Context: an optimization exercise on an open-source flow, tuned for small area and a short achievable clock period. The choices shown serve that exercise and are no tape-out recipe. RTL that was checked went through simulation tests only; none was proved equivalent to the original. Some runs may be left out. An edit can pass the tests and still lose a function that they never use. The RTL of runs 1 to 3 and 6 to 9 was laid out without a check of its function. Power is estimated from default activity; no workload was simulated.

## flow/design.v in outline (module list and top-level ports)
// module fpmul_sa: 1552 lines
// module fpmul_sb: 370 lines
// module fpmul_sc: 9 lines
// module fpmul_pipe: 27 lines
module fpmul_pipe (clk, oprA, oprB, Result);
  // ...
==> flow/run.sh <==
#!/bin/bash
# synth_recipe.tcl (not shown) runs the flow's synth.tcl, then flattens the netlist and writes it again
# the make line also repeats each setting of config.mk as NAME=value (left out here)
make -C /OpenROAD-flow-scripts/flow DESIGN_CONFIG=/design/flow/config.mk WORK_HOME=/design/flow/orfs CLKGATE_MAP_FILE= SYNTH_SCRIPT=/design/flow/synth_recipe.tcl finish
==> flow/config.mk <==
export PLATFORM = sky130hd
export DESIGN_NAME = fpmul_pipe
export DESIGN_NICKNAME = fpmul_pipe
export VERILOG_FILES = /design/flow/design.v
export SDC_FILE = /design/flow/constraint.sdc
export NUM_CORES = 4
export LEC_CHECK = 0
export CAP_MARGIN = 20
export CORE_MARGIN = 2
export CORE_UTILIZATION = 40
export SLEW_MARGIN = 20
==> flow/constraint.sdc <==
create_clock -name core_clock -period 9.5 [get_ports {clk}]
set_input_delay 1.9000 -clock core_clock [delete_from_list [all_inputs] [get_ports {clk}]]
set_output_delay 1.9000 -clock core_clock [all_outputs]
set_load 0.01 [all_outputs]
run_1/io_fan.png
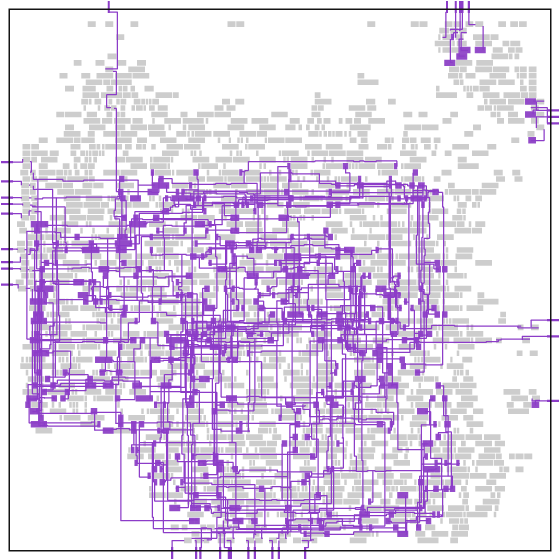
Key: `oprA` = purple [bits 32, direction input, edge 11 bottom, 9 left, 6 right, 6 top, end cells 508, buffers 55, wire 12800 um]

run_1/layer_met1.png
Bar = 50 um.
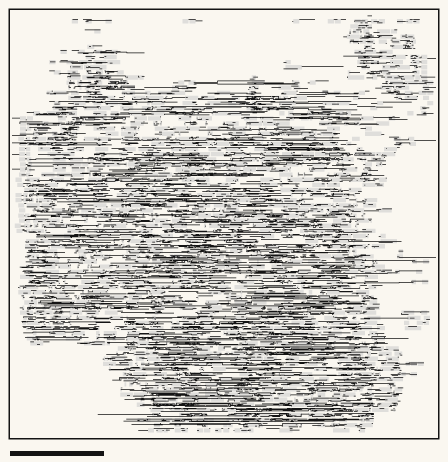
The longest straight run is 68.1 um. The layer holds 39% of the routed length. The wires run mostly horizontal.
vias: 14028
Routed WL: 57.5 mm
met1 usage: 0.298

run_1/cell_density.png
The die is cut into 23 by 23 equal tiles; black is low, pale yellow is high, 0 to 100% covered.
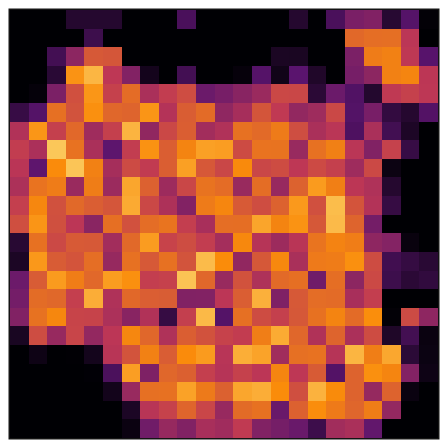
The mean over all tiles is 42%. 19% of the tiles are nearly empty. The fullest tile reaches 88%. 9.1% of the tiles are over 75% full.

run_1/layer_met3.png
Bar = 50 um.
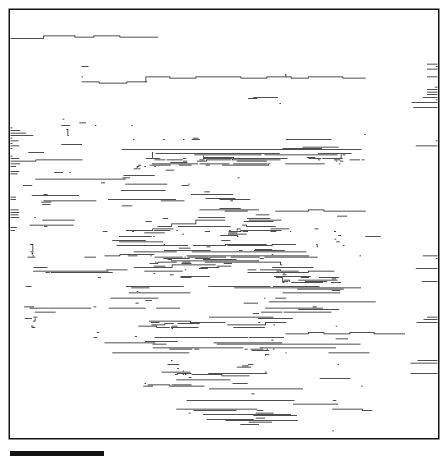
The wires run mostly horizontal. The longest straight run is 127 um. The layer holds 8.6% of the routed length. 165 nets have wire on it.

==> flow_metrics.py, run 1 <==
metrics = {
    "clock_network": {
        "cts_resized": 0,
        "path_clk_slew_ns": 0.06,
        "cts.sink_count": 134,
        "cts_root_buffer": "clkbuf_16",
        "htree_levels": 4,
        "cts_made_buffers": 17,
        "post-cts-setup-buffer-count": 0,
    },
    "route": {
        "drt_pre_antenna_iters": 5,
        "vias_per_cell": 4.95,
        "drt_iter0_markers": 882,
        "drt-met1-wl_mm": 22.6,
        "ant_nets": 0,
        "top_layer": "met4",
    },
    "floorplanning": {
        "pin_count": 97,
        "dieArea_um2": 51800,
        "die_x_um": 228,
        "core_area_um2": 49200,
        "tap_cells": 664,
        "die_y_um": 228,
        "fp-row-count": 81,
    },
    "global_routing": {
        "use_met3": 0.0626,
        "grt_pass1_vias": 16074,
        "grt_max_degree": 25,
        "grt_overflow": 0,
    },
    "sta": {
        "tightestPinTransition_ns": 1.01,
        "setup_violations": 0,
        "fin_tns_setup_ns": 0,
        "holdWs_ns": 0.328,
        "layout_setup_ws_ns": 2.94,
        "final-max-slew-violation-count": 0,
        "max_freq_ghz": 0.152,
        "period_share": 0.691,
        "fin_crit_ns": 6.56,
        "rsz0062_at_grt": "no",
    },
    "layout": {
        "fillCellCount": 4666,
        "largestClassByArea": "multi-input combinational cells",
        "diodes": 0,
        "sh_seq_area": 0.120,
        "fin_area_um2": 22400,
        "layout.nonclk_buf_frac": 0.0583,
        "design.seq.count": 134,
        "inv_count": 569,
        "multi_input_area_share": 0.664,
        "multi_input_area_um2": 14900,
    },
    "worst_setup_path": {
        "worstSetupPathType": "input port to register",
        "crit_fanout": 20,
        "worstPathArrival_ns": 6.91,
        "critPathBufInv": 6,
        "crit_family": "adder cells",
        "path_depth": 14,
        "slowest_stage": "clkdlybuf4s50_1",
        "crit_path_cell_trace": "clkdlybuf4s50_1 -> inv_1 -> nor2_1 -> fa_1 -> inv_1 -> fa_1 -> fa_1 -> inv_1 -> fa_1 -> inv_1 -> fa_1 -> fa_1 -> inv_1 -> fa_1",
        "cp-start-kind": "input port",
    },
    "logic_synthesis": {
        "synth-simple-area-share": 0.139,
        "synth_area_leaders": "fa_1, dfxtp_1, inv_1",
        "ys_seq_area_frac": 0.134,
        "synth_ff_type": "dfxtp_1",
        "avgSynthCellArea_um2": 9.63,
        "synth_top_area_cell": "fa_1",
        "synth_mux_area_frac": 0.0146,
        "netlist_instances": 2078,
        "synthTopCellsByCount": "inv_1, fa_1, nand2_1",
        "synth_edf_count": 0,
    },
    "status": {
        "status": "timing/DRC/antenna clean",
    },
    "power_and_ir_drop": {
        "intPower_mw": 2.90,
        "vdd_drop_max_v": 0.000185,
        "power.density_nw_per_um2": 244,
        "powerSeq_mw": 1.01,
        "p_sw_mw": 2.57,
        "pwr-share-clk": 0.120,
        "p_total_mw": 5.47,
        "p_leak_nw": 11.0,
    },
    "worst_hold_path": {
        "min_path_cells": 0,
        "hp-class": "register to register",
    },
    "place": {
        "io_buffers": 96,
        "dp_cells": 2800,
        "place_congestion": 0.869,
        "place_hpwl_mm": 41.8,
    },
}
run_1/chip.png
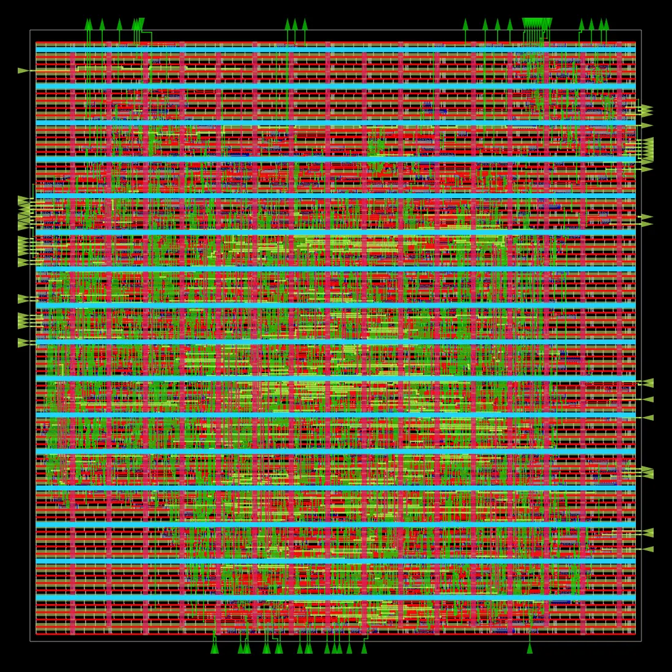

## Run 2: large edit since run 1, in outline
flow/design.v: 1958 -> 2011 lines; modules unchanged: 1
  fpmul_sa: edited, 1552 -> 1426 lines
  fpmul_sb: edited, 370 -> 543 lines
  fpmul_fa: new, 6 lines
  fpmul_pipe: edited, 27 -> 27 lines
==> module fpmul_fa as of run 2 <==
module fpmul_fa (A, B, CIN, COUT, SUM);
    input A, B, CIN;
    output COUT, SUM;
    assign SUM = A ^ B ^ CIN;
    assign COUT = (A & B) | (A & CIN) | (B & CIN);
endmodule
==> module fpmul_pipe as of run 2 <==
module fpmul_pipe (clk, oprA, oprB, Result);
    input clk;
    input [31:0] oprA, oprB;
    output [31:0] Result;
    wire [174:0] r1_d;
    wire [7:0] e1_d;
    wire s1_d;
    reg [174:0] r1_q;
    reg [7:0] e1_q;
    reg s1_q;
    wire [24:0] p2_d;
    reg [24:0] p2_q;
    reg [7:0] e2_q;
    reg s2_q;
    fpmul_sa u_sa (.oprA(oprA), .oprB(oprB), .r1(r1_d), .e1(e1_d), .s1(s1_d));
    fpmul_sb u_sb (.r1(r1_q), .p2(p2_d));
    fpmul_sc u_sc (.p2(p2_q), .e2(e2_q), .s2(s2_q), .Result(Result));
    always @(posedge clk)
    begin
        r1_q <= r1_d;
        e1_q <= e1_d;
        s1_q <= s1_d;
        p2_q <= p2_d;
        e2_q <= e1_q;
        s2_q <= s1_q;
    end
endmodule
--- a/flow/config.mk
+++ b/flow/config.mk
@@ -10,2 +10,4 @@
 export CORE_UTILIZATION = 40
 export SLEW_MARGIN = 20
+export SYNTH_HIERARCHICAL = 1
+export SYNTH_MINIMUM_KEEP_SIZE = 0
run_2/chip.png
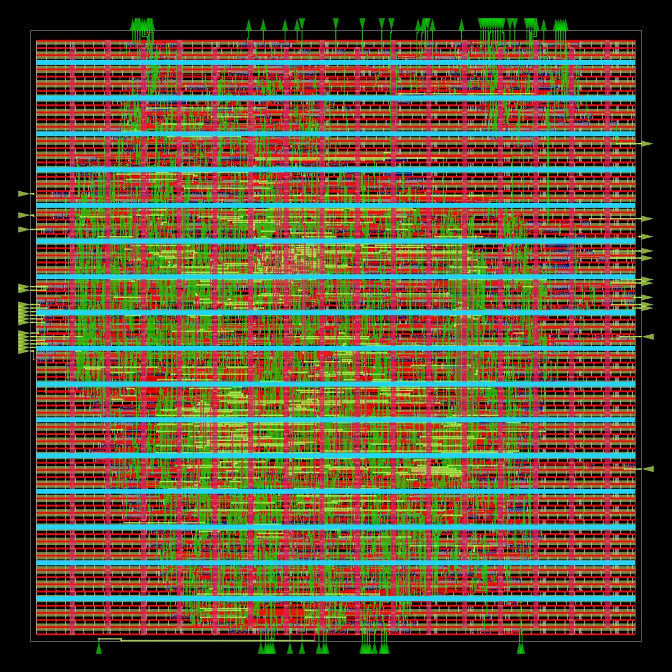
row count: 83
Routed WL: 58.7 mm

run_2/layer_met3.png
Bar = 50 um.
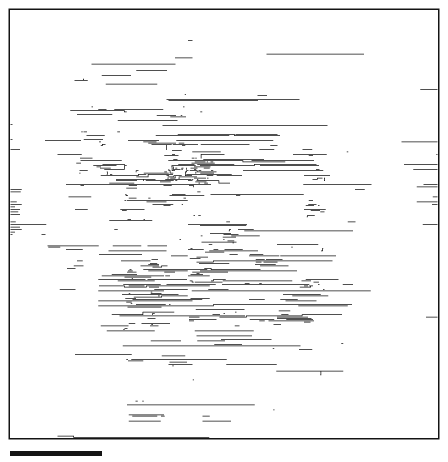
The longest straight run is 96.8 um. The layer carries 5190 um of wire. 201 nets have wire on it.

==> flow_metrics.py, run 2 <==
metrics = {
    "status": {
        "status": "timing/DRC/antenna clean",
    },
    "global_routing": {
        "use_met1": 0.299,
        "grt_max_degree": 25,
    },
    "layout": {
        "inv_count": 113,
        "layout.nonclk_buf_frac": 0.0588,
        "sh_seq_area": 0.198,
        "design.seq.count": 218,
        "largestClassByArea": "multi-input combinational cells",
        "multi_input_area_um2": 14200,
        "fillCellCount": 4771,
        "fin_area_um2": 22100,
    },
    "power_and_ir_drop": {
        "intPower_mw": 4.39,
        "p_sw_mw": 3.51,
        "pwr-share-clk": 0.139,
        "power.density_nw_per_um2": 358,
        "p_total_mw": 7.90,
        "vdd_drop_max_v": 0.000286,
        "p_leak_nw": 8.41,
        "powerSeq_mw": 1.53,
    },
    "floorplanning": {
        "core_area_um2": 51400,
        "die_x_um": 232,
        "pin_count": 97,
        "dieArea_um2": 54000,
    },
    "route": {
        "drt_iter0_markers": 1064,
        "top_layer": "met4",
        "ant_nets": 0,
        "vias_per_cell": 5.31,
        "drt-met1-wl_mm": 23.8,
        "vias": 13290,
    },
    "logic_synthesis": {
        "synth_top_area_cell": "fa_1",
        "synth_ff_type": "dfxtp_1",
        "avgSynthCellArea_um2": 10.8,
        "synthTopCellsByCount": "nand2_1, fa_1, dfxtp_1",
        "synth_edf_count": 0,
        "synth-simple-area-share": 0.115,
        "synth_area_leaders": "fa_1, dfxtp_1, nand2_1",
        "synth_mux_area_frac": 0.0129,
        "netlist_instances": 1933,
    },
    "sta": {
        "setup_violations": 0,
        "fin_tns_setup_ns": 0,
        "final-max-slew-violation-count": 0,
        "tightestPinTransition_ns": 1.15,
        "max_freq_ghz": 0.186,
        "layout_setup_ws_ns": 4.13,
    },
    "worst_setup_path": {
        "path_depth": 7,
        "worstSetupPathType": "input port to register",
        "crit_family": "adder cells",
    },
    "clock_network": {
        "cts_root_buffer": "clkbuf_16",
        "cts_made_buffers": 26,
        "cts_resized": 0,
        "cts.sink_count": 218,
    },
    "worst_hold_path": {
        "min_path_cells": 0,
    },
    "place": {
        "place_congestion": 0.939,
    },
}
run_2/cell_density.png
The die is cut into 23 by 23 equal tiles; black is low, pale yellow is high, 0 to 100% covered.
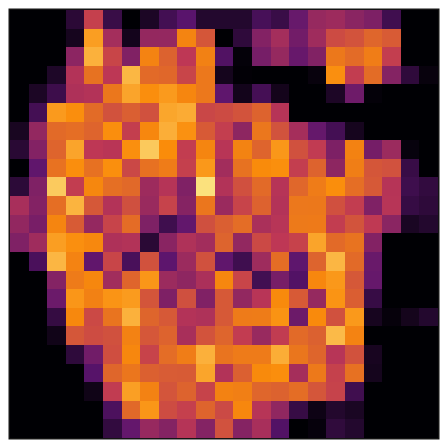

## Run 3: what changed since run 2
--- a/flow/config.mk
+++ b/flow/config.mk
@@ -8,6 +8,7 @@
 export CAP_MARGIN = 20
 export CORE_MARGIN = 2
 export CORE_UTILIZATION = 40
+export SETUP_SLACK_MARGIN = 4.5
 export SLEW_MARGIN = 20
 export SYNTH_HIERARCHICAL = 1
 export SYNTH_MINIMUM_KEEP_SIZE = 0
run_3/cell_density.png
The die is cut into 23 by 23 equal tiles; black is low, pale yellow is high, 0 to 100% covered.
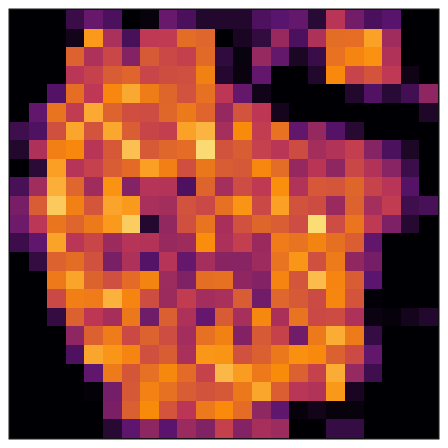
22% of the tiles are nearly empty. The fullest tile reaches 92%. 7.8% of the tiles are over 75% full. The mean over all tiles is 39%.
initial core utilization: 0.406
Final Util: 0.427

==> flow_metrics.py, run 3 <==
metrics = {
    "power_and_ir_drop": {
        "p_sw_mw": 3.50,
        "p_total_mw": 7.79,
        "p_clk_mw": 0.978,
        "intPower_mw": 4.29,
        "p_leak_nw": 8.36,
        "comb_power_share": 0.678,
        "powerSeq_mw": 1.53,
        "pwr-share-clk": 0.125,
        "vdd_drop_max_v": 0.000266,
    },
    "layout": {
        "fillCellCount": 4794,
        "sh_seq_area": 0.199,
        "inv_count": 113,
        "multi_input_area_um2": 14200,
        "fin_area_um2": 21900,
        "largestClassByArea": "multi-input combinational cells",
        "layout.nonclk_buf_frac": 0.0589,
        "design.seq.count": 218,
    },
    "sta": {
        "tightestPinTransition_ns": 0.798,
        "fin_tns_setup_ns": 0,
        "layout_setup_ws_ns": 4.56,
        "final-max-slew-violation-count": 0,
        "max_freq_ghz": 0.203,
        "setup_violations": 0,
    },
    "clock_network": {
        "cts.sink_count": 218,
        "cts_resized": 2,
        "holdBufCountCts": 0,
        "cts_made_buffers": 25,
        "cts_root_buffer": "clkbuf_16",
    },
    "logic_synthesis": {
        "synthTopCellsByCount": "nand2_1, fa_1, dfxtp_1",
        "synth_area_leaders": "fa_1, dfxtp_1, nand2_1",
        "synth-simple-area-share": 0.115,
        "avgSynthCellArea_um2": 10.8,
        "synth_compound_area_frac": 0.0260,
        "netlist_instances": 1933,
        "synth_cell_types": 55,
        "synth_mux_area_frac": 0.0129,
        "synth_ff_type": "dfxtp_1",
        "synth_top_area_cell": "fa_1",
    },
    "route": {
        "top_layer": "met5",
        "drt_iter0_markers": 916,
        "ant_nets": 0,
        "drt-met1-wl_mm": 23.1,
        "vias_per_cell": 5.19,
    },
    "place": {
        "place_hpwl_mm": 41.2,
        "place_congestion": 0.938,
        "io_buffers": 96,
    },
    "floorplanning": {
        "pin_count": 97,
        "dieArea_um2": 54000,
    },
    "worst_setup_path": {
        "path_depth": 8,
        "worstSetupPathType": "input port to register",
        "crit_family": "adder cells",
        "cp-start-kind": "input port",
        "required_ns": 9.93,
    },
    "worst_hold_path": {
        "min_path_cells": 0,
    },
    "global_routing": {
        "grt_util_met2": 0.362,
        "grt_max_degree": 25,
    },
    "status": {
        "status": "timing/DRC/antenna clean",
    },
}
run_3/layer_met1.png
Bar = 50 um.
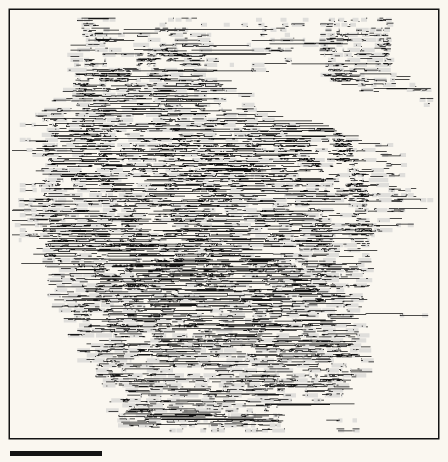
The wires run mostly horizontal. The layer carries 23.1 mm of wire. The layer holds 40% of the routed length. The longest straight run is 81.0 um. 2212 nets have wire on it.
met1 usage: 0.289
Routed WL: 58.2 mm
vias: 12978

run_3/chip.png
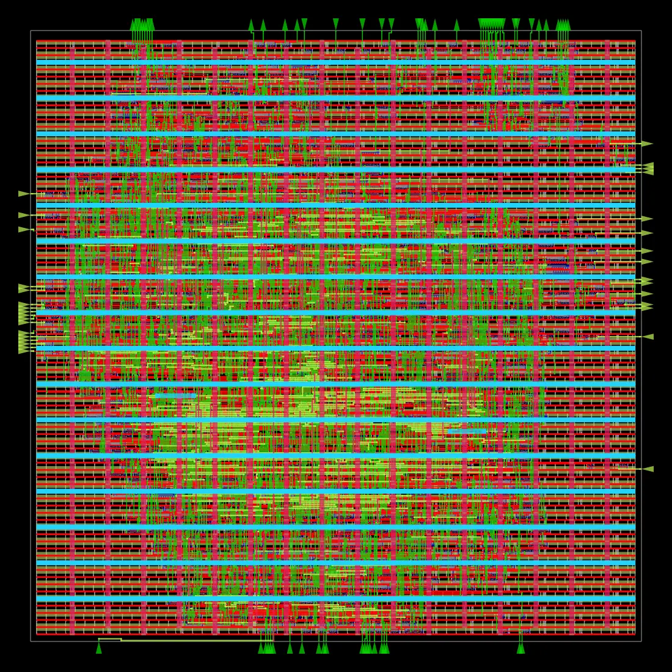

==> run 4: too many edits to list; what changed since run 3 <==
flow/design.v: 2011 -> 2044 lines; modules unchanged: 3
  fpmul_sa: edited, 1426 -> 1447 lines
  fpmul_sb: edited, 543 -> 545 lines
  fpmul_xnor: new, 5 lines
  fpmul_or: new, 5 lines
==> module fpmul_or as of run 4 <==
module fpmul_or (A, B, Y);
    input A, B;
    output Y;
    assign Y = A | B;
endmodule
==> module fpmul_xnor as of run 4 <==
module fpmul_xnor (A, B, Y);
    input A, B;
    output Y;
    assign Y = ~(A ^ B);
endmodule
--- a/flow/config.mk
+++ b/flow/config.mk
@@ -9,5 +9,5 @@
 export CORE_MARGIN = 2
 export CORE_UTILIZATION = 40
-export SETUP_SLACK_MARGIN = 4.5
+export SETUP_SLACK_MARGIN = 5
 export SLEW_MARGIN = 20
 export SYNTH_HIERARCHICAL = 1
run_4/chip.png
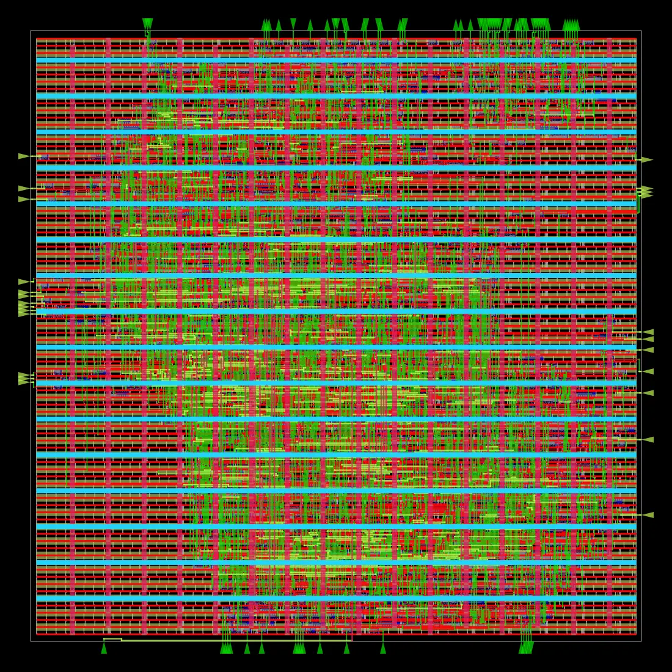
Non-Filler Instances: 2499
Ports: 97

==> flow_metrics.py, run 4 <==
metrics = {
    "floorplanning": {
        "die_y_um": 232,
        "fp-row-count": 83,
        "dieArea_um2": 53600,
        "core_area_um2": 51300,
        "initial_core_util": 0.404,
        "die_x_um": 232,
    },
    "route": {
        "vias": 13195,
        "wl_met2_mm": 28.7,
        "drt_iter0_markers": 1063,
        "wl_per_cell_um": 23.5,
        "ant_nets": 0,
        "drt-met1-wl_mm": 22.8,
        "drt_wl_total_mm": 58.7,
        "vias_per_cell": 5.28,
        "top_layer": "met4",
    },
    "logic_synthesis": {
        "synth_mux_area_frac": 0.0125,
        "synth_area_leaders": "fa_1, dfxtp_1, nand2_1",
        "avgSynthCellArea_um2": 10.9,
        "async_reset_ff_frac": 0,
        "synth_cell_types": 55,
        "synth_compound_area_frac": 0.0270,
        "synth_ff_type": "dfxtp_1",
        "ys_seq_elements": 218,
        "synth_edf_count": 0,
        "synth_top_family_by_area": "adder cells",
        "netlist_instances": 1895,
        "synth-simple-area-share": 0.121,
        "synth_top_area_cell": "fa_1",
        "synthTopCellsByCount": "nand2_1, fa_1, dfxtp_1",
        "synthXorXnorAreaFrac": 0.0228,
    },
    "layout": {
        "inv_count": 63,
        "design.seq.count": 218,
        "final_util": 0.455,
        "largestClassByArea": "multi-input combinational cells",
        "sh_seq_area": 0.187,
        "area_growth_pct": 12.7,
        "nClkBuffers": 38,
        "largest_reg_flops": 175,
        "layout.nonclk_buf_frac": 0.117,
        "layout_commonest_cell": "nand2_1",
        "fin_area_um2": 23400,
        "multi_input_area_um2": 14400,
        "fillCellCount": 4639,
    },
    "sta": {
        "final-max-slew-violation-count": 0,
        "fin_crit_ns": 4.48,
        "rsz0062_at_grt": "yes",
        "holdWs_ns": 0.324,
        "layout_setup_ws_ns": 5.02,
        "max_freq_ghz": 0.223,
        "setup_violations": 0,
        "hold_viol": 0,
        "tightestPinTransition_ns": 0.800,
        "fin_tns_setup_ns": 0,
    },
    "global_routing": {
        "grt_antenna_before_repair": 0,
        "grt_util_met2": 0.382,
        "grt_overflow": 0,
        "use_met1": 0.289,
        "busiest_layer": "met2",
        "gr-usage-all-layers": 0.225,
        "grt_max_degree": 25,
    },
    "power_and_ir_drop": {
        "p_total_mw": 7.75,
        "comb_power_share": 0.680,
        "comb-power_mw": 5.27,
        "intPower_mw": 4.32,
        "p_sw_mw": 3.43,
        "p_clk_mw": 0.959,
        "p_leak_nw": 8.94,
        "vdd_drop_max_v": 0.000329,
        "powerSeq_mw": 1.52,
        "pwr-share-clk": 0.124,
    },
    "clock_network": {
        "holdBufCountCts": 0,
        "clk_path_buf_depth": 3,
        "cts_tree": "built",
        "cts_made_buffers": 27,
        "cts.sink_count": 218,
        "cts_resized": 134,
        "cts_root_buffer": "clkbuf_16",
    },
    "place": {
        "place_congestion": 0.849,
        "dp_cells": 2422,
        "place_hpwl_mm": 36.3,
        "io_buffers": 96,
    },
    "worst_setup_path": {
        "path_depth": 7,
        "crit_family": "adder cells",
        "worstSetupPathType": "input port to register",
        "required_ns": 9.94,
        "crit_fanout": 24,
        "cp-start-kind": "input port",
    },
    "status": {
        "status": "timing/DRC/antenna clean",
    },
    "worst_hold_path": {
        "min_path_cells": 0,
    },
}
run_4/io_fan.png
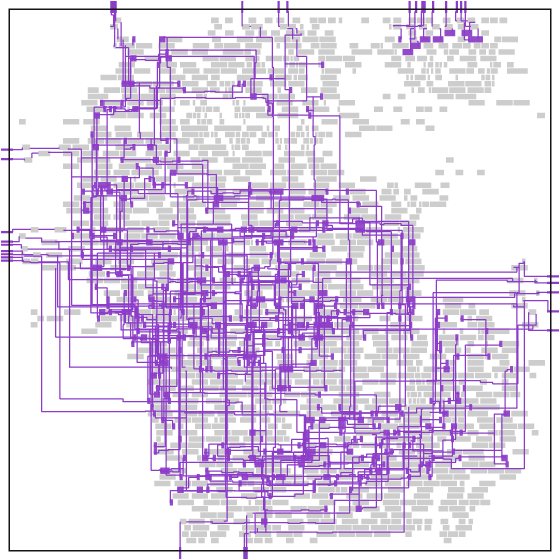
Key: `oprA` = purple [bits 32, direction input, edge 15 top, 9 left, 5 right, 3 bottom, end cells 560, buffers 68, wire 15000 um]

run_4/layer_met3.png
Bar = 50 um.
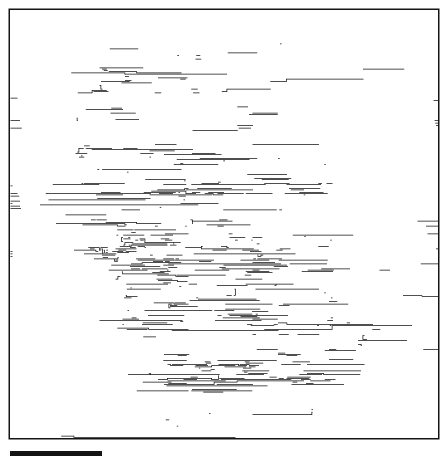

## Run 5: what changed since run 4
==> flow/flow/run.sh (new file) <==
#!/bin/bash
# The standard layout, except that the port buffers are buf_4 cells rather than the
# clkdlybuf4s50_1 delay cells buffer_ports picks by default.
set -euo pipefail
export BUFFER_PORTS_ARGS="-buffer_cell sky130_fd_sc_hd__buf_4"
bash standard.sh finish > orfs_flow.log 2>&1
==> flow/standard.sh (new file) <==
#!/bin/bash
# synth_recipe.tcl (not shown) runs the flow's synth.tcl, then flattens the netlist and writes it again
# the make line also repeats each setting of config.mk as NAME=value (left out here)
make -C /OpenROAD-flow-scripts/flow DESIGN_CONFIG=/design/flow/config.mk WORK_HOME=/design/flow/orfs CLKGATE_MAP_FILE= SYNTH_SCRIPT=/design/flow/synth_recipe.tcl "${@:-finish}"
removed: flow/run.sh
run_5/layer_met3.png
Bar = 50 um.
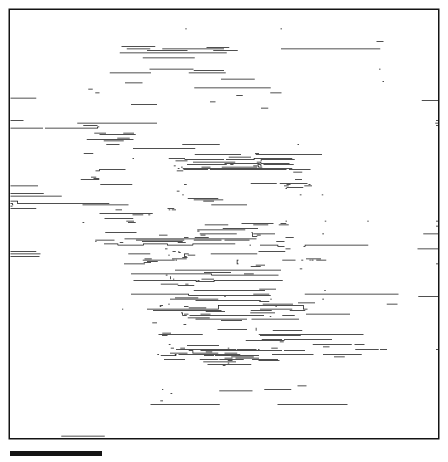
The wires run mostly horizontal. 149 nets have wire on it. The longest straight run is 71.1 um. The layer carries 3910 um of wire. The layer holds 7.4% of the routed length.
vias: 12560
met3 Usage GRT: 0.0461
Routed WL: 52.6 mm

run_5/chip.png
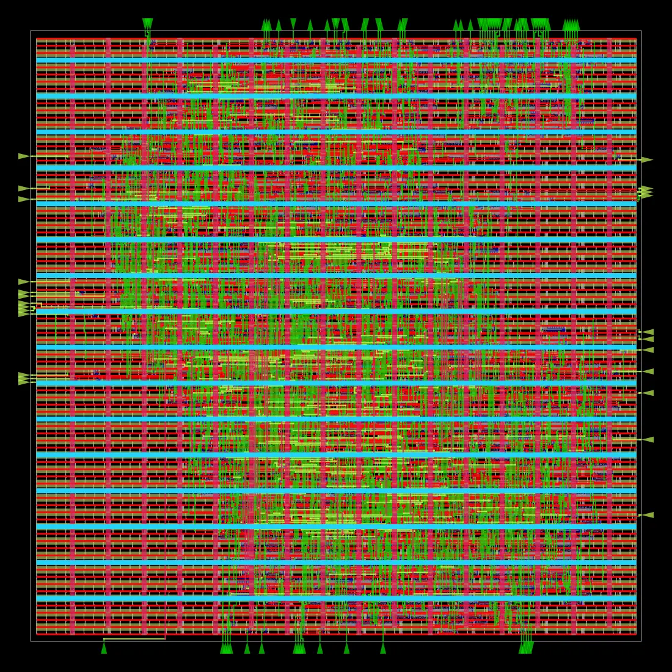
Non-Filler Instances: 2425
die width: 232 um
die height: 232 um
die area: 53600 um2

==> flow_metrics.py, run 5 <==
metrics = {
    "logic_synthesis": {
        "synth_edf_count": 0,
        "avgSynthCellArea_um2": 10.9,
        "synth_mux_area_frac": 0.0125,
        "netlist_instances": 1895,
        "synth_compound_area_frac": 0.0270,
        "synth_cell_types": 55,
        "synth-simple-area-share": 0.121,
        "synthTopCellsByCount": "nand2_1, fa_1, dfxtp_1",
        "synth_fa_ha_area_frac": 0.504,
        "yosysWarnings": 7,
        "synth_area_leaders": "fa_1, dfxtp_1, nand2_1",
        "yosysTopAreaCellShare": 0.469,
        "syn_area_um2": 20700,
        "synth_top_family_by_area": "adder cells",
        "synth_top_area_cell": "fa_1",
        "synthXorXnorAreaFrac": 0.0228,
        "synth_ff_type": "dfxtp_1",
        "async_reset_ff_frac": 0,
        "ys_seq_elements": 218,
    },
    "layout": {
        "nClkBuffers": 34,
        "drive_gt1_frac": 0.123,
        "largestClassByArea": "multi-input combinational cells",
        "area_growth_pct": 3.43,
        "final_util": 0.418,
        "design.seq.count": 218,
        "layout.nonclk_buf_frac": 0.0340,
        "diodes": 0,
        "fin_area_um2": 21400,
        "largest_reg_flops": 175,
        "multiInputCombCellCount": 1319,
        "layout_commonest_cell": "nand2_1",
        "inv_count": 63,
        "layout_common_cells": "nand2_1, fa_1, dfxtp_1",
        "fillCellCount": 4858,
        "sh_seq_area": 0.204,
        "multi_input_area_um2": 14300,
    },
    "floorplanning": {
        "tap_cells": 680,
        "core_area_um2": 51300,
        "initial_core_util": 0.404,
        "fp-row-count": 83,
        "pin_count": 97,
    },
    "power_and_ir_drop": {
        "p_sw_mw": 3.42,
        "pwr-share-clk": 0.135,
        "p_total_mw": 7.68,
        "vdd_drop_max_v": 0.000311,
        "intPower_mw": 4.26,
        "power.density_nw_per_um2": 359,
        "p_clk_mw": 1.04,
        "power_leader": "combinational cells",
        "comb-power_mw": 5.13,
        "p_leak_nw": 8.02,
        "powerSeq_mw": 1.52,
        "comb_power_share": 0.667,
    },
    "route": {
        "drc": 0,
        "drt_iter0_markers": 995,
        "wl_per_cell_um": 21.7,
        "vias_per_cell": 5.18,
        "wl_met2_mm": 26.5,
        "ant_nets": 0,
        "drt-met1-wl_mm": 20.5,
        "top_layer": "met4",
    },
    "sta": {
        "setup_violations": 0,
        "rsz0062_at_grt": "no",
        "fin_crit_ns": 4.38,
        "max_freq_ghz": 0.228,
        "hold_viol": 0,
        "layout_setup_ws_ns": 5.12,
        "maxSlewHeadroom": 0.686,
        "period_share": 0.461,
        "fin_tns_setup_ns": 0,
        "final-max-slew-violation-count": 0,
        "tightestPinTransition_ns": 0.471,
        "holdWs_ns": 0.325,
    },
    "global_routing": {
        "grt_antenna_before_repair": 0,
        "grt_max_degree": 25,
        "grt_util_met2": 0.353,
        "gr-usage-all-layers": 0.205,
        "grt_overflow": 0,
        "use_met1": 0.252,
        "busiest_layer": "met2",
        "grt_pass1_wl_mm": 83.4,
    },
    "worst_setup_path": {
        "path_depth": 7,
        "crit_top_cell": "fa_1",
        "crit_path_cell_trace": "buf_4 -> nand2_1 -> fa_2 -> fa_1 -> fa_1 -> fa_1 -> fa_2",
        "crit_family": "adder cells",
        "worstSetupPathType": "input port to register",
        "crit_fanout": 24,
        "required_ns": 9.94,
        "cp-end-kind": "register",
        "r2r_slack_ns": 5.16,
        "cp-start-kind": "input port",
    },
    "place": {
        "place_hpwl_mm": 36.7,
        "place_congestion": 0.811,
        "dp_slack_ns": 4.55,
        "dp_cells": 2377,
        "io_buffers": 96,
    },
    "clock_network": {
        "clk_path_buf_depth": 3,
        "path_clk_slew_ns": 0.06,
        "cts_resized": 0,
        "cts_made_buffers": 26,
        "cts_tree": "built",
        "holdBufCountCts": 0,
        "cts.sink_count": 218,
        "htree_levels": 1,
        "cts_root_buffer": "clkbuf_16",
    },
    "status": {
        "status": "timing/DRC/antenna clean",
    },
    "worst_hold_path": {
        "min_path_cells": 0,
    },
}
run_5/layer_met1.png
Bar = 50 um.
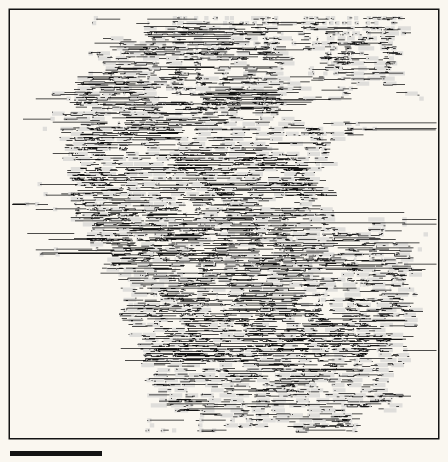

--- run 6: outline of the changes from run 5 ---
flow/design.v: 2044 -> 2099 lines; modules unchanged: 4
  fpmul_sa: edited, 1447 -> 1583 lines
  fpmul_sb: edited, 545 -> 464 lines
  fpmul_pipe: edited, 27 -> 27 lines
==> module fpmul_pipe as of run 6 <==
module fpmul_pipe (clk, oprA, oprB, Result);
    input clk;
    input [31:0] oprA, oprB;
    output [31:0] Result;
    wire [116:0] r1_d;
    wire [7:0] e1_d;
    wire s1_d;
    reg [116:0] r1_q;
    reg [7:0] e1_q;
    reg s1_q;
    wire [24:0] p2_d;
    reg [24:0] p2_q;
    reg [7:0] e2_q;
    reg s2_q;
    fpmul_sa u_sa (.oprA(oprA), .oprB(oprB), .r1(r1_d), .e1(e1_d), .s1(s1_d));
    fpmul_sb u_sb (.r1(r1_q), .p2(p2_d));
    fpmul_sc u_sc (.p2(p2_q), .e2(e2_q), .s2(s2_q), .Result(Result));
    always @(posedge clk)
    begin
        r1_q <= r1_d;
        e1_q <= e1_d;
        s1_q <= s1_d;
        p2_q <= p2_d;
        e2_q <= e1_q;
        s2_q <= s1_q;
    end
endmodule
run_6/layer_met1.png
Bar = 50 um.
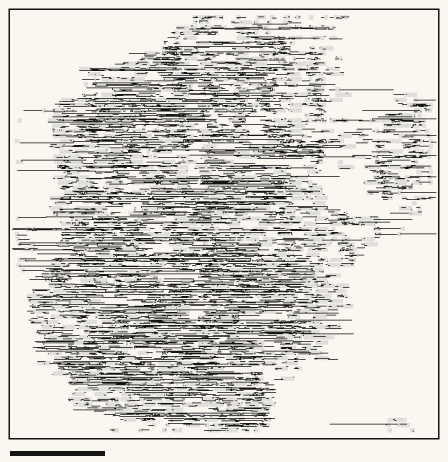
The longest straight run is 86.2 um. The wires run mostly horizontal. The layer holds 41% of the routed length.

==> flow_metrics.py, run 6 <==
metrics = {
    "worst_setup_path": {
        "r2r_slack_ns": 5.20,
        "crit_path_cell_trace": "buf_4 -> nand2_1 -> fa_2 -> fa_1 -> fa_1 -> fa_1 -> fa_2",
        "crit_top_cell": "fa_1",
        "path_depth": 7,
        "cp-end-kind": "register",
        "crit_fanout": 24,
    },
    "power_and_ir_drop": {
        "power_leader": "combinational cells",
        "powerSeq_mw": 1.29,
        "p_clk_mw": 0.667,
        "p_sw_mw": 3.23,
        "vdd_drop_max_v": 0.000328,
    },
    "layout": {
        "fillCellCount": 4599,
        "multi_input_area_um2": 15000,
        "nClkBuffers": 18,
        "final_util": 0.423,
        "stdcell_count": 2364,
        "fin_area_um2": 20600,
        "sh_seq_area": 0.156,
        "drive_gt1_frac": 0.163,
        "largestClassByArea": "multi-input combinational cells",
        "layout_commonest_cell": "nand2_1",
        "area_growth_pct": 4.74,
    },
    "sta": {
        "rsz0062_at_grt": "no",
        "maxSlewHeadroom": 0.511,
        "period_share": 0.471,
        "tightestPinTransition_ns": 0.725,
        "fin_tns_setup_ns": 0,
    },
    "floorplanning": {
        "core_area_um2": 48600,
        "die_x_um": 226,
    },
    "place": {
        "place_hpwl_mm": 36.8,
        "place_congestion": 0.864,
    },
    "logic_synthesis": {
        "synth-simple-area-share": 0.140,
        "synth_top_area_cell": "fa_1",
        "netlist_instances": 1851,
        "synth_cell_types": 58,
        "avgSynthCellArea_um2": 10.6,
        "synth_ff_type": "dfxtp_1",
        "ys_seq_elements": 160,
        "async_reset_ff_frac": 0,
        "synthXorXnorAreaFrac": 0.0406,
        "synth_area_leaders": "fa_1, dfxtp_1, nand2_1",
        "yosysTopAreaCellShare": 0.495,
    },
    "global_routing": {
        "gr-usage-all-layers": 0.218,
        "busiest_layer": "met2",
        "grt_overflow": 0,
        "use_met1": 0.281,
        "grt_antenna_before_repair": 1,
        "use_met3": 0.0572,
        "grt_max_degree": 26,
    },
    "route": {
        "drc": 0,
        "wl_met2_mm": 24.6,
        "drt_iter0_markers": 834,
        "vias_per_cell": 5.30,
        "top_layer": "met4",
        "drt-met1-wl_mm": 21.3,
    },
    "clock_network": {
        "htree_levels": 4,
        "holdBufCountCts": 0,
        "cts_resized": 0,
        "path_clk_slew_ns": 0.07,
        "clk_path_buf_depth": 2,
    },
    "status": {
        "status": "timing/DRC/antenna clean",
    },
}
run_6/io_fan.png
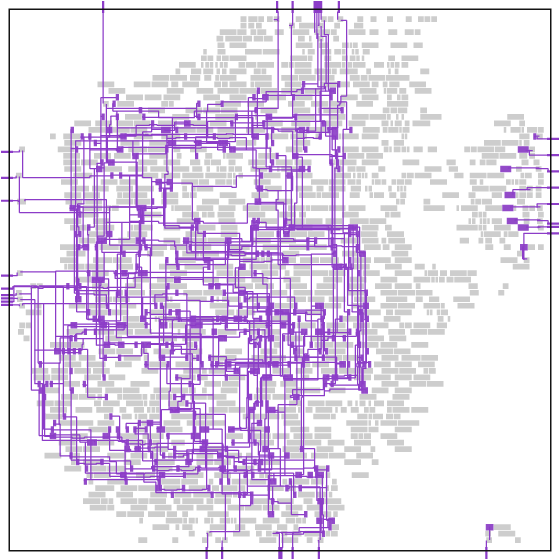
Key: `oprA` = purple [bits 32, direction input, edge 9 left, 8 top, 8 right, 7 bottom, end cells 560, buffers 32, wire 11200 um]

run_6/layer_met3.png
Bar = 50 um.
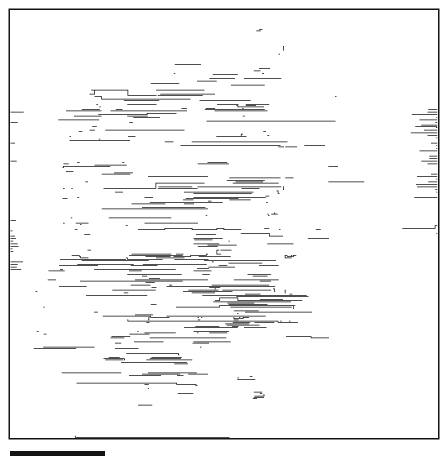

## Run 7: what changed since run 6
--- a/flow/config.mk
+++ b/flow/config.mk
@@ -8,6 +8,7 @@
 export CAP_MARGIN = 20
 export CORE_MARGIN = 2
 export CORE_UTILIZATION = 40
+export CTS_BUF_LIST = sky130_fd_sc_hd__clkbuf_4 sky130_fd_sc_hd__clkbuf_8
 export SETUP_SLACK_MARGIN = 5
 export SLEW_MARGIN = 20
 export SYNTH_HIERARCHICAL = 1
run_7/layer_met3.png
Bar = 50 um.
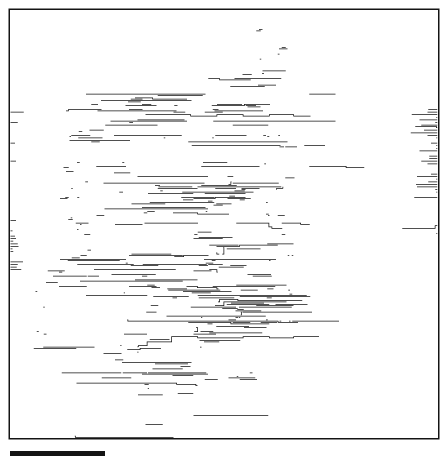
The longest straight run is 79.1 um. The layer holds 8.3% of the routed length. The layer carries 4310 um of wire. 179 nets have wire on it. The wires run mostly horizontal.
vias: 12469
met3 Usage GRT: 0.0597
Routed WL: 51.9 mm

run_7/io_fan.png
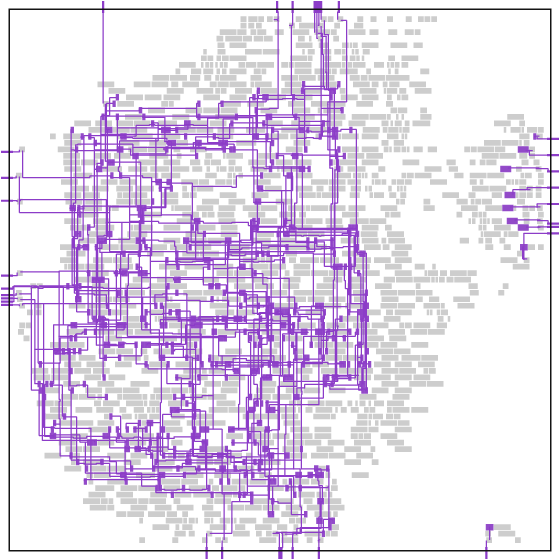
Key: `oprA` = purple [bits 32, direction input, edge 9 left, 8 top, 8 right, 7 bottom, end cells 560, buffers 32, wire 11200 um]

==> flow_metrics.py, run 7 <==
metrics = {
    "logic_synthesis": {
        "ys_seq_elements": 160,
        "async_reset_ff_frac": 0,
        "synth_ff_type": "dfxtp_1",
        "yosysTopAreaCellShare": 0.495,
        "netlist_instances": 1851,
        "synthXorXnorAreaFrac": 0.0406,
        "synth-simple-area-share": 0.140,
        "avgSynthCellArea_um2": 10.6,
    },
    "floorplanning": {
        "core_area_um2": 48600,
        "die_x_um": 226,
    },
    "layout": {
        "area_growth_pct": 3.68,
        "stdcell_count": 2365,
        "fin_area_um2": 20400,
        "multi_input_area_um2": 15000,
        "largestClassByArea": "multi-input combinational cells",
        "final_util": 0.418,
        "drive_gt1_frac": 0.164,
    },
    "worst_setup_path": {
        "crit_fanout": 25,
        "cp-end-kind": "register",
        "crit_path_cell_trace": "buf_4 -> nand2_1 -> fa_2 -> fa_2 -> fa_1 -> fa_2 -> fa_1 -> or2_1",
        "crit_top_cell": "fa_2",
    },
    "global_routing": {
        "gr-usage-all-layers": 0.217,
        "use_met1": 0.281,
        "grt_antenna_before_repair": 2,
    },
    "power_and_ir_drop": {
        "p_clk_mw": 0.494,
        "p_sw_mw": 3.20,
        "powerSeq_mw": 1.28,
    },
    "route": {
        "vias_per_cell": 5.27,
        "drt_iter0_markers": 894,
        "drt-met1-wl_mm": 21.5,
        "top_layer": "met4",
    },
    "clock_network": {
        "clk_path_buf_depth": 2,
        "holdBufCountCts": 0,
        "path_clk_slew_ns": 0.09,
        "htree_levels": 4,
    },
    "place": {
        "place_congestion": 0.864,
        "place_hpwl_mm": 36.8,
    },
    "sta": {
        "period_share": 0.467,
        "rsz0062_at_grt": "no",
        "maxSlewHeadroom": 0.474,
    },
    "status": {
        "status": "timing/DRC/antenna clean",
    },
}
run_7/chip.png
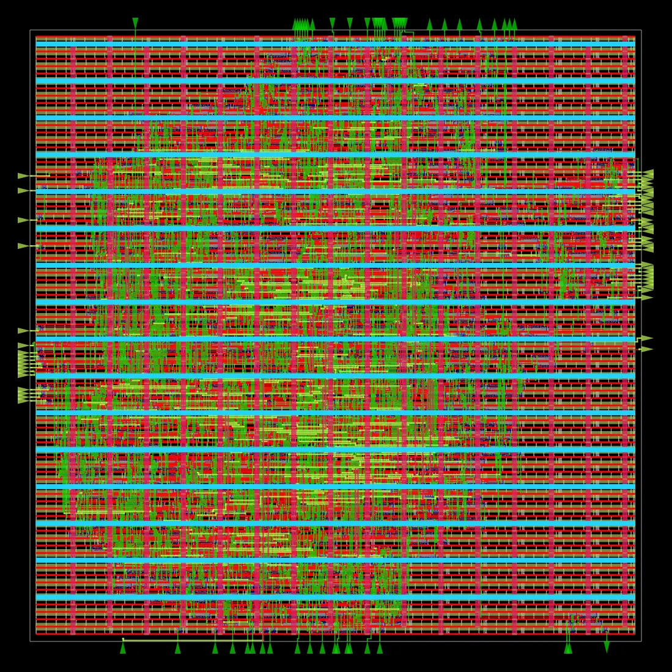

--- run 8: outline of the changes from run 7 ---
flow/design.v: 2099 -> 2053 lines; modules unchanged: 4
  fpmul_sa: edited, 1583 -> 1557 lines
  fpmul_sb: edited, 464 -> 444 lines
  fpmul_pipe: edited, 27 -> 27 lines
==> module fpmul_pipe as of run 8 <==
module fpmul_pipe (clk, oprA, oprB, Result);
    input clk;
    input [31:0] oprA, oprB;
    output [31:0] Result;
    wire [114:0] r1_d;
    wire [7:0] e1_d;
    wire s1_d;
    reg [114:0] r1_q;
    reg [7:0] e1_q;
    reg s1_q;
    wire [24:0] p2_d;
    reg [24:0] p2_q;
    reg [7:0] e2_q;
    reg s2_q;
    fpmul_sa u_sa (.oprA(oprA), .oprB(oprB), .r1(r1_d), .e1(e1_d), .s1(s1_d));
    fpmul_sb u_sb (.r1(r1_q), .p2(p2_d));
    fpmul_sc u_sc (.p2(p2_q), .e2(e2_q), .s2(s2_q), .Result(Result));
    always @(posedge clk)
    begin
        r1_q <= r1_d;
        e1_q <= e1_d;
        s1_q <= s1_d;
        p2_q <= p2_d;
        e2_q <= e1_q;
        s2_q <= s1_q;
    end
endmodule
==> flow/flow/run.sh (replaced) <==
#!/bin/bash
# The standard layout, except that the port buffers are buf_2 cells rather than the
# clkdlybuf4s50_1 delay cells buffer_ports picks by default.
set -euo pipefail
export BUFFER_PORTS_ARGS="-buffer_cell sky130_fd_sc_hd__buf_2"
bash standard.sh finish > orfs_flow.log 2>&1
--- a/flow/config.mk
+++ b/flow/config.mk
@@ -9,5 +9,4 @@
 export CORE_MARGIN = 2
 export CORE_UTILIZATION = 40
-export CTS_BUF_LIST = sky130_fd_sc_hd__clkbuf_4 sky130_fd_sc_hd__clkbuf_8
 export SETUP_SLACK_MARGIN = 5
 export SLEW_MARGIN = 20
run_8/chip.png
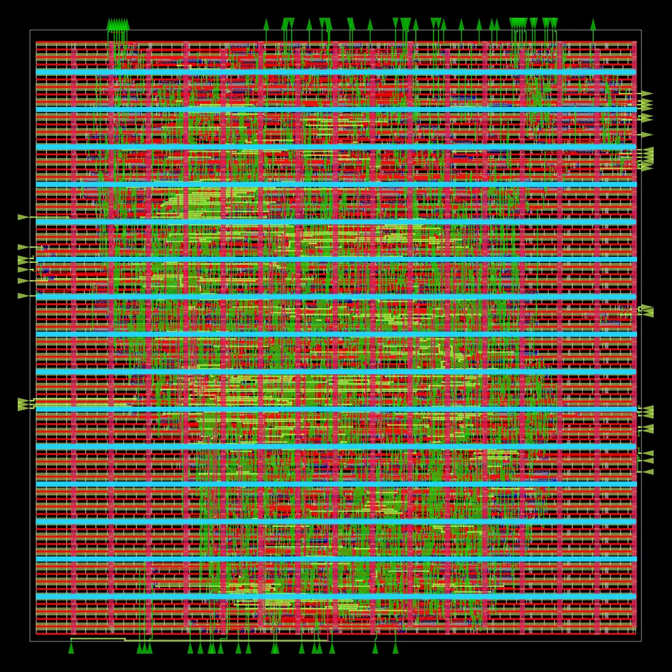
Routed WL: 51.7 mm
row count: 79
Non-Filler Instances: 2252
final instance area: 19900 um2
die height: 222 um

==> flow_metrics.py, run 8 <==
metrics = {
    "logic_synthesis": {
        "synth_fa_ha_area_frac": 0.558,
        "synthXorXnorAreaFrac": 0.0217,
        "avgSynthCellArea_um2": 10.8,
        "yosysTopAreaCellShare": 0.522,
        "ys_seq_elements": 158,
        "synth-simple-area-share": 0.126,
        "synth_mux_area_frac": 0.0136,
        "netlist_instances": 1752,
        "synth_ff_type": "dfxtp_1",
        "yosysWarnings": 7,
        "async_reset_ff_frac": 0,
    },
    "layout": {
        "largestClassByArea": "multi-input combinational cells",
        "fillCellCount": 4345,
        "sh_seq_area": 0.159,
        "drive_gt1_frac": 0.176,
        "multi_input_area_um2": 14500,
        "area_growth_pct": 4.60,
        "fin_nets": 2246,
        "layout_commonest_cell": "nand2_1",
        "clock_area_frac": 0.0293,
        "final_util": 0.425,
    },
    "sta": {
        "fin_tns_setup_ns": 0,
        "max_freq_ghz": 0.224,
        "fin_crit_ns": 4.47,
        "maxSlewHeadroom": 0.567,
        "rsz0062_at_grt": "no",
        "period_share": 0.471,
        "skew_ns": 0.0118,
    },
    "route": {
        "top_layer": "met4",
        "drt-met1-wl_mm": 20.1,
        "vias_per_cell": 5.39,
        "vias": 12142,
        "drt_iter0_markers": 874,
    },
    "floorplanning": {
        "core_area_um2": 46800,
        "die_x_um": 222,
    },
    "place": {
        "place_hpwl_mm": 35.6,
        "io_buffers": 96,
        "place_congestion": 0.812,
    },
    "power_and_ir_drop": {
        "p_sw_mw": 2.88,
        "p_clk_mw": 0.708,
        "comb-power_mw": 4.31,
        "seqPwrFrac": 0.200,
        "swShare": 0.459,
        "powerSeq_mw": 1.26,
    },
    "global_routing": {
        "grt_pass1_wl_mm": 81.4,
        "use_met1": 0.271,
        "gr-usage-all-layers": 0.222,
        "use_met3": 0.0539,
        "grt_antenna_before_repair": 0,
    },
    "clock_network": {
        "htree_levels": 4,
        "holdBufCountCts": 0,
        "path_clk_slew_ns": 0.06,
        "cts_resized": 46,
        "cts_root_buffer": "clkbuf_16",
        "clk_path_buf_depth": 2,
    },
    "worst_setup_path": {
        "crit_fanout": 24,
        "cp-end-kind": "register",
        "crit_path_cell_trace": "buf_4 -> nand2_1 -> fa_2 -> fa_1 -> fa_1 -> fa_1 -> fa_2",
        "slowest_delay_ns": 0.58,
        "crit_top_cell": "fa_1",
        "ff2ff_path_depth": 12,
    },
    "flow_run": {
        "drv_cap": 0,
    },
    "status": {
        "status": "timing/DRC/antenna clean",
    },
}
run_8/layer_met3.png
Bar = 50 um.
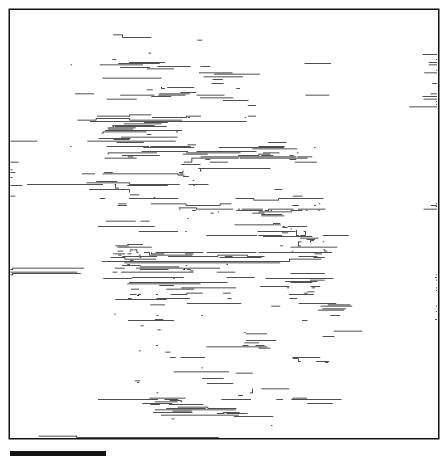
The layer holds 8.4% of the routed length. 170 nets have wire on it.

run_8/layer_met1.png
Bar = 50 um.
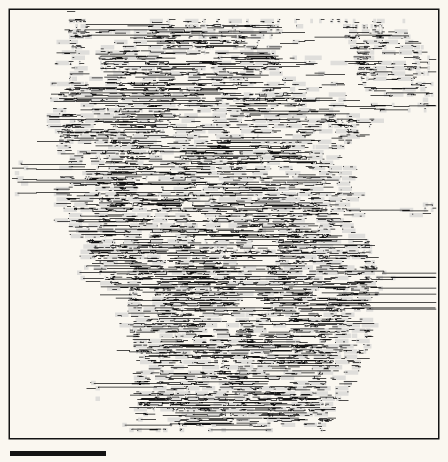

==> run 9: too many edits to list; what changed since run 8 <==
flow/design.v: 2053 -> 1538 lines; modules unchanged: 4
  fpmul_sa: edited, 1557 -> 956 lines
  fpmul_sb: edited, 444 -> 530 lines
  fpmul_pipe: edited, 27 -> 27 lines
==> module fpmul_pipe as of run 9 <==
module fpmul_pipe (clk, oprA, oprB, Result);
    input clk;
    input [31:0] oprA, oprB;
    output [31:0] Result;
    wire [139:0] r1_d;
    wire [7:0] e1_d;
    wire s1_d;
    reg [139:0] r1_q;
    reg [7:0] e1_q;
    reg s1_q;
    wire [24:0] p2_d;
    reg [24:0] p2_q;
    reg [7:0] e2_q;
    reg s2_q;
    fpmul_sa u_sa (.oprA(oprA), .oprB(oprB), .r1(r1_d), .e1(e1_d), .s1(s1_d));
    fpmul_sb u_sb (.r1(r1_q), .p2(p2_d));
    fpmul_sc u_sc (.p2(p2_q), .e2(e2_q), .s2(s2_q), .Result(Result));
    always @(posedge clk)
    begin
        r1_q <= r1_d;
        e1_q <= e1_d;
        s1_q <= s1_d;
        p2_q <= p2_d;
        e2_q <= e1_q;
        s2_q <= s1_q;
    end
endmodule
==> flow/flow/run.sh (replaced) <==
#!/bin/bash
# The standard layout, except that the port buffers are buf_4 cells rather than the
# clkdlybuf4s50_1 delay cells buffer_ports picks by default.
set -euo pipefail
export BUFFER_PORTS_ARGS="-buffer_cell sky130_fd_sc_hd__buf_4"
bash standard.sh finish > orfs_flow.log 2>&1
--- a/flow/config.mk
+++ b/flow/config.mk
@@ -9,4 +9,5 @@
 export CORE_MARGIN = 2
 export CORE_UTILIZATION = 40
+export CTS_BUF_LIST = sky130_fd_sc_hd__clkbuf_4 sky130_fd_sc_hd__clkbuf_8
 export SETUP_SLACK_MARGIN = 5
 export SLEW_MARGIN = 20
run_9/layer_met1.png
Bar = 50 um.
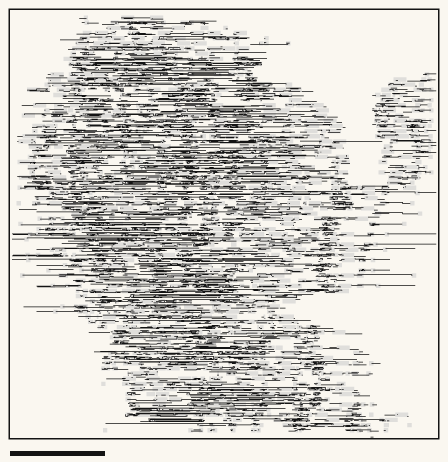
The layer carries 22.2 mm of wire. The wires run mostly horizontal. 1922 nets have wire on it. The layer holds 43% of the routed length. The longest straight run is 65.3 um.

==> flow_metrics.py, run 9 <==
metrics = {
    "sta": {
        "period_share": 0.472,
        "skew_ns": 0.0204,
        "rsz0062_at_grt": "no",
        "max_freq_ghz": 0.223,
        "fin_crit_ns": 4.49,
        "setup_violations": 0,
        "fin_tns_setup_ns": 0,
        "maxSlewHeadroom": 0.229,
    },
    "clock_network": {
        "path_clk_slew_ns": 0.11,
        "clk_path_buf_depth": 2,
        "cts_made_buffers": 17,
        "htree_levels": 4,
        "post-cts-setup-buffer-count": 0,
        "cts_resized": 6,
        "holdBufCountCts": 0,
        "cts_root_buffer": "clkbuf_8",
    },
    "worst_setup_path": {
        "ff2ff_path_depth": 11,
        "cp-end-kind": "register",
        "slowest_delay_ns": 0.50,
        "crit_fanout": 25,
        "path_depth": 9,
        "crit_path_cell_trace": "buf_4 -> ha_1 -> nor2b_1 -> inv_4 -> xnor2_1 -> fa_1 -> fa_1 -> fa_1 -> or2_1",
        "crit_top_cell": "fa_1",
    },
    "logic_synthesis": {
        "synth-simple-area-share": 0.0565,
        "syn_area_um2": 19700,
        "synth_ff_type": "dfxtp_1",
        "async_reset_ff_frac": 0,
        "netlist_instances": 1893,
        "synth_fa_ha_area_frac": 0.311,
        "yosysTopAreaCellShare": 0.263,
        "avgSynthCellArea_um2": 10.4,
        "synth_mux_area_frac": 0.0143,
        "synthXorXnorAreaFrac": 0.180,
        "ys_seq_elements": 183,
        "yosysWarnings": 7,
    },
    "power_and_ir_drop": {
        "seqPwrFrac": 0.175,
        "swShare": 0.480,
        "comb-power_mw": 6.44,
        "p_clk_mw": 0.558,
        "powerSeq_mw": 1.48,
        "p_sw_mw": 4.07,
    },
    "layout": {
        "fin_nets": 2115,
        "stdcell_count": 2394,
        "drive_gt1_frac": 0.136,
        "sh_seq_area": 0.184,
        "area_growth_pct": 1.30,
        "multi_input_area_um2": 13900,
        "largestClassByArea": "multi-input combinational cells",
        "fillCellCount": 4702,
        "layout_commonest_cell": "xnor2_1",
        "clock_area_frac": 0.0206,
        "fin_area_um2": 19900,
    },
    "route": {
        "vias": 12927,
        "drt_wl_total_mm": 52.1,
        "vias_per_cell": 5.40,
        "drt_iter0_markers": 1056,
        "drt-met1-wl_mm": 22.2,
        "top_layer": "met4",
    },
    "place": {
        "place_congestion": 0.884,
        "io_buffers": 96,
        "place_hpwl_mm": 36.2,
    },
    "floorplanning": {
        "die_x_um": 226,
        "fp-row-count": 81,
        "die_y_um": 226,
    },
    "worst_hold_path": {
        "min_path_cells": 0,
    },
    "global_routing": {
        "use_met3": 0.0493,
        "grt_pass1_wl_mm": 80.5,
        "gr-usage-all-layers": 0.211,
        "grt_antenna_before_repair": 1,
        "use_met1": 0.272,
    },
    "status": {
        "status": "timing/DRC/antenna clean",
    },
}
run_9/cell_density.png
The die is cut into 23 by 23 equal tiles; black is low, pale yellow is high, 0 to 100% covered.
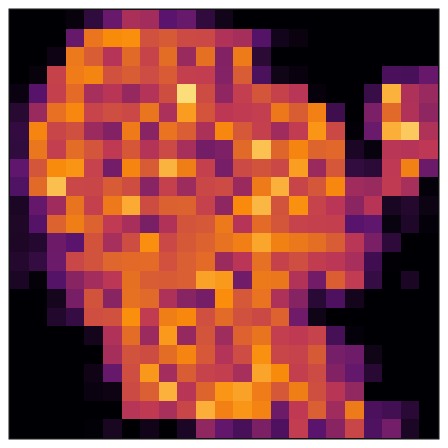
The densest ninth of the die: middle. 5.9% of the tiles are over 75% full. The fullest tile reaches 93%. The emptiest ninth of the die: bottom left. 22% of the tiles are nearly empty. The mean over all tiles is 38%.
Final Util: 0.408
core area: 48700 um2

run_9/io_fan.png
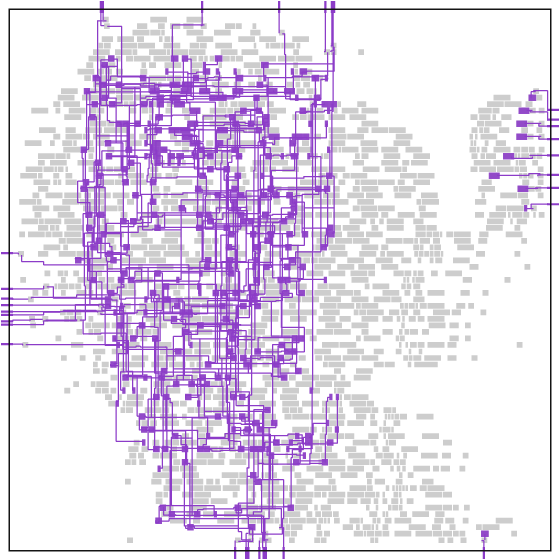

--- run 10: outline of the changes from run 9 ---
flow/design.v: 1538 -> 1532 lines; modules unchanged: 4
  fpmul_sa: edited, 956 -> 988 lines
  fpmul_sb: edited, 530 -> 492 lines
  fpmul_pipe: edited, 27 -> 27 lines
==> module fpmul_pipe as of run 10 <==
module fpmul_pipe (clk, oprA, oprB, Result);
    input clk;
    input [31:0] oprA, oprB;
    output [31:0] Result;
    wire [129:0] r1_d;
    wire [7:0] e1_d;
    wire s1_d;
    reg [129:0] r1_q;
    reg [7:0] e1_q;
    reg s1_q;
    wire [24:0] p2_d;
    reg [24:0] p2_q;
    reg [7:0] e2_q;
    reg s2_q;
    fpmul_sa u_sa (.oprA(oprA), .oprB(oprB), .r1(r1_d), .e1(e1_d), .s1(s1_d));
    fpmul_sb u_sb (.r1(r1_q), .p2(p2_d));
    fpmul_sc u_sc (.p2(p2_q), .e2(e2_q), .s2(s2_q), .Result(Result));
    always @(posedge clk)
    begin
        r1_q <= r1_d;
        e1_q <= e1_d;
        s1_q <= s1_d;
        p2_q <= p2_d;
        e2_q <= e1_q;
        s2_q <= s1_q;
    end
endmodule
==> flow/flow/run.sh (replaced) <==
#!/bin/bash
# The standard layout, except that the port buffers are buf_4 cells rather than the
# clkdlybuf4s50_1 delay cells buffer_ports picks by default, and that timing repair aims
# for a setup slack of 5.5 ns at the 9.5 ns clock.
set -euo pipefail
export BUFFER_PORTS_ARGS="-buffer_cell sky130_fd_sc_hd__buf_4"
export SETUP_SLACK_MARGIN=5.5
bash standard.sh finish > orfs_flow.log 2>&1
--- a/flow/config.mk
+++ b/flow/config.mk
@@ -9,6 +9,4 @@
 export CORE_MARGIN = 2
 export CORE_UTILIZATION = 40
-export CTS_BUF_LIST = sky130_fd_sc_hd__clkbuf_4 sky130_fd_sc_hd__clkbuf_8
-export SETUP_SLACK_MARGIN = 5
 export SLEW_MARGIN = 20
 export SYNTH_HIERARCHICAL = 1
run_10/io_fan.png
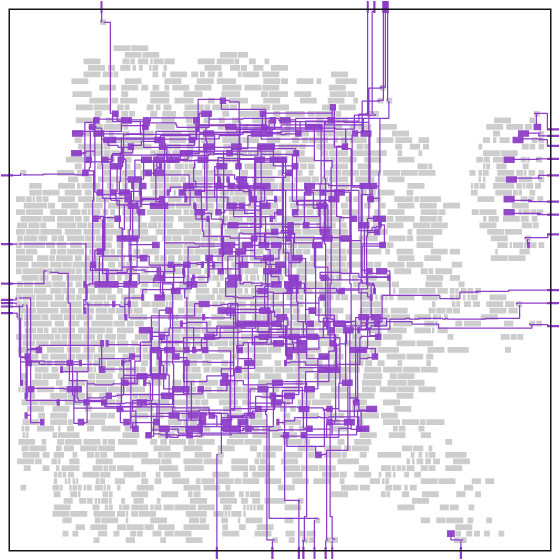
Key: `oprA` = purple [bits 32, direction input, edge 11 right, 8 bottom, 7 left, 6 top, end cells 340, buffers 32, wire 10900 um]

==> flow_metrics.py, run 10 <==
metrics = {
    "power_and_ir_drop": {
        "comb-power_mw": 6.43,
        "p_sw_mw": 3.92,
        "powerSeq_mw": 1.39,
        "comb_power_share": 0.753,
        "swShare": 0.459,
        "p_clk_mw": 0.719,
        "seqPwrFrac": 0.163,
    },
    "route": {
        "drt_wl_total_mm": 64.3,
        "top_layer": "met4",
        "drt_iter0_markers": 1636,
        "vias_per_cell": 5.83,
        "vias": 14701,
        "drt-met1-wl_mm": 24.6,
    },
    "clock_network": {
        "post-cts-setup-buffer-count": 136,
        "cts_tree": "built",
        "clk_path_buf_depth": 2,
        "cts_made_buffers": 17,
        "path_clk_slew_ns": 0.07,
        "holdBufCountCts": 0,
        "cts_resized": 182,
        "htree_levels": 4,
        "cts_root_buffer": "clkbuf_16",
    },
    "logic_synthesis": {
        "synth_top_area_cell": "fa_1",
        "yosysTopAreaCellShare": 0.267,
        "async_reset_ff_frac": 0,
        "netlist_instances": 1869,
        "syn_area_um2": 19300,
        "ys_seq_elements": 173,
        "synth-simple-area-share": 0.0568,
        "synth_compound_area_frac": 0.142,
        "synth_mux_area_frac": 0.0145,
        "synth_ff_type": "dfxtp_1",
        "avgSynthCellArea_um2": 10.4,
        "synth_area_leaders": "fa_1, dfxtp_1, xnor2_1",
        "synthXorXnorAreaFrac": 0.182,
        "yosysWarnings": 7,
        "synth_fa_ha_area_frac": 0.316,
    },
    "layout": {
        "sh_seq_area": 0.143,
        "clock_area_frac": 0.0240,
        "fin_area_um2": 24300,
        "layout_commonest_cell": "xnor2_1",
        "multiInputCombCellCount": 1350,
        "largestClassByArea": "multi-input combinational cells",
        "fin_nets": 2291,
        "area_growth_pct": 25.5,
        "stdcell_count": 2521,
        "fillCellCount": 4005,
        "drive_gt1_frac": 0.393,
        "largest_reg_flops": 130,
        "seq_area_um2": 3460,
        "multi_input_area_um2": 15700,
    },
    "global_routing": {
        "use_met3": 0.0908,
        "grt_pass1_wl_mm": 95.0,
        "use_met1": 0.316,
        "grt_overflow": 0,
        "grt_pass1_vias": 15226,
        "gr-usage-all-layers": 0.257,
        "grt_antenna_before_repair": 1,
    },
    "sta": {
        "skew_ns": 0.0134,
        "max_freq_ghz": 0.237,
        "maxSlewHeadroom": 0.570,
        "fin_crit_ns": 4.22,
        "period_share": 0.444,
        "setup_violations": 0,
        "final-max-slew-violation-count": 0,
        "fin_tns_setup_ns": 0,
        "layout_setup_ws_ns": 5.28,
        "rsz0062_at_grt": "yes",
    },
    "place": {
        "place_hpwl_mm": 36.6,
        "dp_cells": 2287,
        "place_congestion": 0.813,
        "io_buffers": 96,
    },
    "worst_hold_path": {
        "min_path_cells": 0,
    },
    "worst_setup_path": {
        "path_depth": 11,
        "ff2ff_path_depth": 11,
        "cp-end-kind": "register",
        "crit_fanout": 6,
        "crit_path_cell_trace": "buf_12 -> nand3b_1 -> o21ai_4 -> buf_12 -> a22oi_1 -> xnor2_1 -> or2_1 -> fa_2 -> fa_1 -> or2_1 -> fa_2",
        "slowest_delay_ns": 0.52,
        "slowest_stage": "fa_2",
    },
    "floorplanning": {
        "die_y_um": 224,
        "fp-row-count": 80,
        "die_x_um": 224,
    },
    "status": {
        "status": "timing/DRC/antenna clean",
    },
}
run_10/cell_density.png
The die is cut into 22 by 22 equal tiles; black is low, pale yellow is high, 0 to 100% covered.
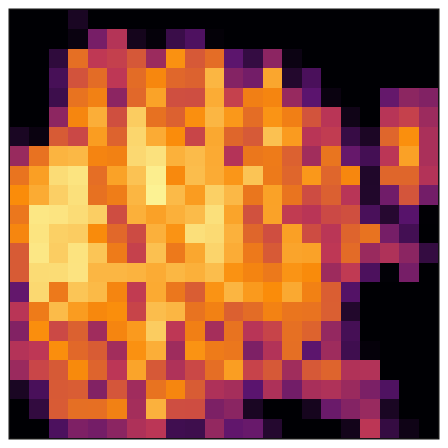
23% of the tiles are over 75% full. The fullest tile reaches 97%. The emptiest ninth of the die: top right.
core area: 47700 um2
Final Util: 0.508
initial core utilization: 0.405

run_10/chip.png
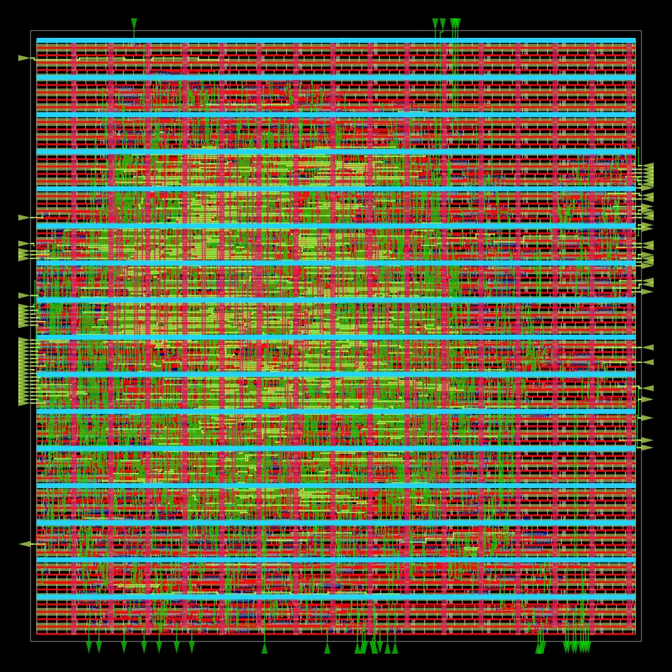

## Run 11: what changed since run 10
==> flow/flow/run.sh (replaced) <==
#!/bin/bash
# The standard layout, except that the port buffers are buf_4 cells rather than the
# clkdlybuf4s50_1 delay cells buffer_ports picks by default, and that timing repair aims
# for a setup slack of 6.5 ns at the 9.5 ns clock.
set -euo pipefail
export BUFFER_PORTS_ARGS="-buffer_cell sky130_fd_sc_hd__buf_4"
export SETUP_SLACK_MARGIN=6.5
bash standard.sh finish > orfs_flow.log 2>&1
run_11/chip.png
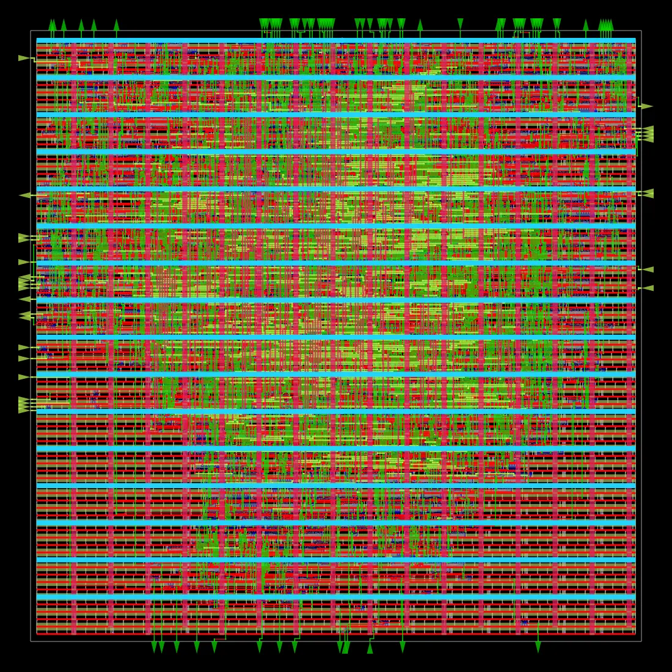
Final Util: 0.554
row count: 80
final instance area: 26400 um2

==> flow_metrics.py, run 11 <==
metrics = {
    "status": {
        "status": "timing/DRC/antenna clean",
    },
    "sta": {
        "rsz0062_at_grt": "yes",
        "max_freq_ghz": 0.236,
        "holdWs_ns": 0.330,
        "maxSlewHeadroom": 0.469,
        "skew_ns": 0.0129,
        "layout_setup_ws_ns": 5.27,
        "fin_crit_ns": 4.23,
        "final-max-slew-violation-count": 0,
        "setup_violations": 0,
        "fin_tns_setup_ns": 0,
        "period_share": 0.445,
        "hold_viol": 0,
    },
    "logic_synthesis": {
        "ys_seq_area_frac": 0.179,
        "yosysTopAreaCellShare": 0.267,
        "synth_area_leaders": "fa_1, dfxtp_1, xnor2_1",
        "synth_compound_area_frac": 0.142,
        "yosysWarnings": 7,
        "async_reset_ff_frac": 0,
        "synth_fa_ha_area_frac": 0.316,
        "syn_area_um2": 19300,
        "synth-simple-area-share": 0.0568,
        "synth_mux_area_frac": 0.0145,
        "ys_seq_elements": 173,
        "synth_edf_count": 0,
        "synth_top_family_by_area": "adder cells",
        "synthXorXnorAreaFrac": 0.182,
        "synth_ff_type": "dfxtp_1",
        "synth_top_area_cell": "fa_1",
        "netlist_instances": 1869,
        "avgSynthCellArea_um2": 10.4,
    },
    "power_and_ir_drop": {
        "power.density_nw_per_um2": 424,
        "p_total_mw": 11.2,
        "seqPwrFrac": 0.126,
        "swShare": 0.441,
        "p_sw_mw": 4.94,
        "powerSeq_mw": 1.41,
        "p_clk_mw": 0.714,
        "comb_power_share": 0.810,
        "comb-power_mw": 9.08,
        "power_leader": "combinational cells",
        "vdd_drop_max_v": 0.000431,
    },
    "worst_setup_path": {
        "required_ns": 9.87,
        "crit_path_cell_trace": "buf_8 -> ha_4 -> buf_6 -> buf_4 -> a22oi_2 -> xnor2_2 -> fa_2 -> fa_2 -> fa_2",
        "ff2ff_path_depth": 12,
        "slowest_stage": "fa_2",
        "r2r_slack_ns": 6.04,
        "cp-end-kind": "register",
        "path_depth": 9,
        "crit_fanout": 4,
        "slowest_delay_ns": 0.59,
    },
    "route": {
        "drt_pre_antenna_iters": 5,
        "drt_wl_total_mm": 70.5,
        "drt-met1-wl_mm": 26.1,
        "vias_per_cell": 5.86,
        "top_layer": "met4",
        "drc": 0,
        "vias": 15177,
        "drt_iter0_markers": 1657,
    },
    "global_routing": {
        "gr-usage-all-layers": 0.277,
        "grt_overflow": 0,
        "grt_pass1_wl_mm": 102,
        "grt_max_degree": 27,
        "grt_antenna_before_repair": 0,
        "use_met1": 0.333,
        "use_met3": 0.0843,
        "grt_pass1_vias": 16210,
        "busiest_layer": "met2",
    },
    "place": {
        "place_hpwl_mm": 37.4,
        "placed_cell_area_um2": 20400,
        "io_buffers": 96,
        "place_congestion": 0.844,
        "dp_cells": 2284,
    },
    "clock_network": {
        "cts_resized": 411,
        "post-cts-setup-buffer-count": 212,
        "cts_root_buffer": "clkbuf_16",
        "cts_made_buffers": 17,
        "cts_tree": "built",
        "path_clk_slew_ns": 0.07,
        "htree_levels": 4,
        "clk_path_buf_depth": 2,
        "holdBufCountCts": 0,
    },
    "layout": {
        "stdcell_count": 2589,
        "layout_commonest_cell": "xnor2_1",
        "clock_area_frac": 0.0219,
        "design.seq.count": 173,
        "layout.nonclk_buf_frac": 0.166,
        "layout_common_cells": "xnor2_1, dfxtp_1, fa_2",
        "nClkBuffers": 17,
        "largestClassByArea": "multi-input combinational cells",
        "fillCellCount": 3800,
        "multi_input_area_um2": 16900,
        "multiInputCombCellCount": 1350,
        "sh_seq_area": 0.131,
        "multi_input_area_share": 0.639,
        "largest_reg_flops": 130,
        "fin_nets": 2359,
        "seq_area_um2": 3470,
        "area_growth_pct": 36.7,
        "drive_gt1_frac": 0.492,
    },
    "worst_hold_path": {
        "hp-class": "register to register",
        "min_path_cells": 0,
    },
    "floorplanning": {
        "die_x_um": 224,
        "dieArea_um2": 50100,
        "core_area_um2": 47700,
        "pin_count": 97,
        "initial_core_util": 0.405,
        "die_y_um": 224,
    },
    "flow_run": {
        "drv_cap": 0,
    },
}
run_11/cell_density.png
The die is cut into 22 by 22 equal tiles; black is low, pale yellow is high, 0 to 100% covered.
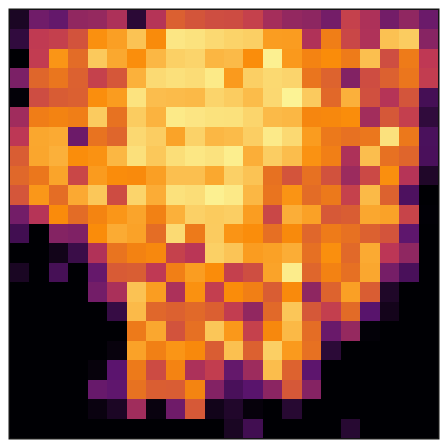
32% of the tiles are over 75% full. The fullest tile reaches 98%. The mean over all tiles is 51%. 20% of the tiles are nearly empty.

run_11/io_fan.png
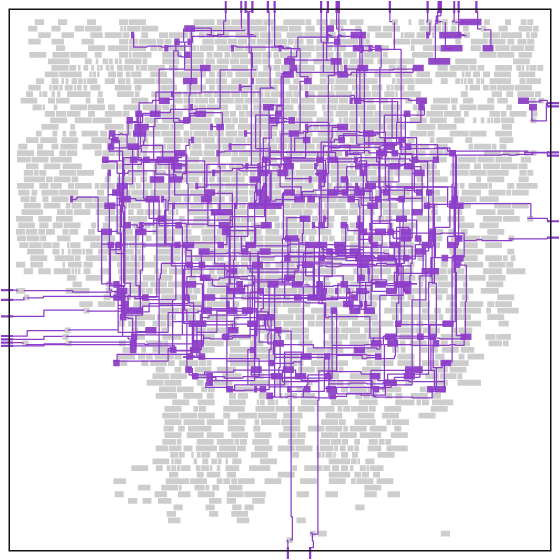

## Run 12: what changed since run 11
==> flow/flow/run.sh (replaced) <==
#!/bin/bash
# The standard layout, except that the port buffers are buf_4 cells rather than the
# clkdlybuf4s50_1 delay cells buffer_ports picks by default, and that timing repair aims
# for a setup slack of 5.2 ns at the 9.5 ns clock.
set -euo pipefail
export BUFFER_PORTS_ARGS="-buffer_cell sky130_fd_sc_hd__buf_4"
export SETUP_SLACK_MARGIN=5.2
bash standard.sh finish > orfs_flow.log 2>&1
--- a/flow/config.mk
+++ b/flow/config.mk
@@ -8,6 +8,7 @@
 export CAP_MARGIN = 20
 export CORE_MARGIN = 2
 export CORE_UTILIZATION = 40
+export CTS_BUF_LIST = sky130_fd_sc_hd__clkbuf_4 sky130_fd_sc_hd__clkbuf_8
 export SLEW_MARGIN = 20
 export SYNTH_HIERARCHICAL = 1
 export SYNTH_MINIMUM_KEEP_SIZE = 0
run_12/io_fan.png
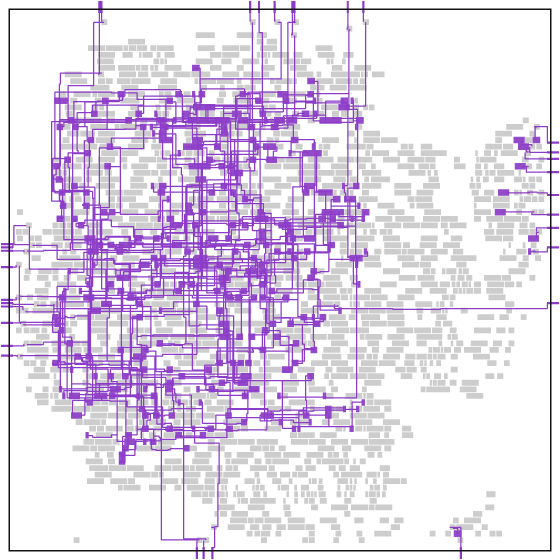
Key: `oprA` = purple [bits 32, direction input, edge 10 left, 9 top, 9 right, 4 bottom, end cells 340, buffers 32, wire 11500 um]
I/O Buffers: 96

run_12/layer_met1.png
Bar = 50 um.
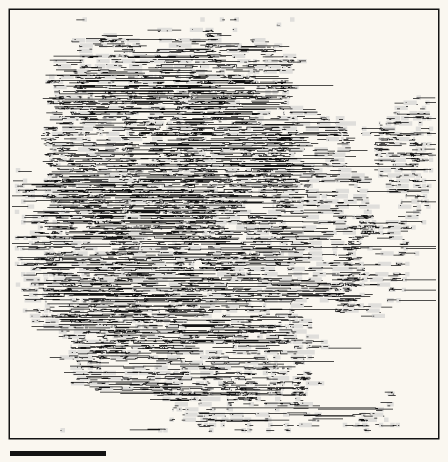
The layer carries 24.8 mm of wire. The wires run mostly horizontal. The longest straight run is 86.0 um. The layer holds 44% of the routed length. 1924 nets have wire on it.
Routed WL: 56.3 mm
vias: 13343
met1 usage: 0.319

==> flow_metrics.py, run 12 <==
metrics = {
    "worst_setup_path": {
        "crit_path_cell_trace": "buf_4 -> ha_4 -> a22oi_1 -> xnor2_1 -> or2_1 -> fa_2 -> fa_1 -> or2_1 -> fa_1",
        "cp-end-kind": "register",
        "r2r_slack_ns": 5.48,
        "slowest_delay_ns": 0.50,
        "slowest_stage": "ha_4",
        "crit_fanout": 24,
    },
    "logic_synthesis": {
        "synth_mux_area_frac": 0.0145,
        "ys_seq_area_frac": 0.179,
        "synth_top_family_by_area": "adder cells",
        "synthXorXnorAreaFrac": 0.182,
        "yosysTopAreaCellShare": 0.267,
    },
    "layout": {
        "multi_input_area_share": 0.712,
        "clock_area_frac": 0.0230,
        "multiInputCombCellCount": 1350,
        "fin_area_um2": 20700,
        "final_util": 0.433,
        "seq_area_um2": 3460,
        "nClkBuffers": 20,
        "fillCellCount": 4479,
    },
    "global_routing": {
        "grt_pass1_vias": 13875,
        "grt_max_degree": 30,
        "grt_antenna_before_repair": 1,
    },
    "sta": {
        "skew_ns": 0.0292,
        "max_freq_ghz": 0.230,
        "rsz0062_at_grt": "yes",
        "setup_violations": 0,
    },
    "clock_network": {
        "cts_root_buffer": "clkbuf_8",
        "clk_path_buf_depth": 2,
    },
    "place": {
        "dp_cells": 2286,
    },
    "status": {
        "status": "timing/DRC/antenna clean",
    },
    "power_and_ir_drop": {
        "powerSeq_mw": 1.39,
        "comb_power_share": 0.751,
        "p_sw_mw": 3.77,
        "p_total_mw": 8.10,
        "swShare": 0.466,
        "p_clk_mw": 0.629,
    },
    "floorplanning": {
        "initial_core_util": 0.405,
    },
    "route": {
        "drt_pre_antenna_iters": 5,
        "vias_per_cell": 5.68,
        "drt_iter0_markers": 1242,
        "drt-met1-wl_mm": 24.8,
    },
}
run_12/cell_density.png
The die is cut into 22 by 22 equal tiles; black is low, pale yellow is high, 0 to 100% covered.
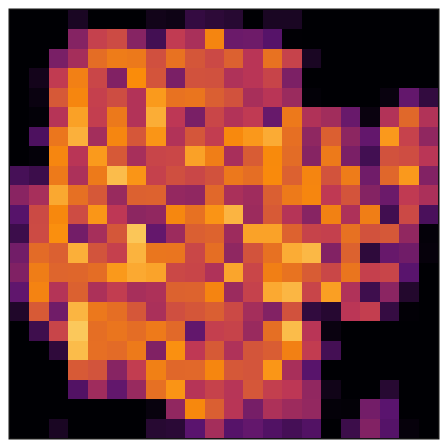

## Run 13: what changed since run 12
==> flow/flow/run.sh (replaced) <==
#!/bin/bash
# The standard layout, except that the port buffers are buf_4 cells rather than the
# clkdlybuf4s50_1 delay cells buffer_ports picks by default.
set -euo pipefail
export BUFFER_PORTS_ARGS="-buffer_cell sky130_fd_sc_hd__buf_4"
bash standard.sh finish > orfs_flow.log 2>&1
--- a/flow/config.mk
+++ b/flow/config.mk
@@ -9,6 +9,7 @@
 export CORE_MARGIN = 2
 export CORE_UTILIZATION = 40
 export CTS_BUF_LIST = sky130_fd_sc_hd__clkbuf_4 sky130_fd_sc_hd__clkbuf_8
+export SETUP_SLACK_MARGIN = 5
 export SLEW_MARGIN = 20
 export SYNTH_HIERARCHICAL = 1
 export SYNTH_MINIMUM_KEEP_SIZE = 0
run_13/cell_density.png
The die is cut into 22 by 22 equal tiles; black is low, pale yellow is high, 0 to 100% covered.
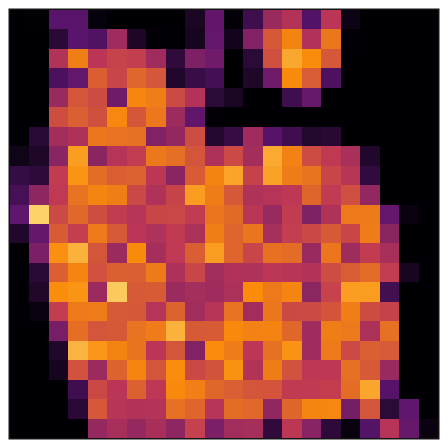
The fullest tile reaches 90%. The emptiest ninth of the die: top right. The mean over all tiles is 38%. 24% of the tiles are nearly empty.
Final Util: 0.416

==> flow_metrics.py, run 13 <==
metrics = {
    "power_and_ir_drop": {
        "p_clk_mw": 0.533,
        "pwr-share-clk": 0.068,
        "intPower_mw": 4.14,
        "seqPwrFrac": 0.181,
        "comb-power_mw": 5.90,
        "comb_power_share": 0.751,
        "p_sw_mw": 3.72,
        "p_total_mw": 7.86,
        "swShare": 0.474,
        "power.density_nw_per_um2": 396,
        "p_leak_nw": 7.20,
        "powerSeq_mw": 1.42,
    },
    "logic_synthesis": {
        "netlist_instances": 1869,
        "synth_ff_type": "dfxtp_1",
        "synth_edf_count": 0,
        "synth_mux_area_frac": 0.0145,
        "synth_top_area_cell": "fa_1",
        "syn_area_um2": 19300,
        "yosysWarnings": 7,
        "synth_top_family_by_area": "adder cells",
        "ys_seq_area_frac": 0.179,
        "ys_seq_elements": 173,
        "avgSynthCellArea_um2": 10.4,
        "yosysTopAreaCellShare": 0.267,
        "synth.most_common_cell": "xnor2_1",
        "synth_compound_area_frac": 0.142,
        "synthXorXnorAreaFrac": 0.182,
    },
    "worst_setup_path": {
        "slowest_stage": "fa_1",
        "slowest_delay_ns": 0.51,
        "crit_fanout": 25,
        "ff2ff_path_depth": 10,
        "path_depth": 9,
        "crit_family": "adder cells",
        "cp-end-kind": "register",
        "r2r_slack_ns": 5.32,
        "worstSetupPathType": "input port to register",
        "critPathBufInv": 2,
        "cp-start-kind": "input port",
        "crit_path_cell_trace": "buf_4 -> ha_4 -> nor2b_2 -> inv_4 -> xnor2_1 -> fa_1 -> fa_1 -> fa_2 -> fa_1",
        "worstPathArrival_ns": 4.89,
    },
    "global_routing": {
        "use_met1": 0.282,
        "grt_antenna_before_repair": 2,
        "grt_pass1_wl_mm": 83.3,
        "grt_max_degree": 30,
        "gr-usage-all-layers": 0.219,
        "grt_pass1_vias": 14086,
        "use_met3": 0.0468,
    },
    "layout": {
        "largestClassByArea": "multi-input combinational cells",
        "fin_nets": 2103,
        "sh_seq_area": 0.174,
        "diodes": 1,
        "multiInputCombCellCount": 1341,
        "drive_gt1_frac": 0.159,
        "largest_reg_flops": 130,
        "fin_area_um2": 19900,
        "nClkBuffers": 23,
        "seq_area_um2": 3460,
        "n_all_buffers": 118,
        "multi_input_area_share": 0.709,
        "layout_common_cells": "xnor2_1, fa_1, a22oi_1",
        "fillCellCount": 4520,
        "clock_area_frac": 0.0191,
    },
    "route": {
        "vias_per_cell": 5.63,
        "drt_pre_antenna_iters": 6,
        "drt_wl_total_mm": 53.6,
        "wl_per_cell_um": 23.0,
        "drt_iter0_markers": 980,
        "vias": 13117,
        "top_layer": "met5",
        "drt-met1-wl_mm": 22.5,
    },
    "sta": {
        "final-max-slew-violation-count": 0,
        "max_freq_ghz": 0.223,
        "maxSlewHeadroom": 0.265,
        "holdWs_ns": 0.325,
        "skew_ns": 0.0144,
        "fin_tns_setup_ns": 0,
        "setup_violations": 0,
        "tightestPinTransition_ns": 1.10,
        "period_share": 0.472,
        "rsz0062_at_grt": "yes",
    },
    "worst_hold_path": {
        "hp-class": "register to register",
        "min_path_cells": 0,
    },
    "flow_run": {
        "drv_cap": 0,
    },
    "clock_network": {
        "path_clk_slew_ns": 0.09,
        "cts_root_buffer": "clkbuf_8",
        "htree_levels": 4,
        "cts_tree": "built",
        "clk_path_buf_depth": 2,
        "cts_made_buffers": 17,
    },
    "place": {
        "io_buffers": 96,
        "place_congestion": 0.810,
        "dp_slack_ns": 4.02,
        "placed_cell_area_um2": 19300,
        "dp_cells": 2294,
    },
    "floorplanning": {
        "core_area_um2": 47700,
        "fp-row-count": 80,
        "initial_core_util": 0.405,
        "pin_count": 97,
    },
    "status": {
        "status": "timing/DRC/antenna clean",
    },
}
run_13/io_fan.png
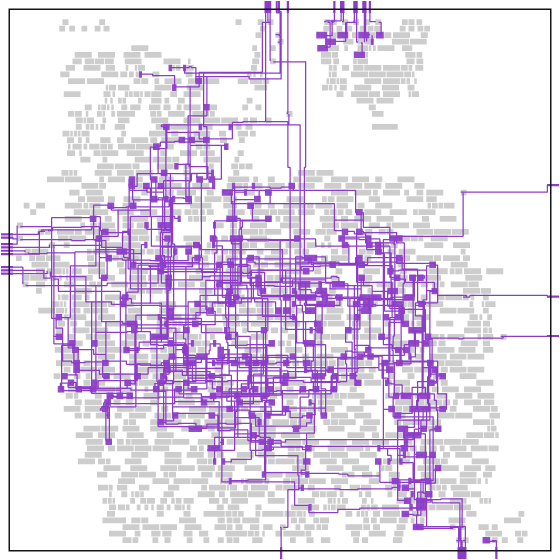
Key: `oprA` = purple [bits 32, direction input, edge 14 top, 9 left, 6 bottom, 3 right, end cells 340, buffers 32, wire 11600 um]

run_13/chip.png
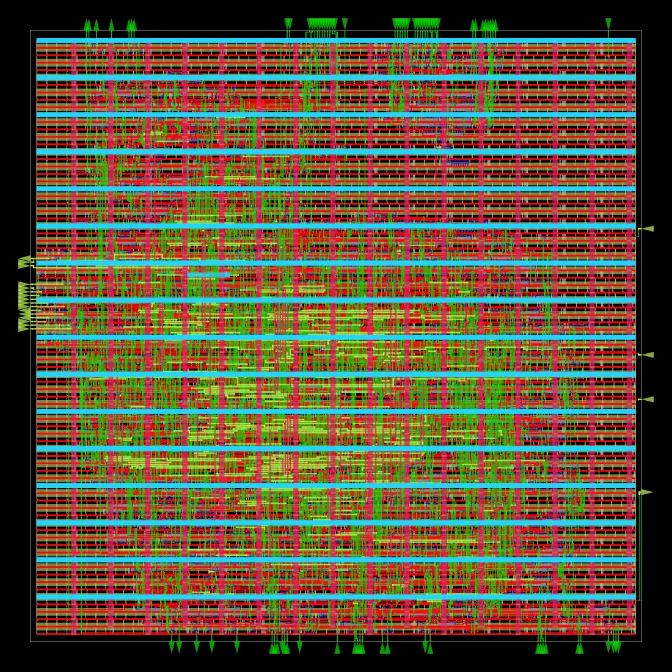

## Run 14: what changed since run 13
--- a/flow/config.mk
+++ b/flow/config.mk
@@ -7,8 +7,7 @@
 export LEC_CHECK = 0
 export CAP_MARGIN = 20
 export CORE_MARGIN = 2
-export CORE_UTILIZATION = 40
-export CTS_BUF_LIST = sky130_fd_sc_hd__clkbuf_4 sky130_fd_sc_hd__clkbuf_8
+export CORE_UTILIZATION = 60
 export SETUP_SLACK_MARGIN = 5
 export SLEW_MARGIN = 20
 export SYNTH_HIERARCHICAL = 1
run_14/chip.png
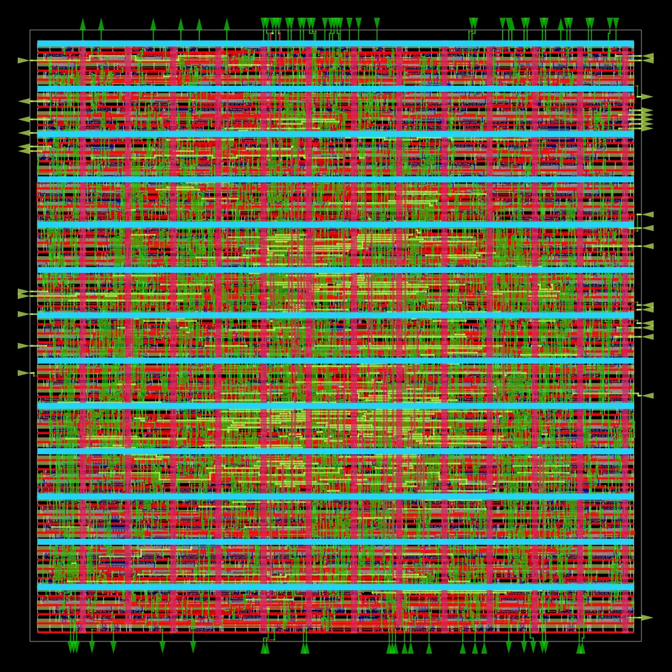
die height: 184 um
row count: 65
die width: 184 um

run_14/layer_met3.png
Bar = 50 um.
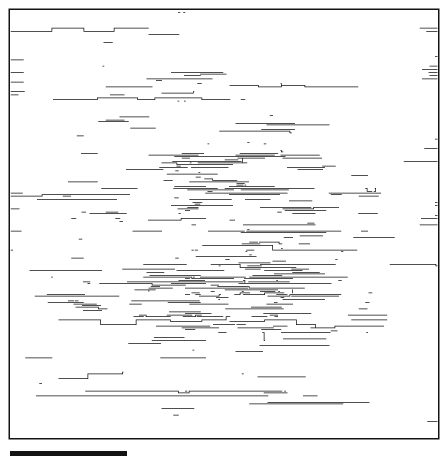
The layer carries 3880 um of wire. 164 nets have wire on it. The wires run mostly horizontal. The longest straight run is 99.4 um. The layer holds 7.6% of the routed length.

==> flow_metrics.py, run 14 <==
metrics = {
    "status": {
        "status": "timing/DRC/antenna clean",
    },
    "logic_synthesis": {
        "avgSynthCellArea_um2": 10.4,
        "yosysTopAreaCellShare": 0.267,
        "netlist_instances": 1869,
        "synth_top_area_cell": "fa_1",
        "synth_mux_area_frac": 0.0145,
        "ys_seq_elements": 173,
        "synth_edf_count": 0,
        "yosysWarnings": 7,
        "synth_ff_type": "dfxtp_1",
        "synthXorXnorAreaFrac": 0.182,
        "synth.most_common_cell": "xnor2_1",
        "synth_compound_area_frac": 0.142,
        "synth_top_family_by_area": "adder cells",
    },
    "worst_setup_path": {
        "crit_fanout": 24,
        "cp-start-kind": "input port",
        "worstPathArrival_ns": 4.77,
        "cp-end-kind": "register",
        "crit_family": "adder cells",
        "crit_path_cell_trace": "buf_4 -> ha_4 -> nor2b_2 -> inv_4 -> xnor2_1 -> fa_2 -> fa_1 -> fa_2 -> fa_1",
        "worstSetupPathType": "input port to register",
        "path_depth": 9,
        "slowest_stage": "fa_1",
        "slowest_delay_ns": 0.47,
        "r2r_slack_ns": 5.34,
        "critPathBufInv": 2,
    },
    "route": {
        "top_layer": "met4",
        "wl_per_cell_um": 24.0,
        "drt_wl_total_mm": 50.9,
        "drt_iter0_markers": 1033,
        "ant_nets": 0,
        "vias_per_cell": 6.16,
        "drt_pre_antenna_iters": 5,
        "vias": 13061,
        "drt-met1-wl_mm": 21.6,
    },
    "sta": {
        "skew_ns": 0.0121,
        "final-max-slew-violation-count": 0,
        "fin_tns_setup_ns": 0,
        "maxSlewHeadroom": 0.438,
        "setup_violations": 0,
        "max_freq_ghz": 0.225,
        "rsz0062_at_grt": "no",
        "tightestPinTransition_ns": 0.836,
        "period_share": 0.467,
        "holdWs_ns": 0.325,
    },
    "power_and_ir_drop": {
        "p_total_mw": 8.09,
        "seqPwrFrac": 0.173,
        "pwr-share-clk": 0.094,
        "comb-power_mw": 5.93,
        "p_sw_mw": 3.76,
        "power.density_nw_per_um2": 406,
        "powerSeq_mw": 1.40,
        "comb_power_share": 0.733,
        "swShare": 0.464,
        "intPower_mw": 4.33,
        "p_clk_mw": 0.762,
        "p_leak_nw": 7.33,
    },
    "layout": {
        "layout_common_cells": "xnor2_1, fa_1, a22oi_1",
        "fin_area_um2": 19900,
        "largest_reg_flops": 130,
        "multiInputCombCellCount": 1341,
        "nClkBuffers": 19,
        "clock_area_frac": 0.0316,
        "design.seq.count": 173,
        "diodes": 1,
        "drive_gt1_frac": 0.160,
        "n_all_buffers": 119,
        "multi_input_area_share": 0.710,
        "seq_area_um2": 3460,
        "fin_nets": 2104,
        "final_util": 0.629,
        "sh_seq_area": 0.174,
        "fillCellCount": 2659,
        "largestClassByArea": "multi-input combinational cells",
    },
    "floorplanning": {
        "pin_count": 97,
        "core_area_um2": 31600,
        "initial_core_util": 0.612,
    },
    "place": {
        "place_congestion": 0.858,
        "io_buffers": 96,
        "dp_cells": 2080,
        "placed_cell_area_um2": 19000,
    },
    "global_routing": {
        "grt_pass1_vias": 13658,
        "grt_util_met2": 0.501,
        "use_met1": 0.423,
        "grt_pass1_wl_mm": 79.5,
        "grt_overflow": 0,
        "grt_antenna_before_repair": 0,
        "gr-usage-all-layers": 0.315,
        "grt_max_degree": 30,
        "use_met3": 0.0681,
    },
    "clock_network": {
        "post-cts-setup-buffer-count": 5,
        "cts_made_buffers": 17,
        "clk_path_buf_depth": 2,
        "htree_levels": 4,
        "cts_root_buffer": "clkbuf_16",
        "cts_tree": "built",
        "path_clk_slew_ns": 0.06,
    },
    "worst_hold_path": {
        "hp-class": "register to register",
        "min_path_cells": 0,
    },
    "flow_run": {
        "drv_cap": 0,
    },
}
run_14/cell_density.png
The die is cut into 18 by 18 equal tiles; black is low, pale yellow is high, 0 to 100% covered.
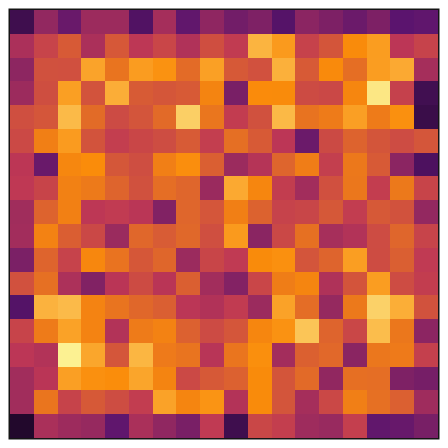

## Run 15: what changed since run 14
--- a/flow/config.mk
+++ b/flow/config.mk
@@ -7,8 +7,9 @@
 export LEC_CHECK = 0
 export CAP_MARGIN = 20
 export CORE_MARGIN = 2
-export CORE_UTILIZATION = 60
+export CORE_UTILIZATION = 40
 export SETUP_SLACK_MARGIN = 5
 export SLEW_MARGIN = 20
 export SYNTH_HIERARCHICAL = 1
 export SYNTH_MINIMUM_KEEP_SIZE = 0
+export TNS_END_PERCENT = 0
run_15/cell_density.png
The die is cut into 22 by 22 equal tiles; black is low, pale yellow is high, 0 to 100% covered.
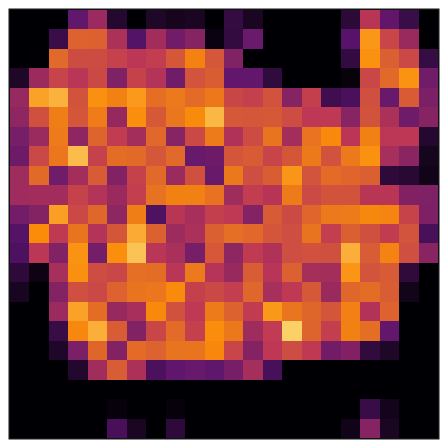
5.2% of the tiles are over 75% full. The fullest tile reaches 90%. The mean over all tiles is 38%. The emptiest ninth of the die: bottom right.

run_15/layer_met3.png
Bar = 50 um.
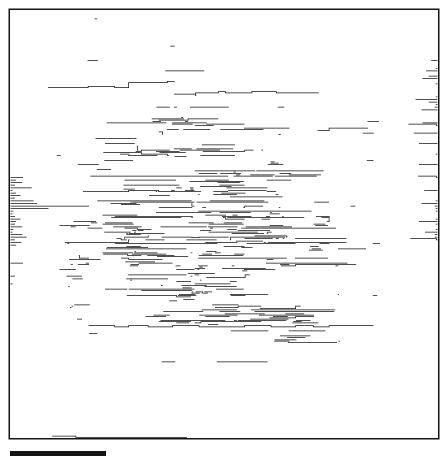
The layer holds 9.0% of the routed length. The wires run mostly horizontal. 194 nets have wire on it. The longest straight run is 71.8 um. The layer carries 4780 um of wire.

==> flow_metrics.py, run 15 <==
metrics = {
    "floorplanning": {
        "core_area_um2": 47700,
        "initial_core_util": 0.405,
        "die_y_um": 224,
        "die_x_um": 224,
    },
    "layout": {
        "clock_area_frac": 0.0288,
        "n_all_buffers": 115,
        "fin_area_um2": 19900,
        "fillCellCount": 4582,
        "seq_area_um2": 3460,
        "multi_input_area_share": 0.703,
        "largestClassByArea": "multi-input combinational cells",
        "layout_common_cells": "xnor2_1, fa_1, a22oi_1",
        "design.seq.count": 173,
    },
    "power_and_ir_drop": {
        "pwr-share-clk": 0.087,
        "swShare": 0.465,
        "intPower_mw": 4.23,
        "p_total_mw": 7.91,
    },
    "worst_setup_path": {
        "crit_family": "adder cells",
        "crit_path_cell_trace": "buf_4 -> ha_4 -> nor2b_2 -> inv_4 -> xnor2_1 -> fa_1 -> fa_1 -> fa_1 -> fa_1",
        "r2r_slack_ns": 5.43,
        "critPathBufInv": 2,
        "worstPathArrival_ns": 4.86,
        "cp-end-kind": "register",
        "slowest_stage": "fa_1",
    },
    "global_routing": {
        "grt_overflow": 0,
        "use_met3": 0.0518,
        "use_met1": 0.296,
        "grt_pass1_wl_mm": 81.8,
    },
    "route": {
        "top_layer": "met4",
        "drt_pre_antenna_iters": 6,
        "ant_nets": 0,
        "wl_per_cell_um": 22.7,
    },
    "clock_network": {
        "cts_root_buffer": "clkbuf_16",
        "clk_path_buf_depth": 2,
    },
    "logic_synthesis": {
        "synth_ff_type": "dfxtp_1",
        "yosysWarnings": 7,
        "synth_mux_area_frac": 0.0145,
        "synthXorXnorAreaFrac": 0.182,
        "avgSynthCellArea_um2": 10.4,
        "synth.most_common_cell": "xnor2_1",
        "yosysTopAreaCellShare": 0.267,
        "synth_top_area_cell": "fa_1",
        "synth_compound_area_frac": 0.142,
    },
    "sta": {
        "setup_violations": 0,
        "period_share": 0.472,
        "holdWs_ns": 0.329,
        "fin_tns_setup_ns": 0,
    },
    "place": {
        "io_buffers": 96,
        "dp_cells": 2297,
    },
    "status": {
        "status": "timing/DRC/antenna clean",
    },
    "flow_run": {
        "drv_cap": 0,
    },
    "worst_hold_path": {
        "min_path_cells": 0,
    },
}
run_15/io_fan.png
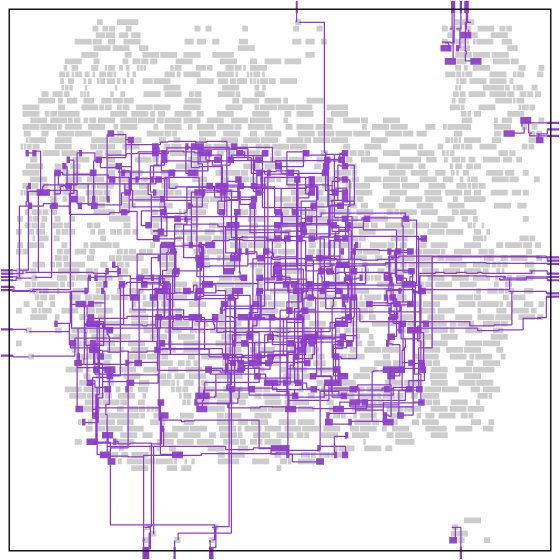

## Run 16: what changed since run 15
--- a/flow/config.mk
+++ b/flow/config.mk
@@ -12,4 +12,3 @@
 export SLEW_MARGIN = 20
 export SYNTH_HIERARCHICAL = 1
 export SYNTH_MINIMUM_KEEP_SIZE = 0
-export TNS_END_PERCENT = 0
run_16/io_fan.png
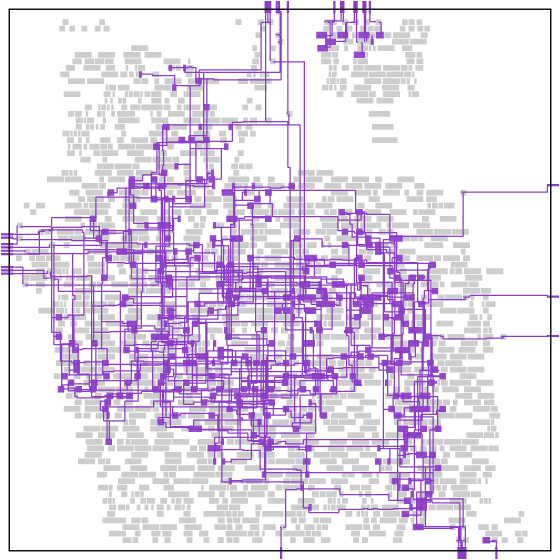
Key: `oprA` = purple [bits 32, direction input, edge 14 top, 9 left, 6 bottom, 3 right, end cells 340, buffers 32, wire 11600 um]

==> flow_metrics.py, run 16 <==
metrics = {
    "status": {
        "status": "timing/DRC/antenna clean",
    },
    "clock_network": {
        "cts_tree": "built",
        "post-cts-setup-buffer-count": 4,
        "holdBufCountCts": 0,
        "cts_root_buffer": "clkbuf_16",
        "htree_levels": 4,
        "cts_resized": 20,
        "path_clk_slew_ns": 0.07,
        "cts.sink_count": 173,
        "cts_made_buffers": 17,
        "clk_path_buf_depth": 2,
    },
    "worst_setup_path": {
        "critPathBufInv": 2,
        "crit_fanout": 25,
        "worstPathArrival_ns": 4.81,
        "cp-end-kind": "register",
        "slowest_stage": "fa_1",
        "crit_family": "adder cells",
        "worstSetupPathType": "input port to register",
        "slowest_delay_ns": 0.51,
        "r2r_slack_ns": 5.29,
        "crit_path_cell_trace": "buf_4 -> ha_4 -> nor2b_2 -> inv_6 -> xnor2_1 -> fa_1 -> fa_1 -> fa_1 -> or2_1",
        "crit_top_cell": "fa_1",
        "required_ns": 9.87,
        "ff2ff_path_depth": 11,
    },
    "flow_run": {
        "drv_cap": 0,
    },
    "layout": {
        "layout_commonest_cell": "xnor2_1",
        "fin_nets": 2103,
        "drive_gt1_frac": 0.156,
        "largest_reg_flops": 130,
        "diodes": 0,
        "layout.nonclk_buf_frac": 0.0478,
        "n_all_buffers": 118,
        "clock_area_frac": 0.0277,
        "area_growth_pct": 3.89,
        "seq_area_um2": 3460,
        "multiInputCombCellCount": 1341,
        "sh_seq_area": 0.172,
        "largestClassByArea": "multi-input combinational cells",
        "fin_area_um2": 20100,
        "inv_count": 54,
        "fillCellCount": 4490,
        "stdcell_count": 2330,
        "multi_input_area_share": 0.702,
        "layout_common_cells": "xnor2_1, fa_1, a22oi_1",
        "design.seq.count": 173,
        "nClkBuffers": 23,
    },
    "place": {
        "place_congestion": 0.810,
        "io_buffers": 96,
        "place_hpwl_mm": 36.0,
        "dp_cells": 2294,
    },
    "global_routing": {
        "grt_pass1_wl_mm": 83.2,
        "grt_antenna_before_repair": 1,
        "use_met3": 0.0464,
        "grt_pass1_vias": 14063,
        "grt_overflow": 0,
        "use_met1": 0.283,
    },
    "logic_synthesis": {
        "synth_mux_area_frac": 0.0145,
        "synth_top_area_cell": "fa_1",
        "syn_area_um2": 19300,
        "synth_edf_count": 0,
        "netlist_instances": 1869,
        "synthTopCellsByCount": "xnor2_1, fa_1, a22oi_1",
        "yosysTopAreaCellShare": 0.267,
        "synth-simple-area-share": 0.0568,
        "synth_fa_ha_area_frac": 0.316,
        "synth_cell_types": 66,
        "synthXorXnorAreaFrac": 0.182,
        "avgSynthCellArea_um2": 10.4,
        "synth_area_leaders": "fa_1, dfxtp_1, xnor2_1",
        "synth.most_common_cell": "xnor2_1",
        "synth_ff_type": "dfxtp_1",
        "synth_compound_area_frac": 0.142,
        "async_reset_ff_frac": 0,
        "yosysWarnings": 7,
    },
    "route": {
        "vias": 13095,
        "vias_per_cell": 5.62,
        "drt_iter0_markers": 1048,
        "drt_wl_total_mm": 53.6,
        "top_layer": "met5",
        "ant_nets": 0,
        "drt_pre_antenna_iters": 6,
        "wl_per_cell_um": 23.0,
        "drt-met1-wl_mm": 22.3,
    },
    "power_and_ir_drop": {
        "p_leak_nw": 7.30,
        "comb-power_mw": 5.90,
        "vdd_drop_max_v": 0.000285,
        "seqPwrFrac": 0.178,
        "pwr-share-clk": 0.087,
        "intPower_mw": 4.28,
        "power_leader": "combinational cells",
        "p_total_mw": 8.02,
        "swShare": 0.466,
        "power.density_nw_per_um2": 399,
    },
    "sta": {
        "period_share": 0.468,
        "hold_viol": 0,
        "fin_tns_setup_ns": 0,
        "setup_violations": 0,
        "maxSlewHeadroom": 0.266,
        "rsz0062_at_grt": "yes",
        "tightestPinTransition_ns": 1.10,
        "skew_ns": 0.0124,
        "holdWs_ns": 0.324,
    },
    "worst_hold_path": {
        "min_path_cells": 0,
    },
    "floorplanning": {
        "tap_cells": 615,
        "die_x_um": 224,
        "core_area_um2": 47700,
        "die_y_um": 224,
        "initial_core_util": 0.405,
    },
}
run_16/chip.png
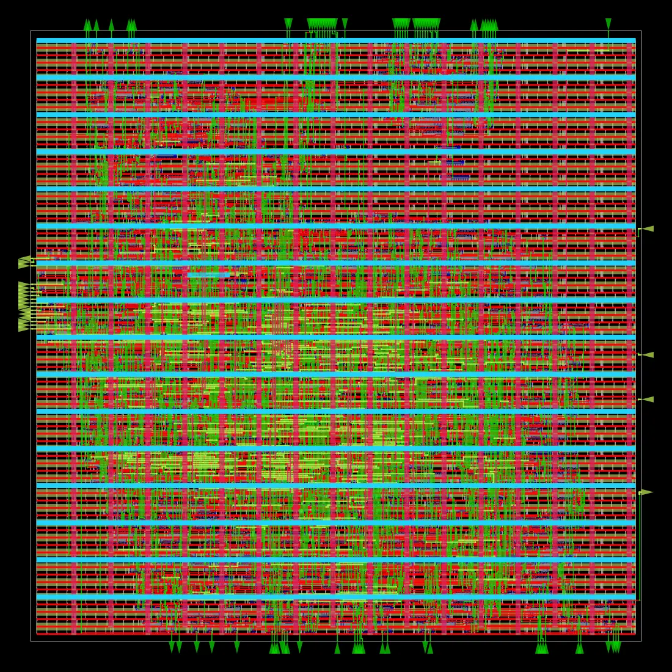
row count: 80
die area: 50100 um2
Final Util: 0.421

run_16/layer_met3.png
Bar = 50 um.
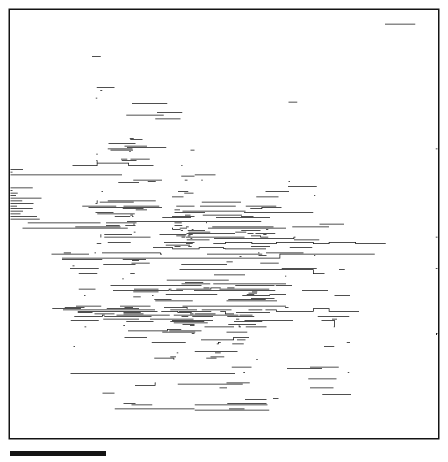

## Run 17: what changed since run 16
==> flow/flow/run.sh (replaced) <==
#!/bin/bash
# The standard layout, except that the port buffers are buf_8 cells rather than the
# clkdlybuf4s50_1 delay cells buffer_ports picks by default.
set -euo pipefail
export BUFFER_PORTS_ARGS="-buffer_cell sky130_fd_sc_hd__buf_8"
bash standard.sh finish > orfs_flow.log 2>&1
run_17/layer_met3.png
Bar = 50 um.
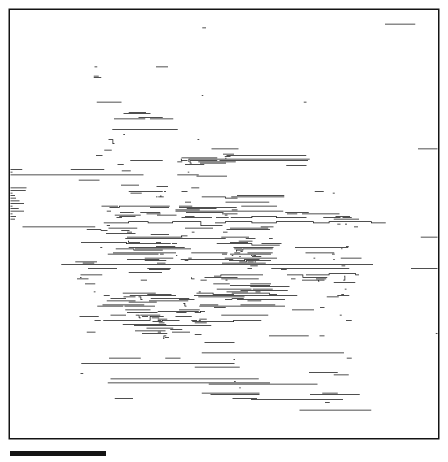
The layer holds 8.1% of the routed length. 147 nets have wire on it. The layer carries 4380 um of wire. The longest straight run is 163 um.
met3 Usage GRT: 0.0472
vias: 13072
Routed WL: 53.9 mm

run_17/chip.png
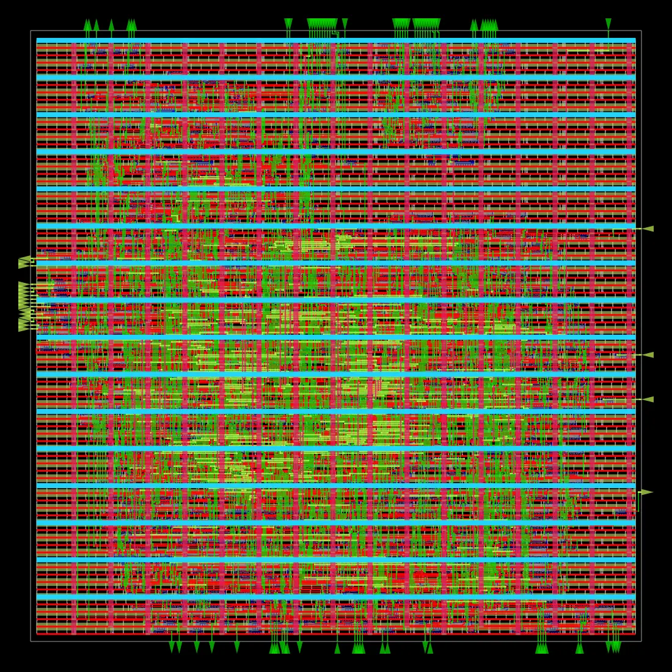
die width: 224 um
Non-Filler Instances: 2329
Final Util: 0.434
final instance area: 20700 um2

==> flow_metrics.py, run 17 <==
metrics = {
    "worst_setup_path": {
        "slowest_stage": "fa_1",
        "crit_fanout": 24,
        "r2r_slack_ns": 5.44,
        "crit_family": "adder cells",
    },
    "power_and_ir_drop": {
        "intPower_mw": 4.40,
        "seqPwrFrac": 0.175,
        "vdd_drop_max_v": 0.000301,
        "swShare": 0.460,
        "p_total_mw": 8.16,
        "power_leader": "combinational cells",
    },
    "route": {
        "wl_per_cell_um": 23.1,
        "vias_per_cell": 5.61,
        "ant_nets": 0,
        "drt_pre_antenna_iters": 5,
        "drt_iter0_markers": 1138,
    },
    "logic_synthesis": {
        "avgSynthCellArea_um2": 10.4,
        "synth_mux_area_frac": 0.0145,
        "synth_ff_type": "dfxtp_1",
        "synthXorXnorAreaFrac": 0.182,
        "synth_edf_count": 0,
        "synthTopCellsByCount": "xnor2_1, fa_1, a22oi_1",
        "synth_cell_types": 66,
        "synth_area_leaders": "fa_1, dfxtp_1, xnor2_1",
        "yosysTopAreaCellShare": 0.267,
        "synth_top_area_cell": "fa_1",
        "syn_area_um2": 19300,
    },
    "layout": {
        "largestClassByArea": "multi-input combinational cells",
        "multiInputCombCellCount": 1341,
        "layout_commonest_cell": "xnor2_1",
        "layout_common_cells": "xnor2_1, fa_1, a22oi_1",
        "layout.nonclk_buf_frac": 0.0771,
    },
    "status": {
        "status": "timing/DRC/antenna clean",
    },
    "clock_network": {
        "post-cts-setup-buffer-count": 2,
        "cts.sink_count": 173,
        "clk_path_buf_depth": 2,
        "cts_made_buffers": 17,
        "cts_tree": "built",
        "path_clk_slew_ns": 0.07,
    },
    "floorplanning": {
        "fp-row-count": 80,
    },
    "global_routing": {
        "grt_overflow": 0,
        "grt_pass1_vias": 14060,
        "use_met1": 0.287,
    },
    "sta": {
        "hold_viol": 0,
    },
    "place": {
        "io_buffers": 96,
    },
}
run_17/cell_density.png
The die is cut into 22 by 22 equal tiles; black is low, pale yellow is high, 0 to 100% covered.
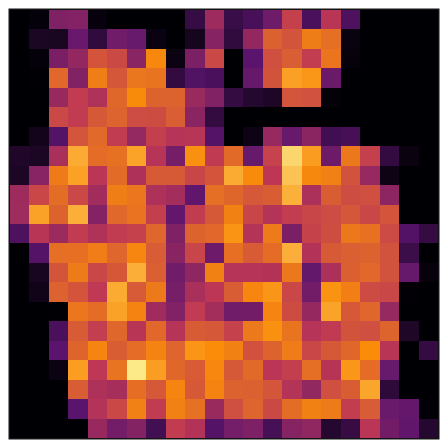

## Run 18: what changed since run 17
==> flow/flow/run.sh (replaced) <==
#!/bin/bash
# The standard layout, except that the port buffers are buf_1 cells rather than the
# clkdlybuf4s50_1 delay cells buffer_ports picks by default.
set -euo pipefail
export BUFFER_PORTS_ARGS="-buffer_cell sky130_fd_sc_hd__buf_1"
bash standard.sh finish > orfs_flow.log 2>&1
run_18/cell_density.png
The die is cut into 22 by 22 equal tiles; black is low, pale yellow is high, 0 to 100% covered.
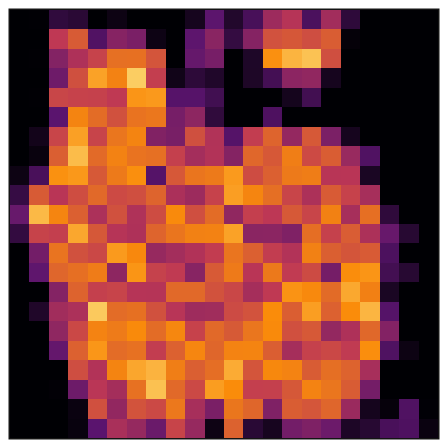
7.4% of the tiles are over 75% full. The mean over all tiles is 38%. 24% of the tiles are nearly empty.
Final Util: 0.419

==> flow_metrics.py, run 18 <==
metrics = {
    "status": {
        "status": "timing/DRC/antenna clean",
    },
    "clock_network": {
        "holdBufCountCts": 0,
        "cts_made_buffers": 17,
        "post-cts-setup-buffer-count": 10,
        "clk_path_buf_depth": 2,
        "cts_tree": "built",
        "path_clk_slew_ns": 0.07,
        "cts.sink_count": 173,
    },
    "layout": {
        "layout_common_cells": "xnor2_1, fa_1, a22oi_1",
        "multi_input_area_um2": 14100,
        "largestClassByArea": "multi-input combinational cells",
        "fin_area_um2": 20000,
        "layout.nonclk_buf_frac": 0.0398,
        "layout_commonest_cell": "xnor2_1",
    },
    "logic_synthesis": {
        "synth_mux_area_frac": 0.0145,
        "syn_area_um2": 19300,
        "synth_ff_type": "dfxtp_1",
        "synth-simple-area-share": 0.0568,
        "synthTopCellsByCount": "xnor2_1, fa_1, a22oi_1",
        "synth_edf_count": 0,
        "synth_top_area_cell": "fa_1",
        "synth_area_leaders": "fa_1, dfxtp_1, xnor2_1",
        "synth_cell_types": 66,
        "yosysTopAreaCellShare": 0.267,
    },
    "route": {
        "wl_per_cell_um": 22.5,
        "drt_wl_total_mm": 53.0,
        "drt_iter0_markers": 1024,
        "vias_per_cell": 5.60,
        "drt_pre_antenna_iters": 5,
        "vias": 13202,
    },
    "sta": {
        "hold_viol": 0,
    },
    "global_routing": {
        "use_met3": 0.0338,
        "grt_overflow": 0,
        "grt_pass1_vias": 14205,
    },
    "power_and_ir_drop": {
        "seqPwrFrac": 0.178,
        "vdd_drop_max_v": 0.000319,
        "power_leader": "combinational cells",
        "p_total_mw": 8.01,
        "swShare": 0.470,
        "intPower_mw": 4.24,
    },
    "place": {
        "dp_slack_ns": 3.62,
        "io_buffers": 96,
    },
    "floorplanning": {
        "pin_count": 97,
        "die_x_um": 224,
        "fp-row-count": 80,
    },
    "worst_setup_path": {
        "crit_family": "adder cells",
        "slowest_stage": "fa_1",
        "r2r_slack_ns": 5.33,
        "crit_fanout": 25,
    },
    "worst_hold_path": {
        "hp-class": "register to register",
    },
}
run_18/layer_met3.png
Bar = 50 um.
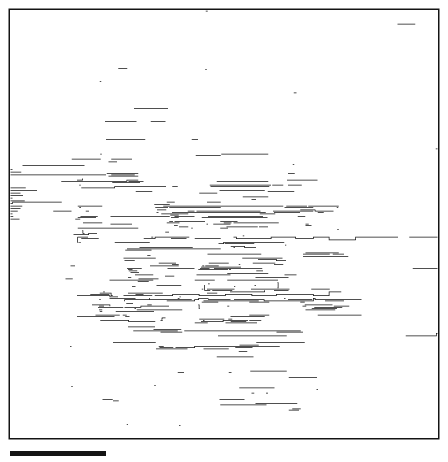
147 nets have wire on it. The layer carries 3520 um of wire.


==> notes/layouts.md <==
Pictures saved along the way, in no particular order.

The metal 3 layer.
Bar = 50 um.
(a)
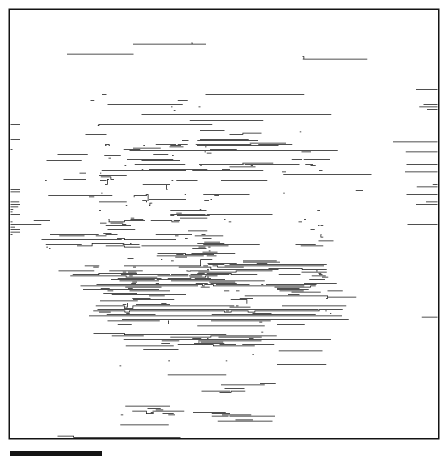
(b)
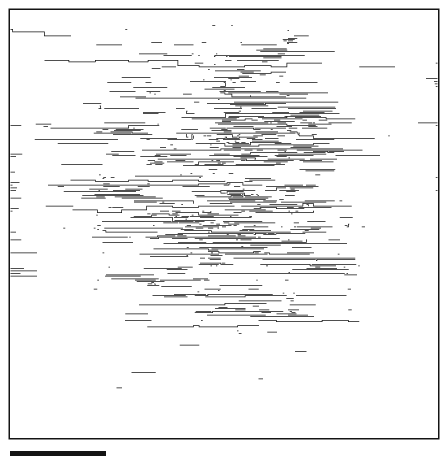
run 3: (a)
run 11: (b)

## what the ideal ports hide
The flow's constraints put no driver on any port. The routed layouts listed below were extracted and timed again, unchanged, in two steps.
Step 1: set_driving_cell puts a clkbuf_16 on clk and a buf_2 on each other input, an assumption about the parent block.
Step 2, shift: input delay + t, output delay - t, t = (earliest + latest rising clock arrival at the registers) / 2. This alone moves slack from input paths to output paths.
Slacks: ideal / step 1 / step 2; pairs: ideal / step 1.
run	t, ns	setup slack, ns	worst data-port slew with drivers (ns)	cell pins on the clock port's net
run 1	0.532	2.940 / 2.975 / 2.443	0.05	1
run 2	0.604	4.126 / 4.129 / 3.525	0.05	1
run 3	0.601	4.564 / 4.589 / 3.989	0.05	1
run 4	0.607	5.022 / 5.047 / 4.440	0.03	1
run 5	0.605	5.121 / 5.149 / 4.545	0.06	1
run 6	0.508	5.024 / 5.040 / 4.532	0.06	1
run 7	0.571	5.065 / 5.076 / 4.505	0.05	1
run 8	0.516	5.029 / 5.048 / 4.532	0.09	1
run 9	0.625	5.012 / 5.046 / 4.421	0.05	1
run 10	0.540	5.279 / 5.185 / 4.645	0.16	1
run 11	0.552	5.270 / 5.285 / 4.733	0.16	1
run 12	0.566	5.148 / 5.174 / 4.609	0.10	1
run 13	0.568	5.020 / 5.046 / 4.479	0.09	1
run 14	0.506	5.062 / 5.095 / 4.589	0.06	1
run 15	0.537	5.013 / 5.033 / 4.496	0.09	1
run 16	0.521	5.058 / 5.094 / 4.573	0.08	1
run 17	0.523	5.057 / 5.074 / 4.551	0.09	1
run 18	0.522	5.068 / 5.098 / 4.577	0.08	1
After both steps setup and hold are still met in every run listed. For run 10, which loses most, drivers alone change the setup slack by -0.094 ns; drivers and shift together by -0.634 ns.
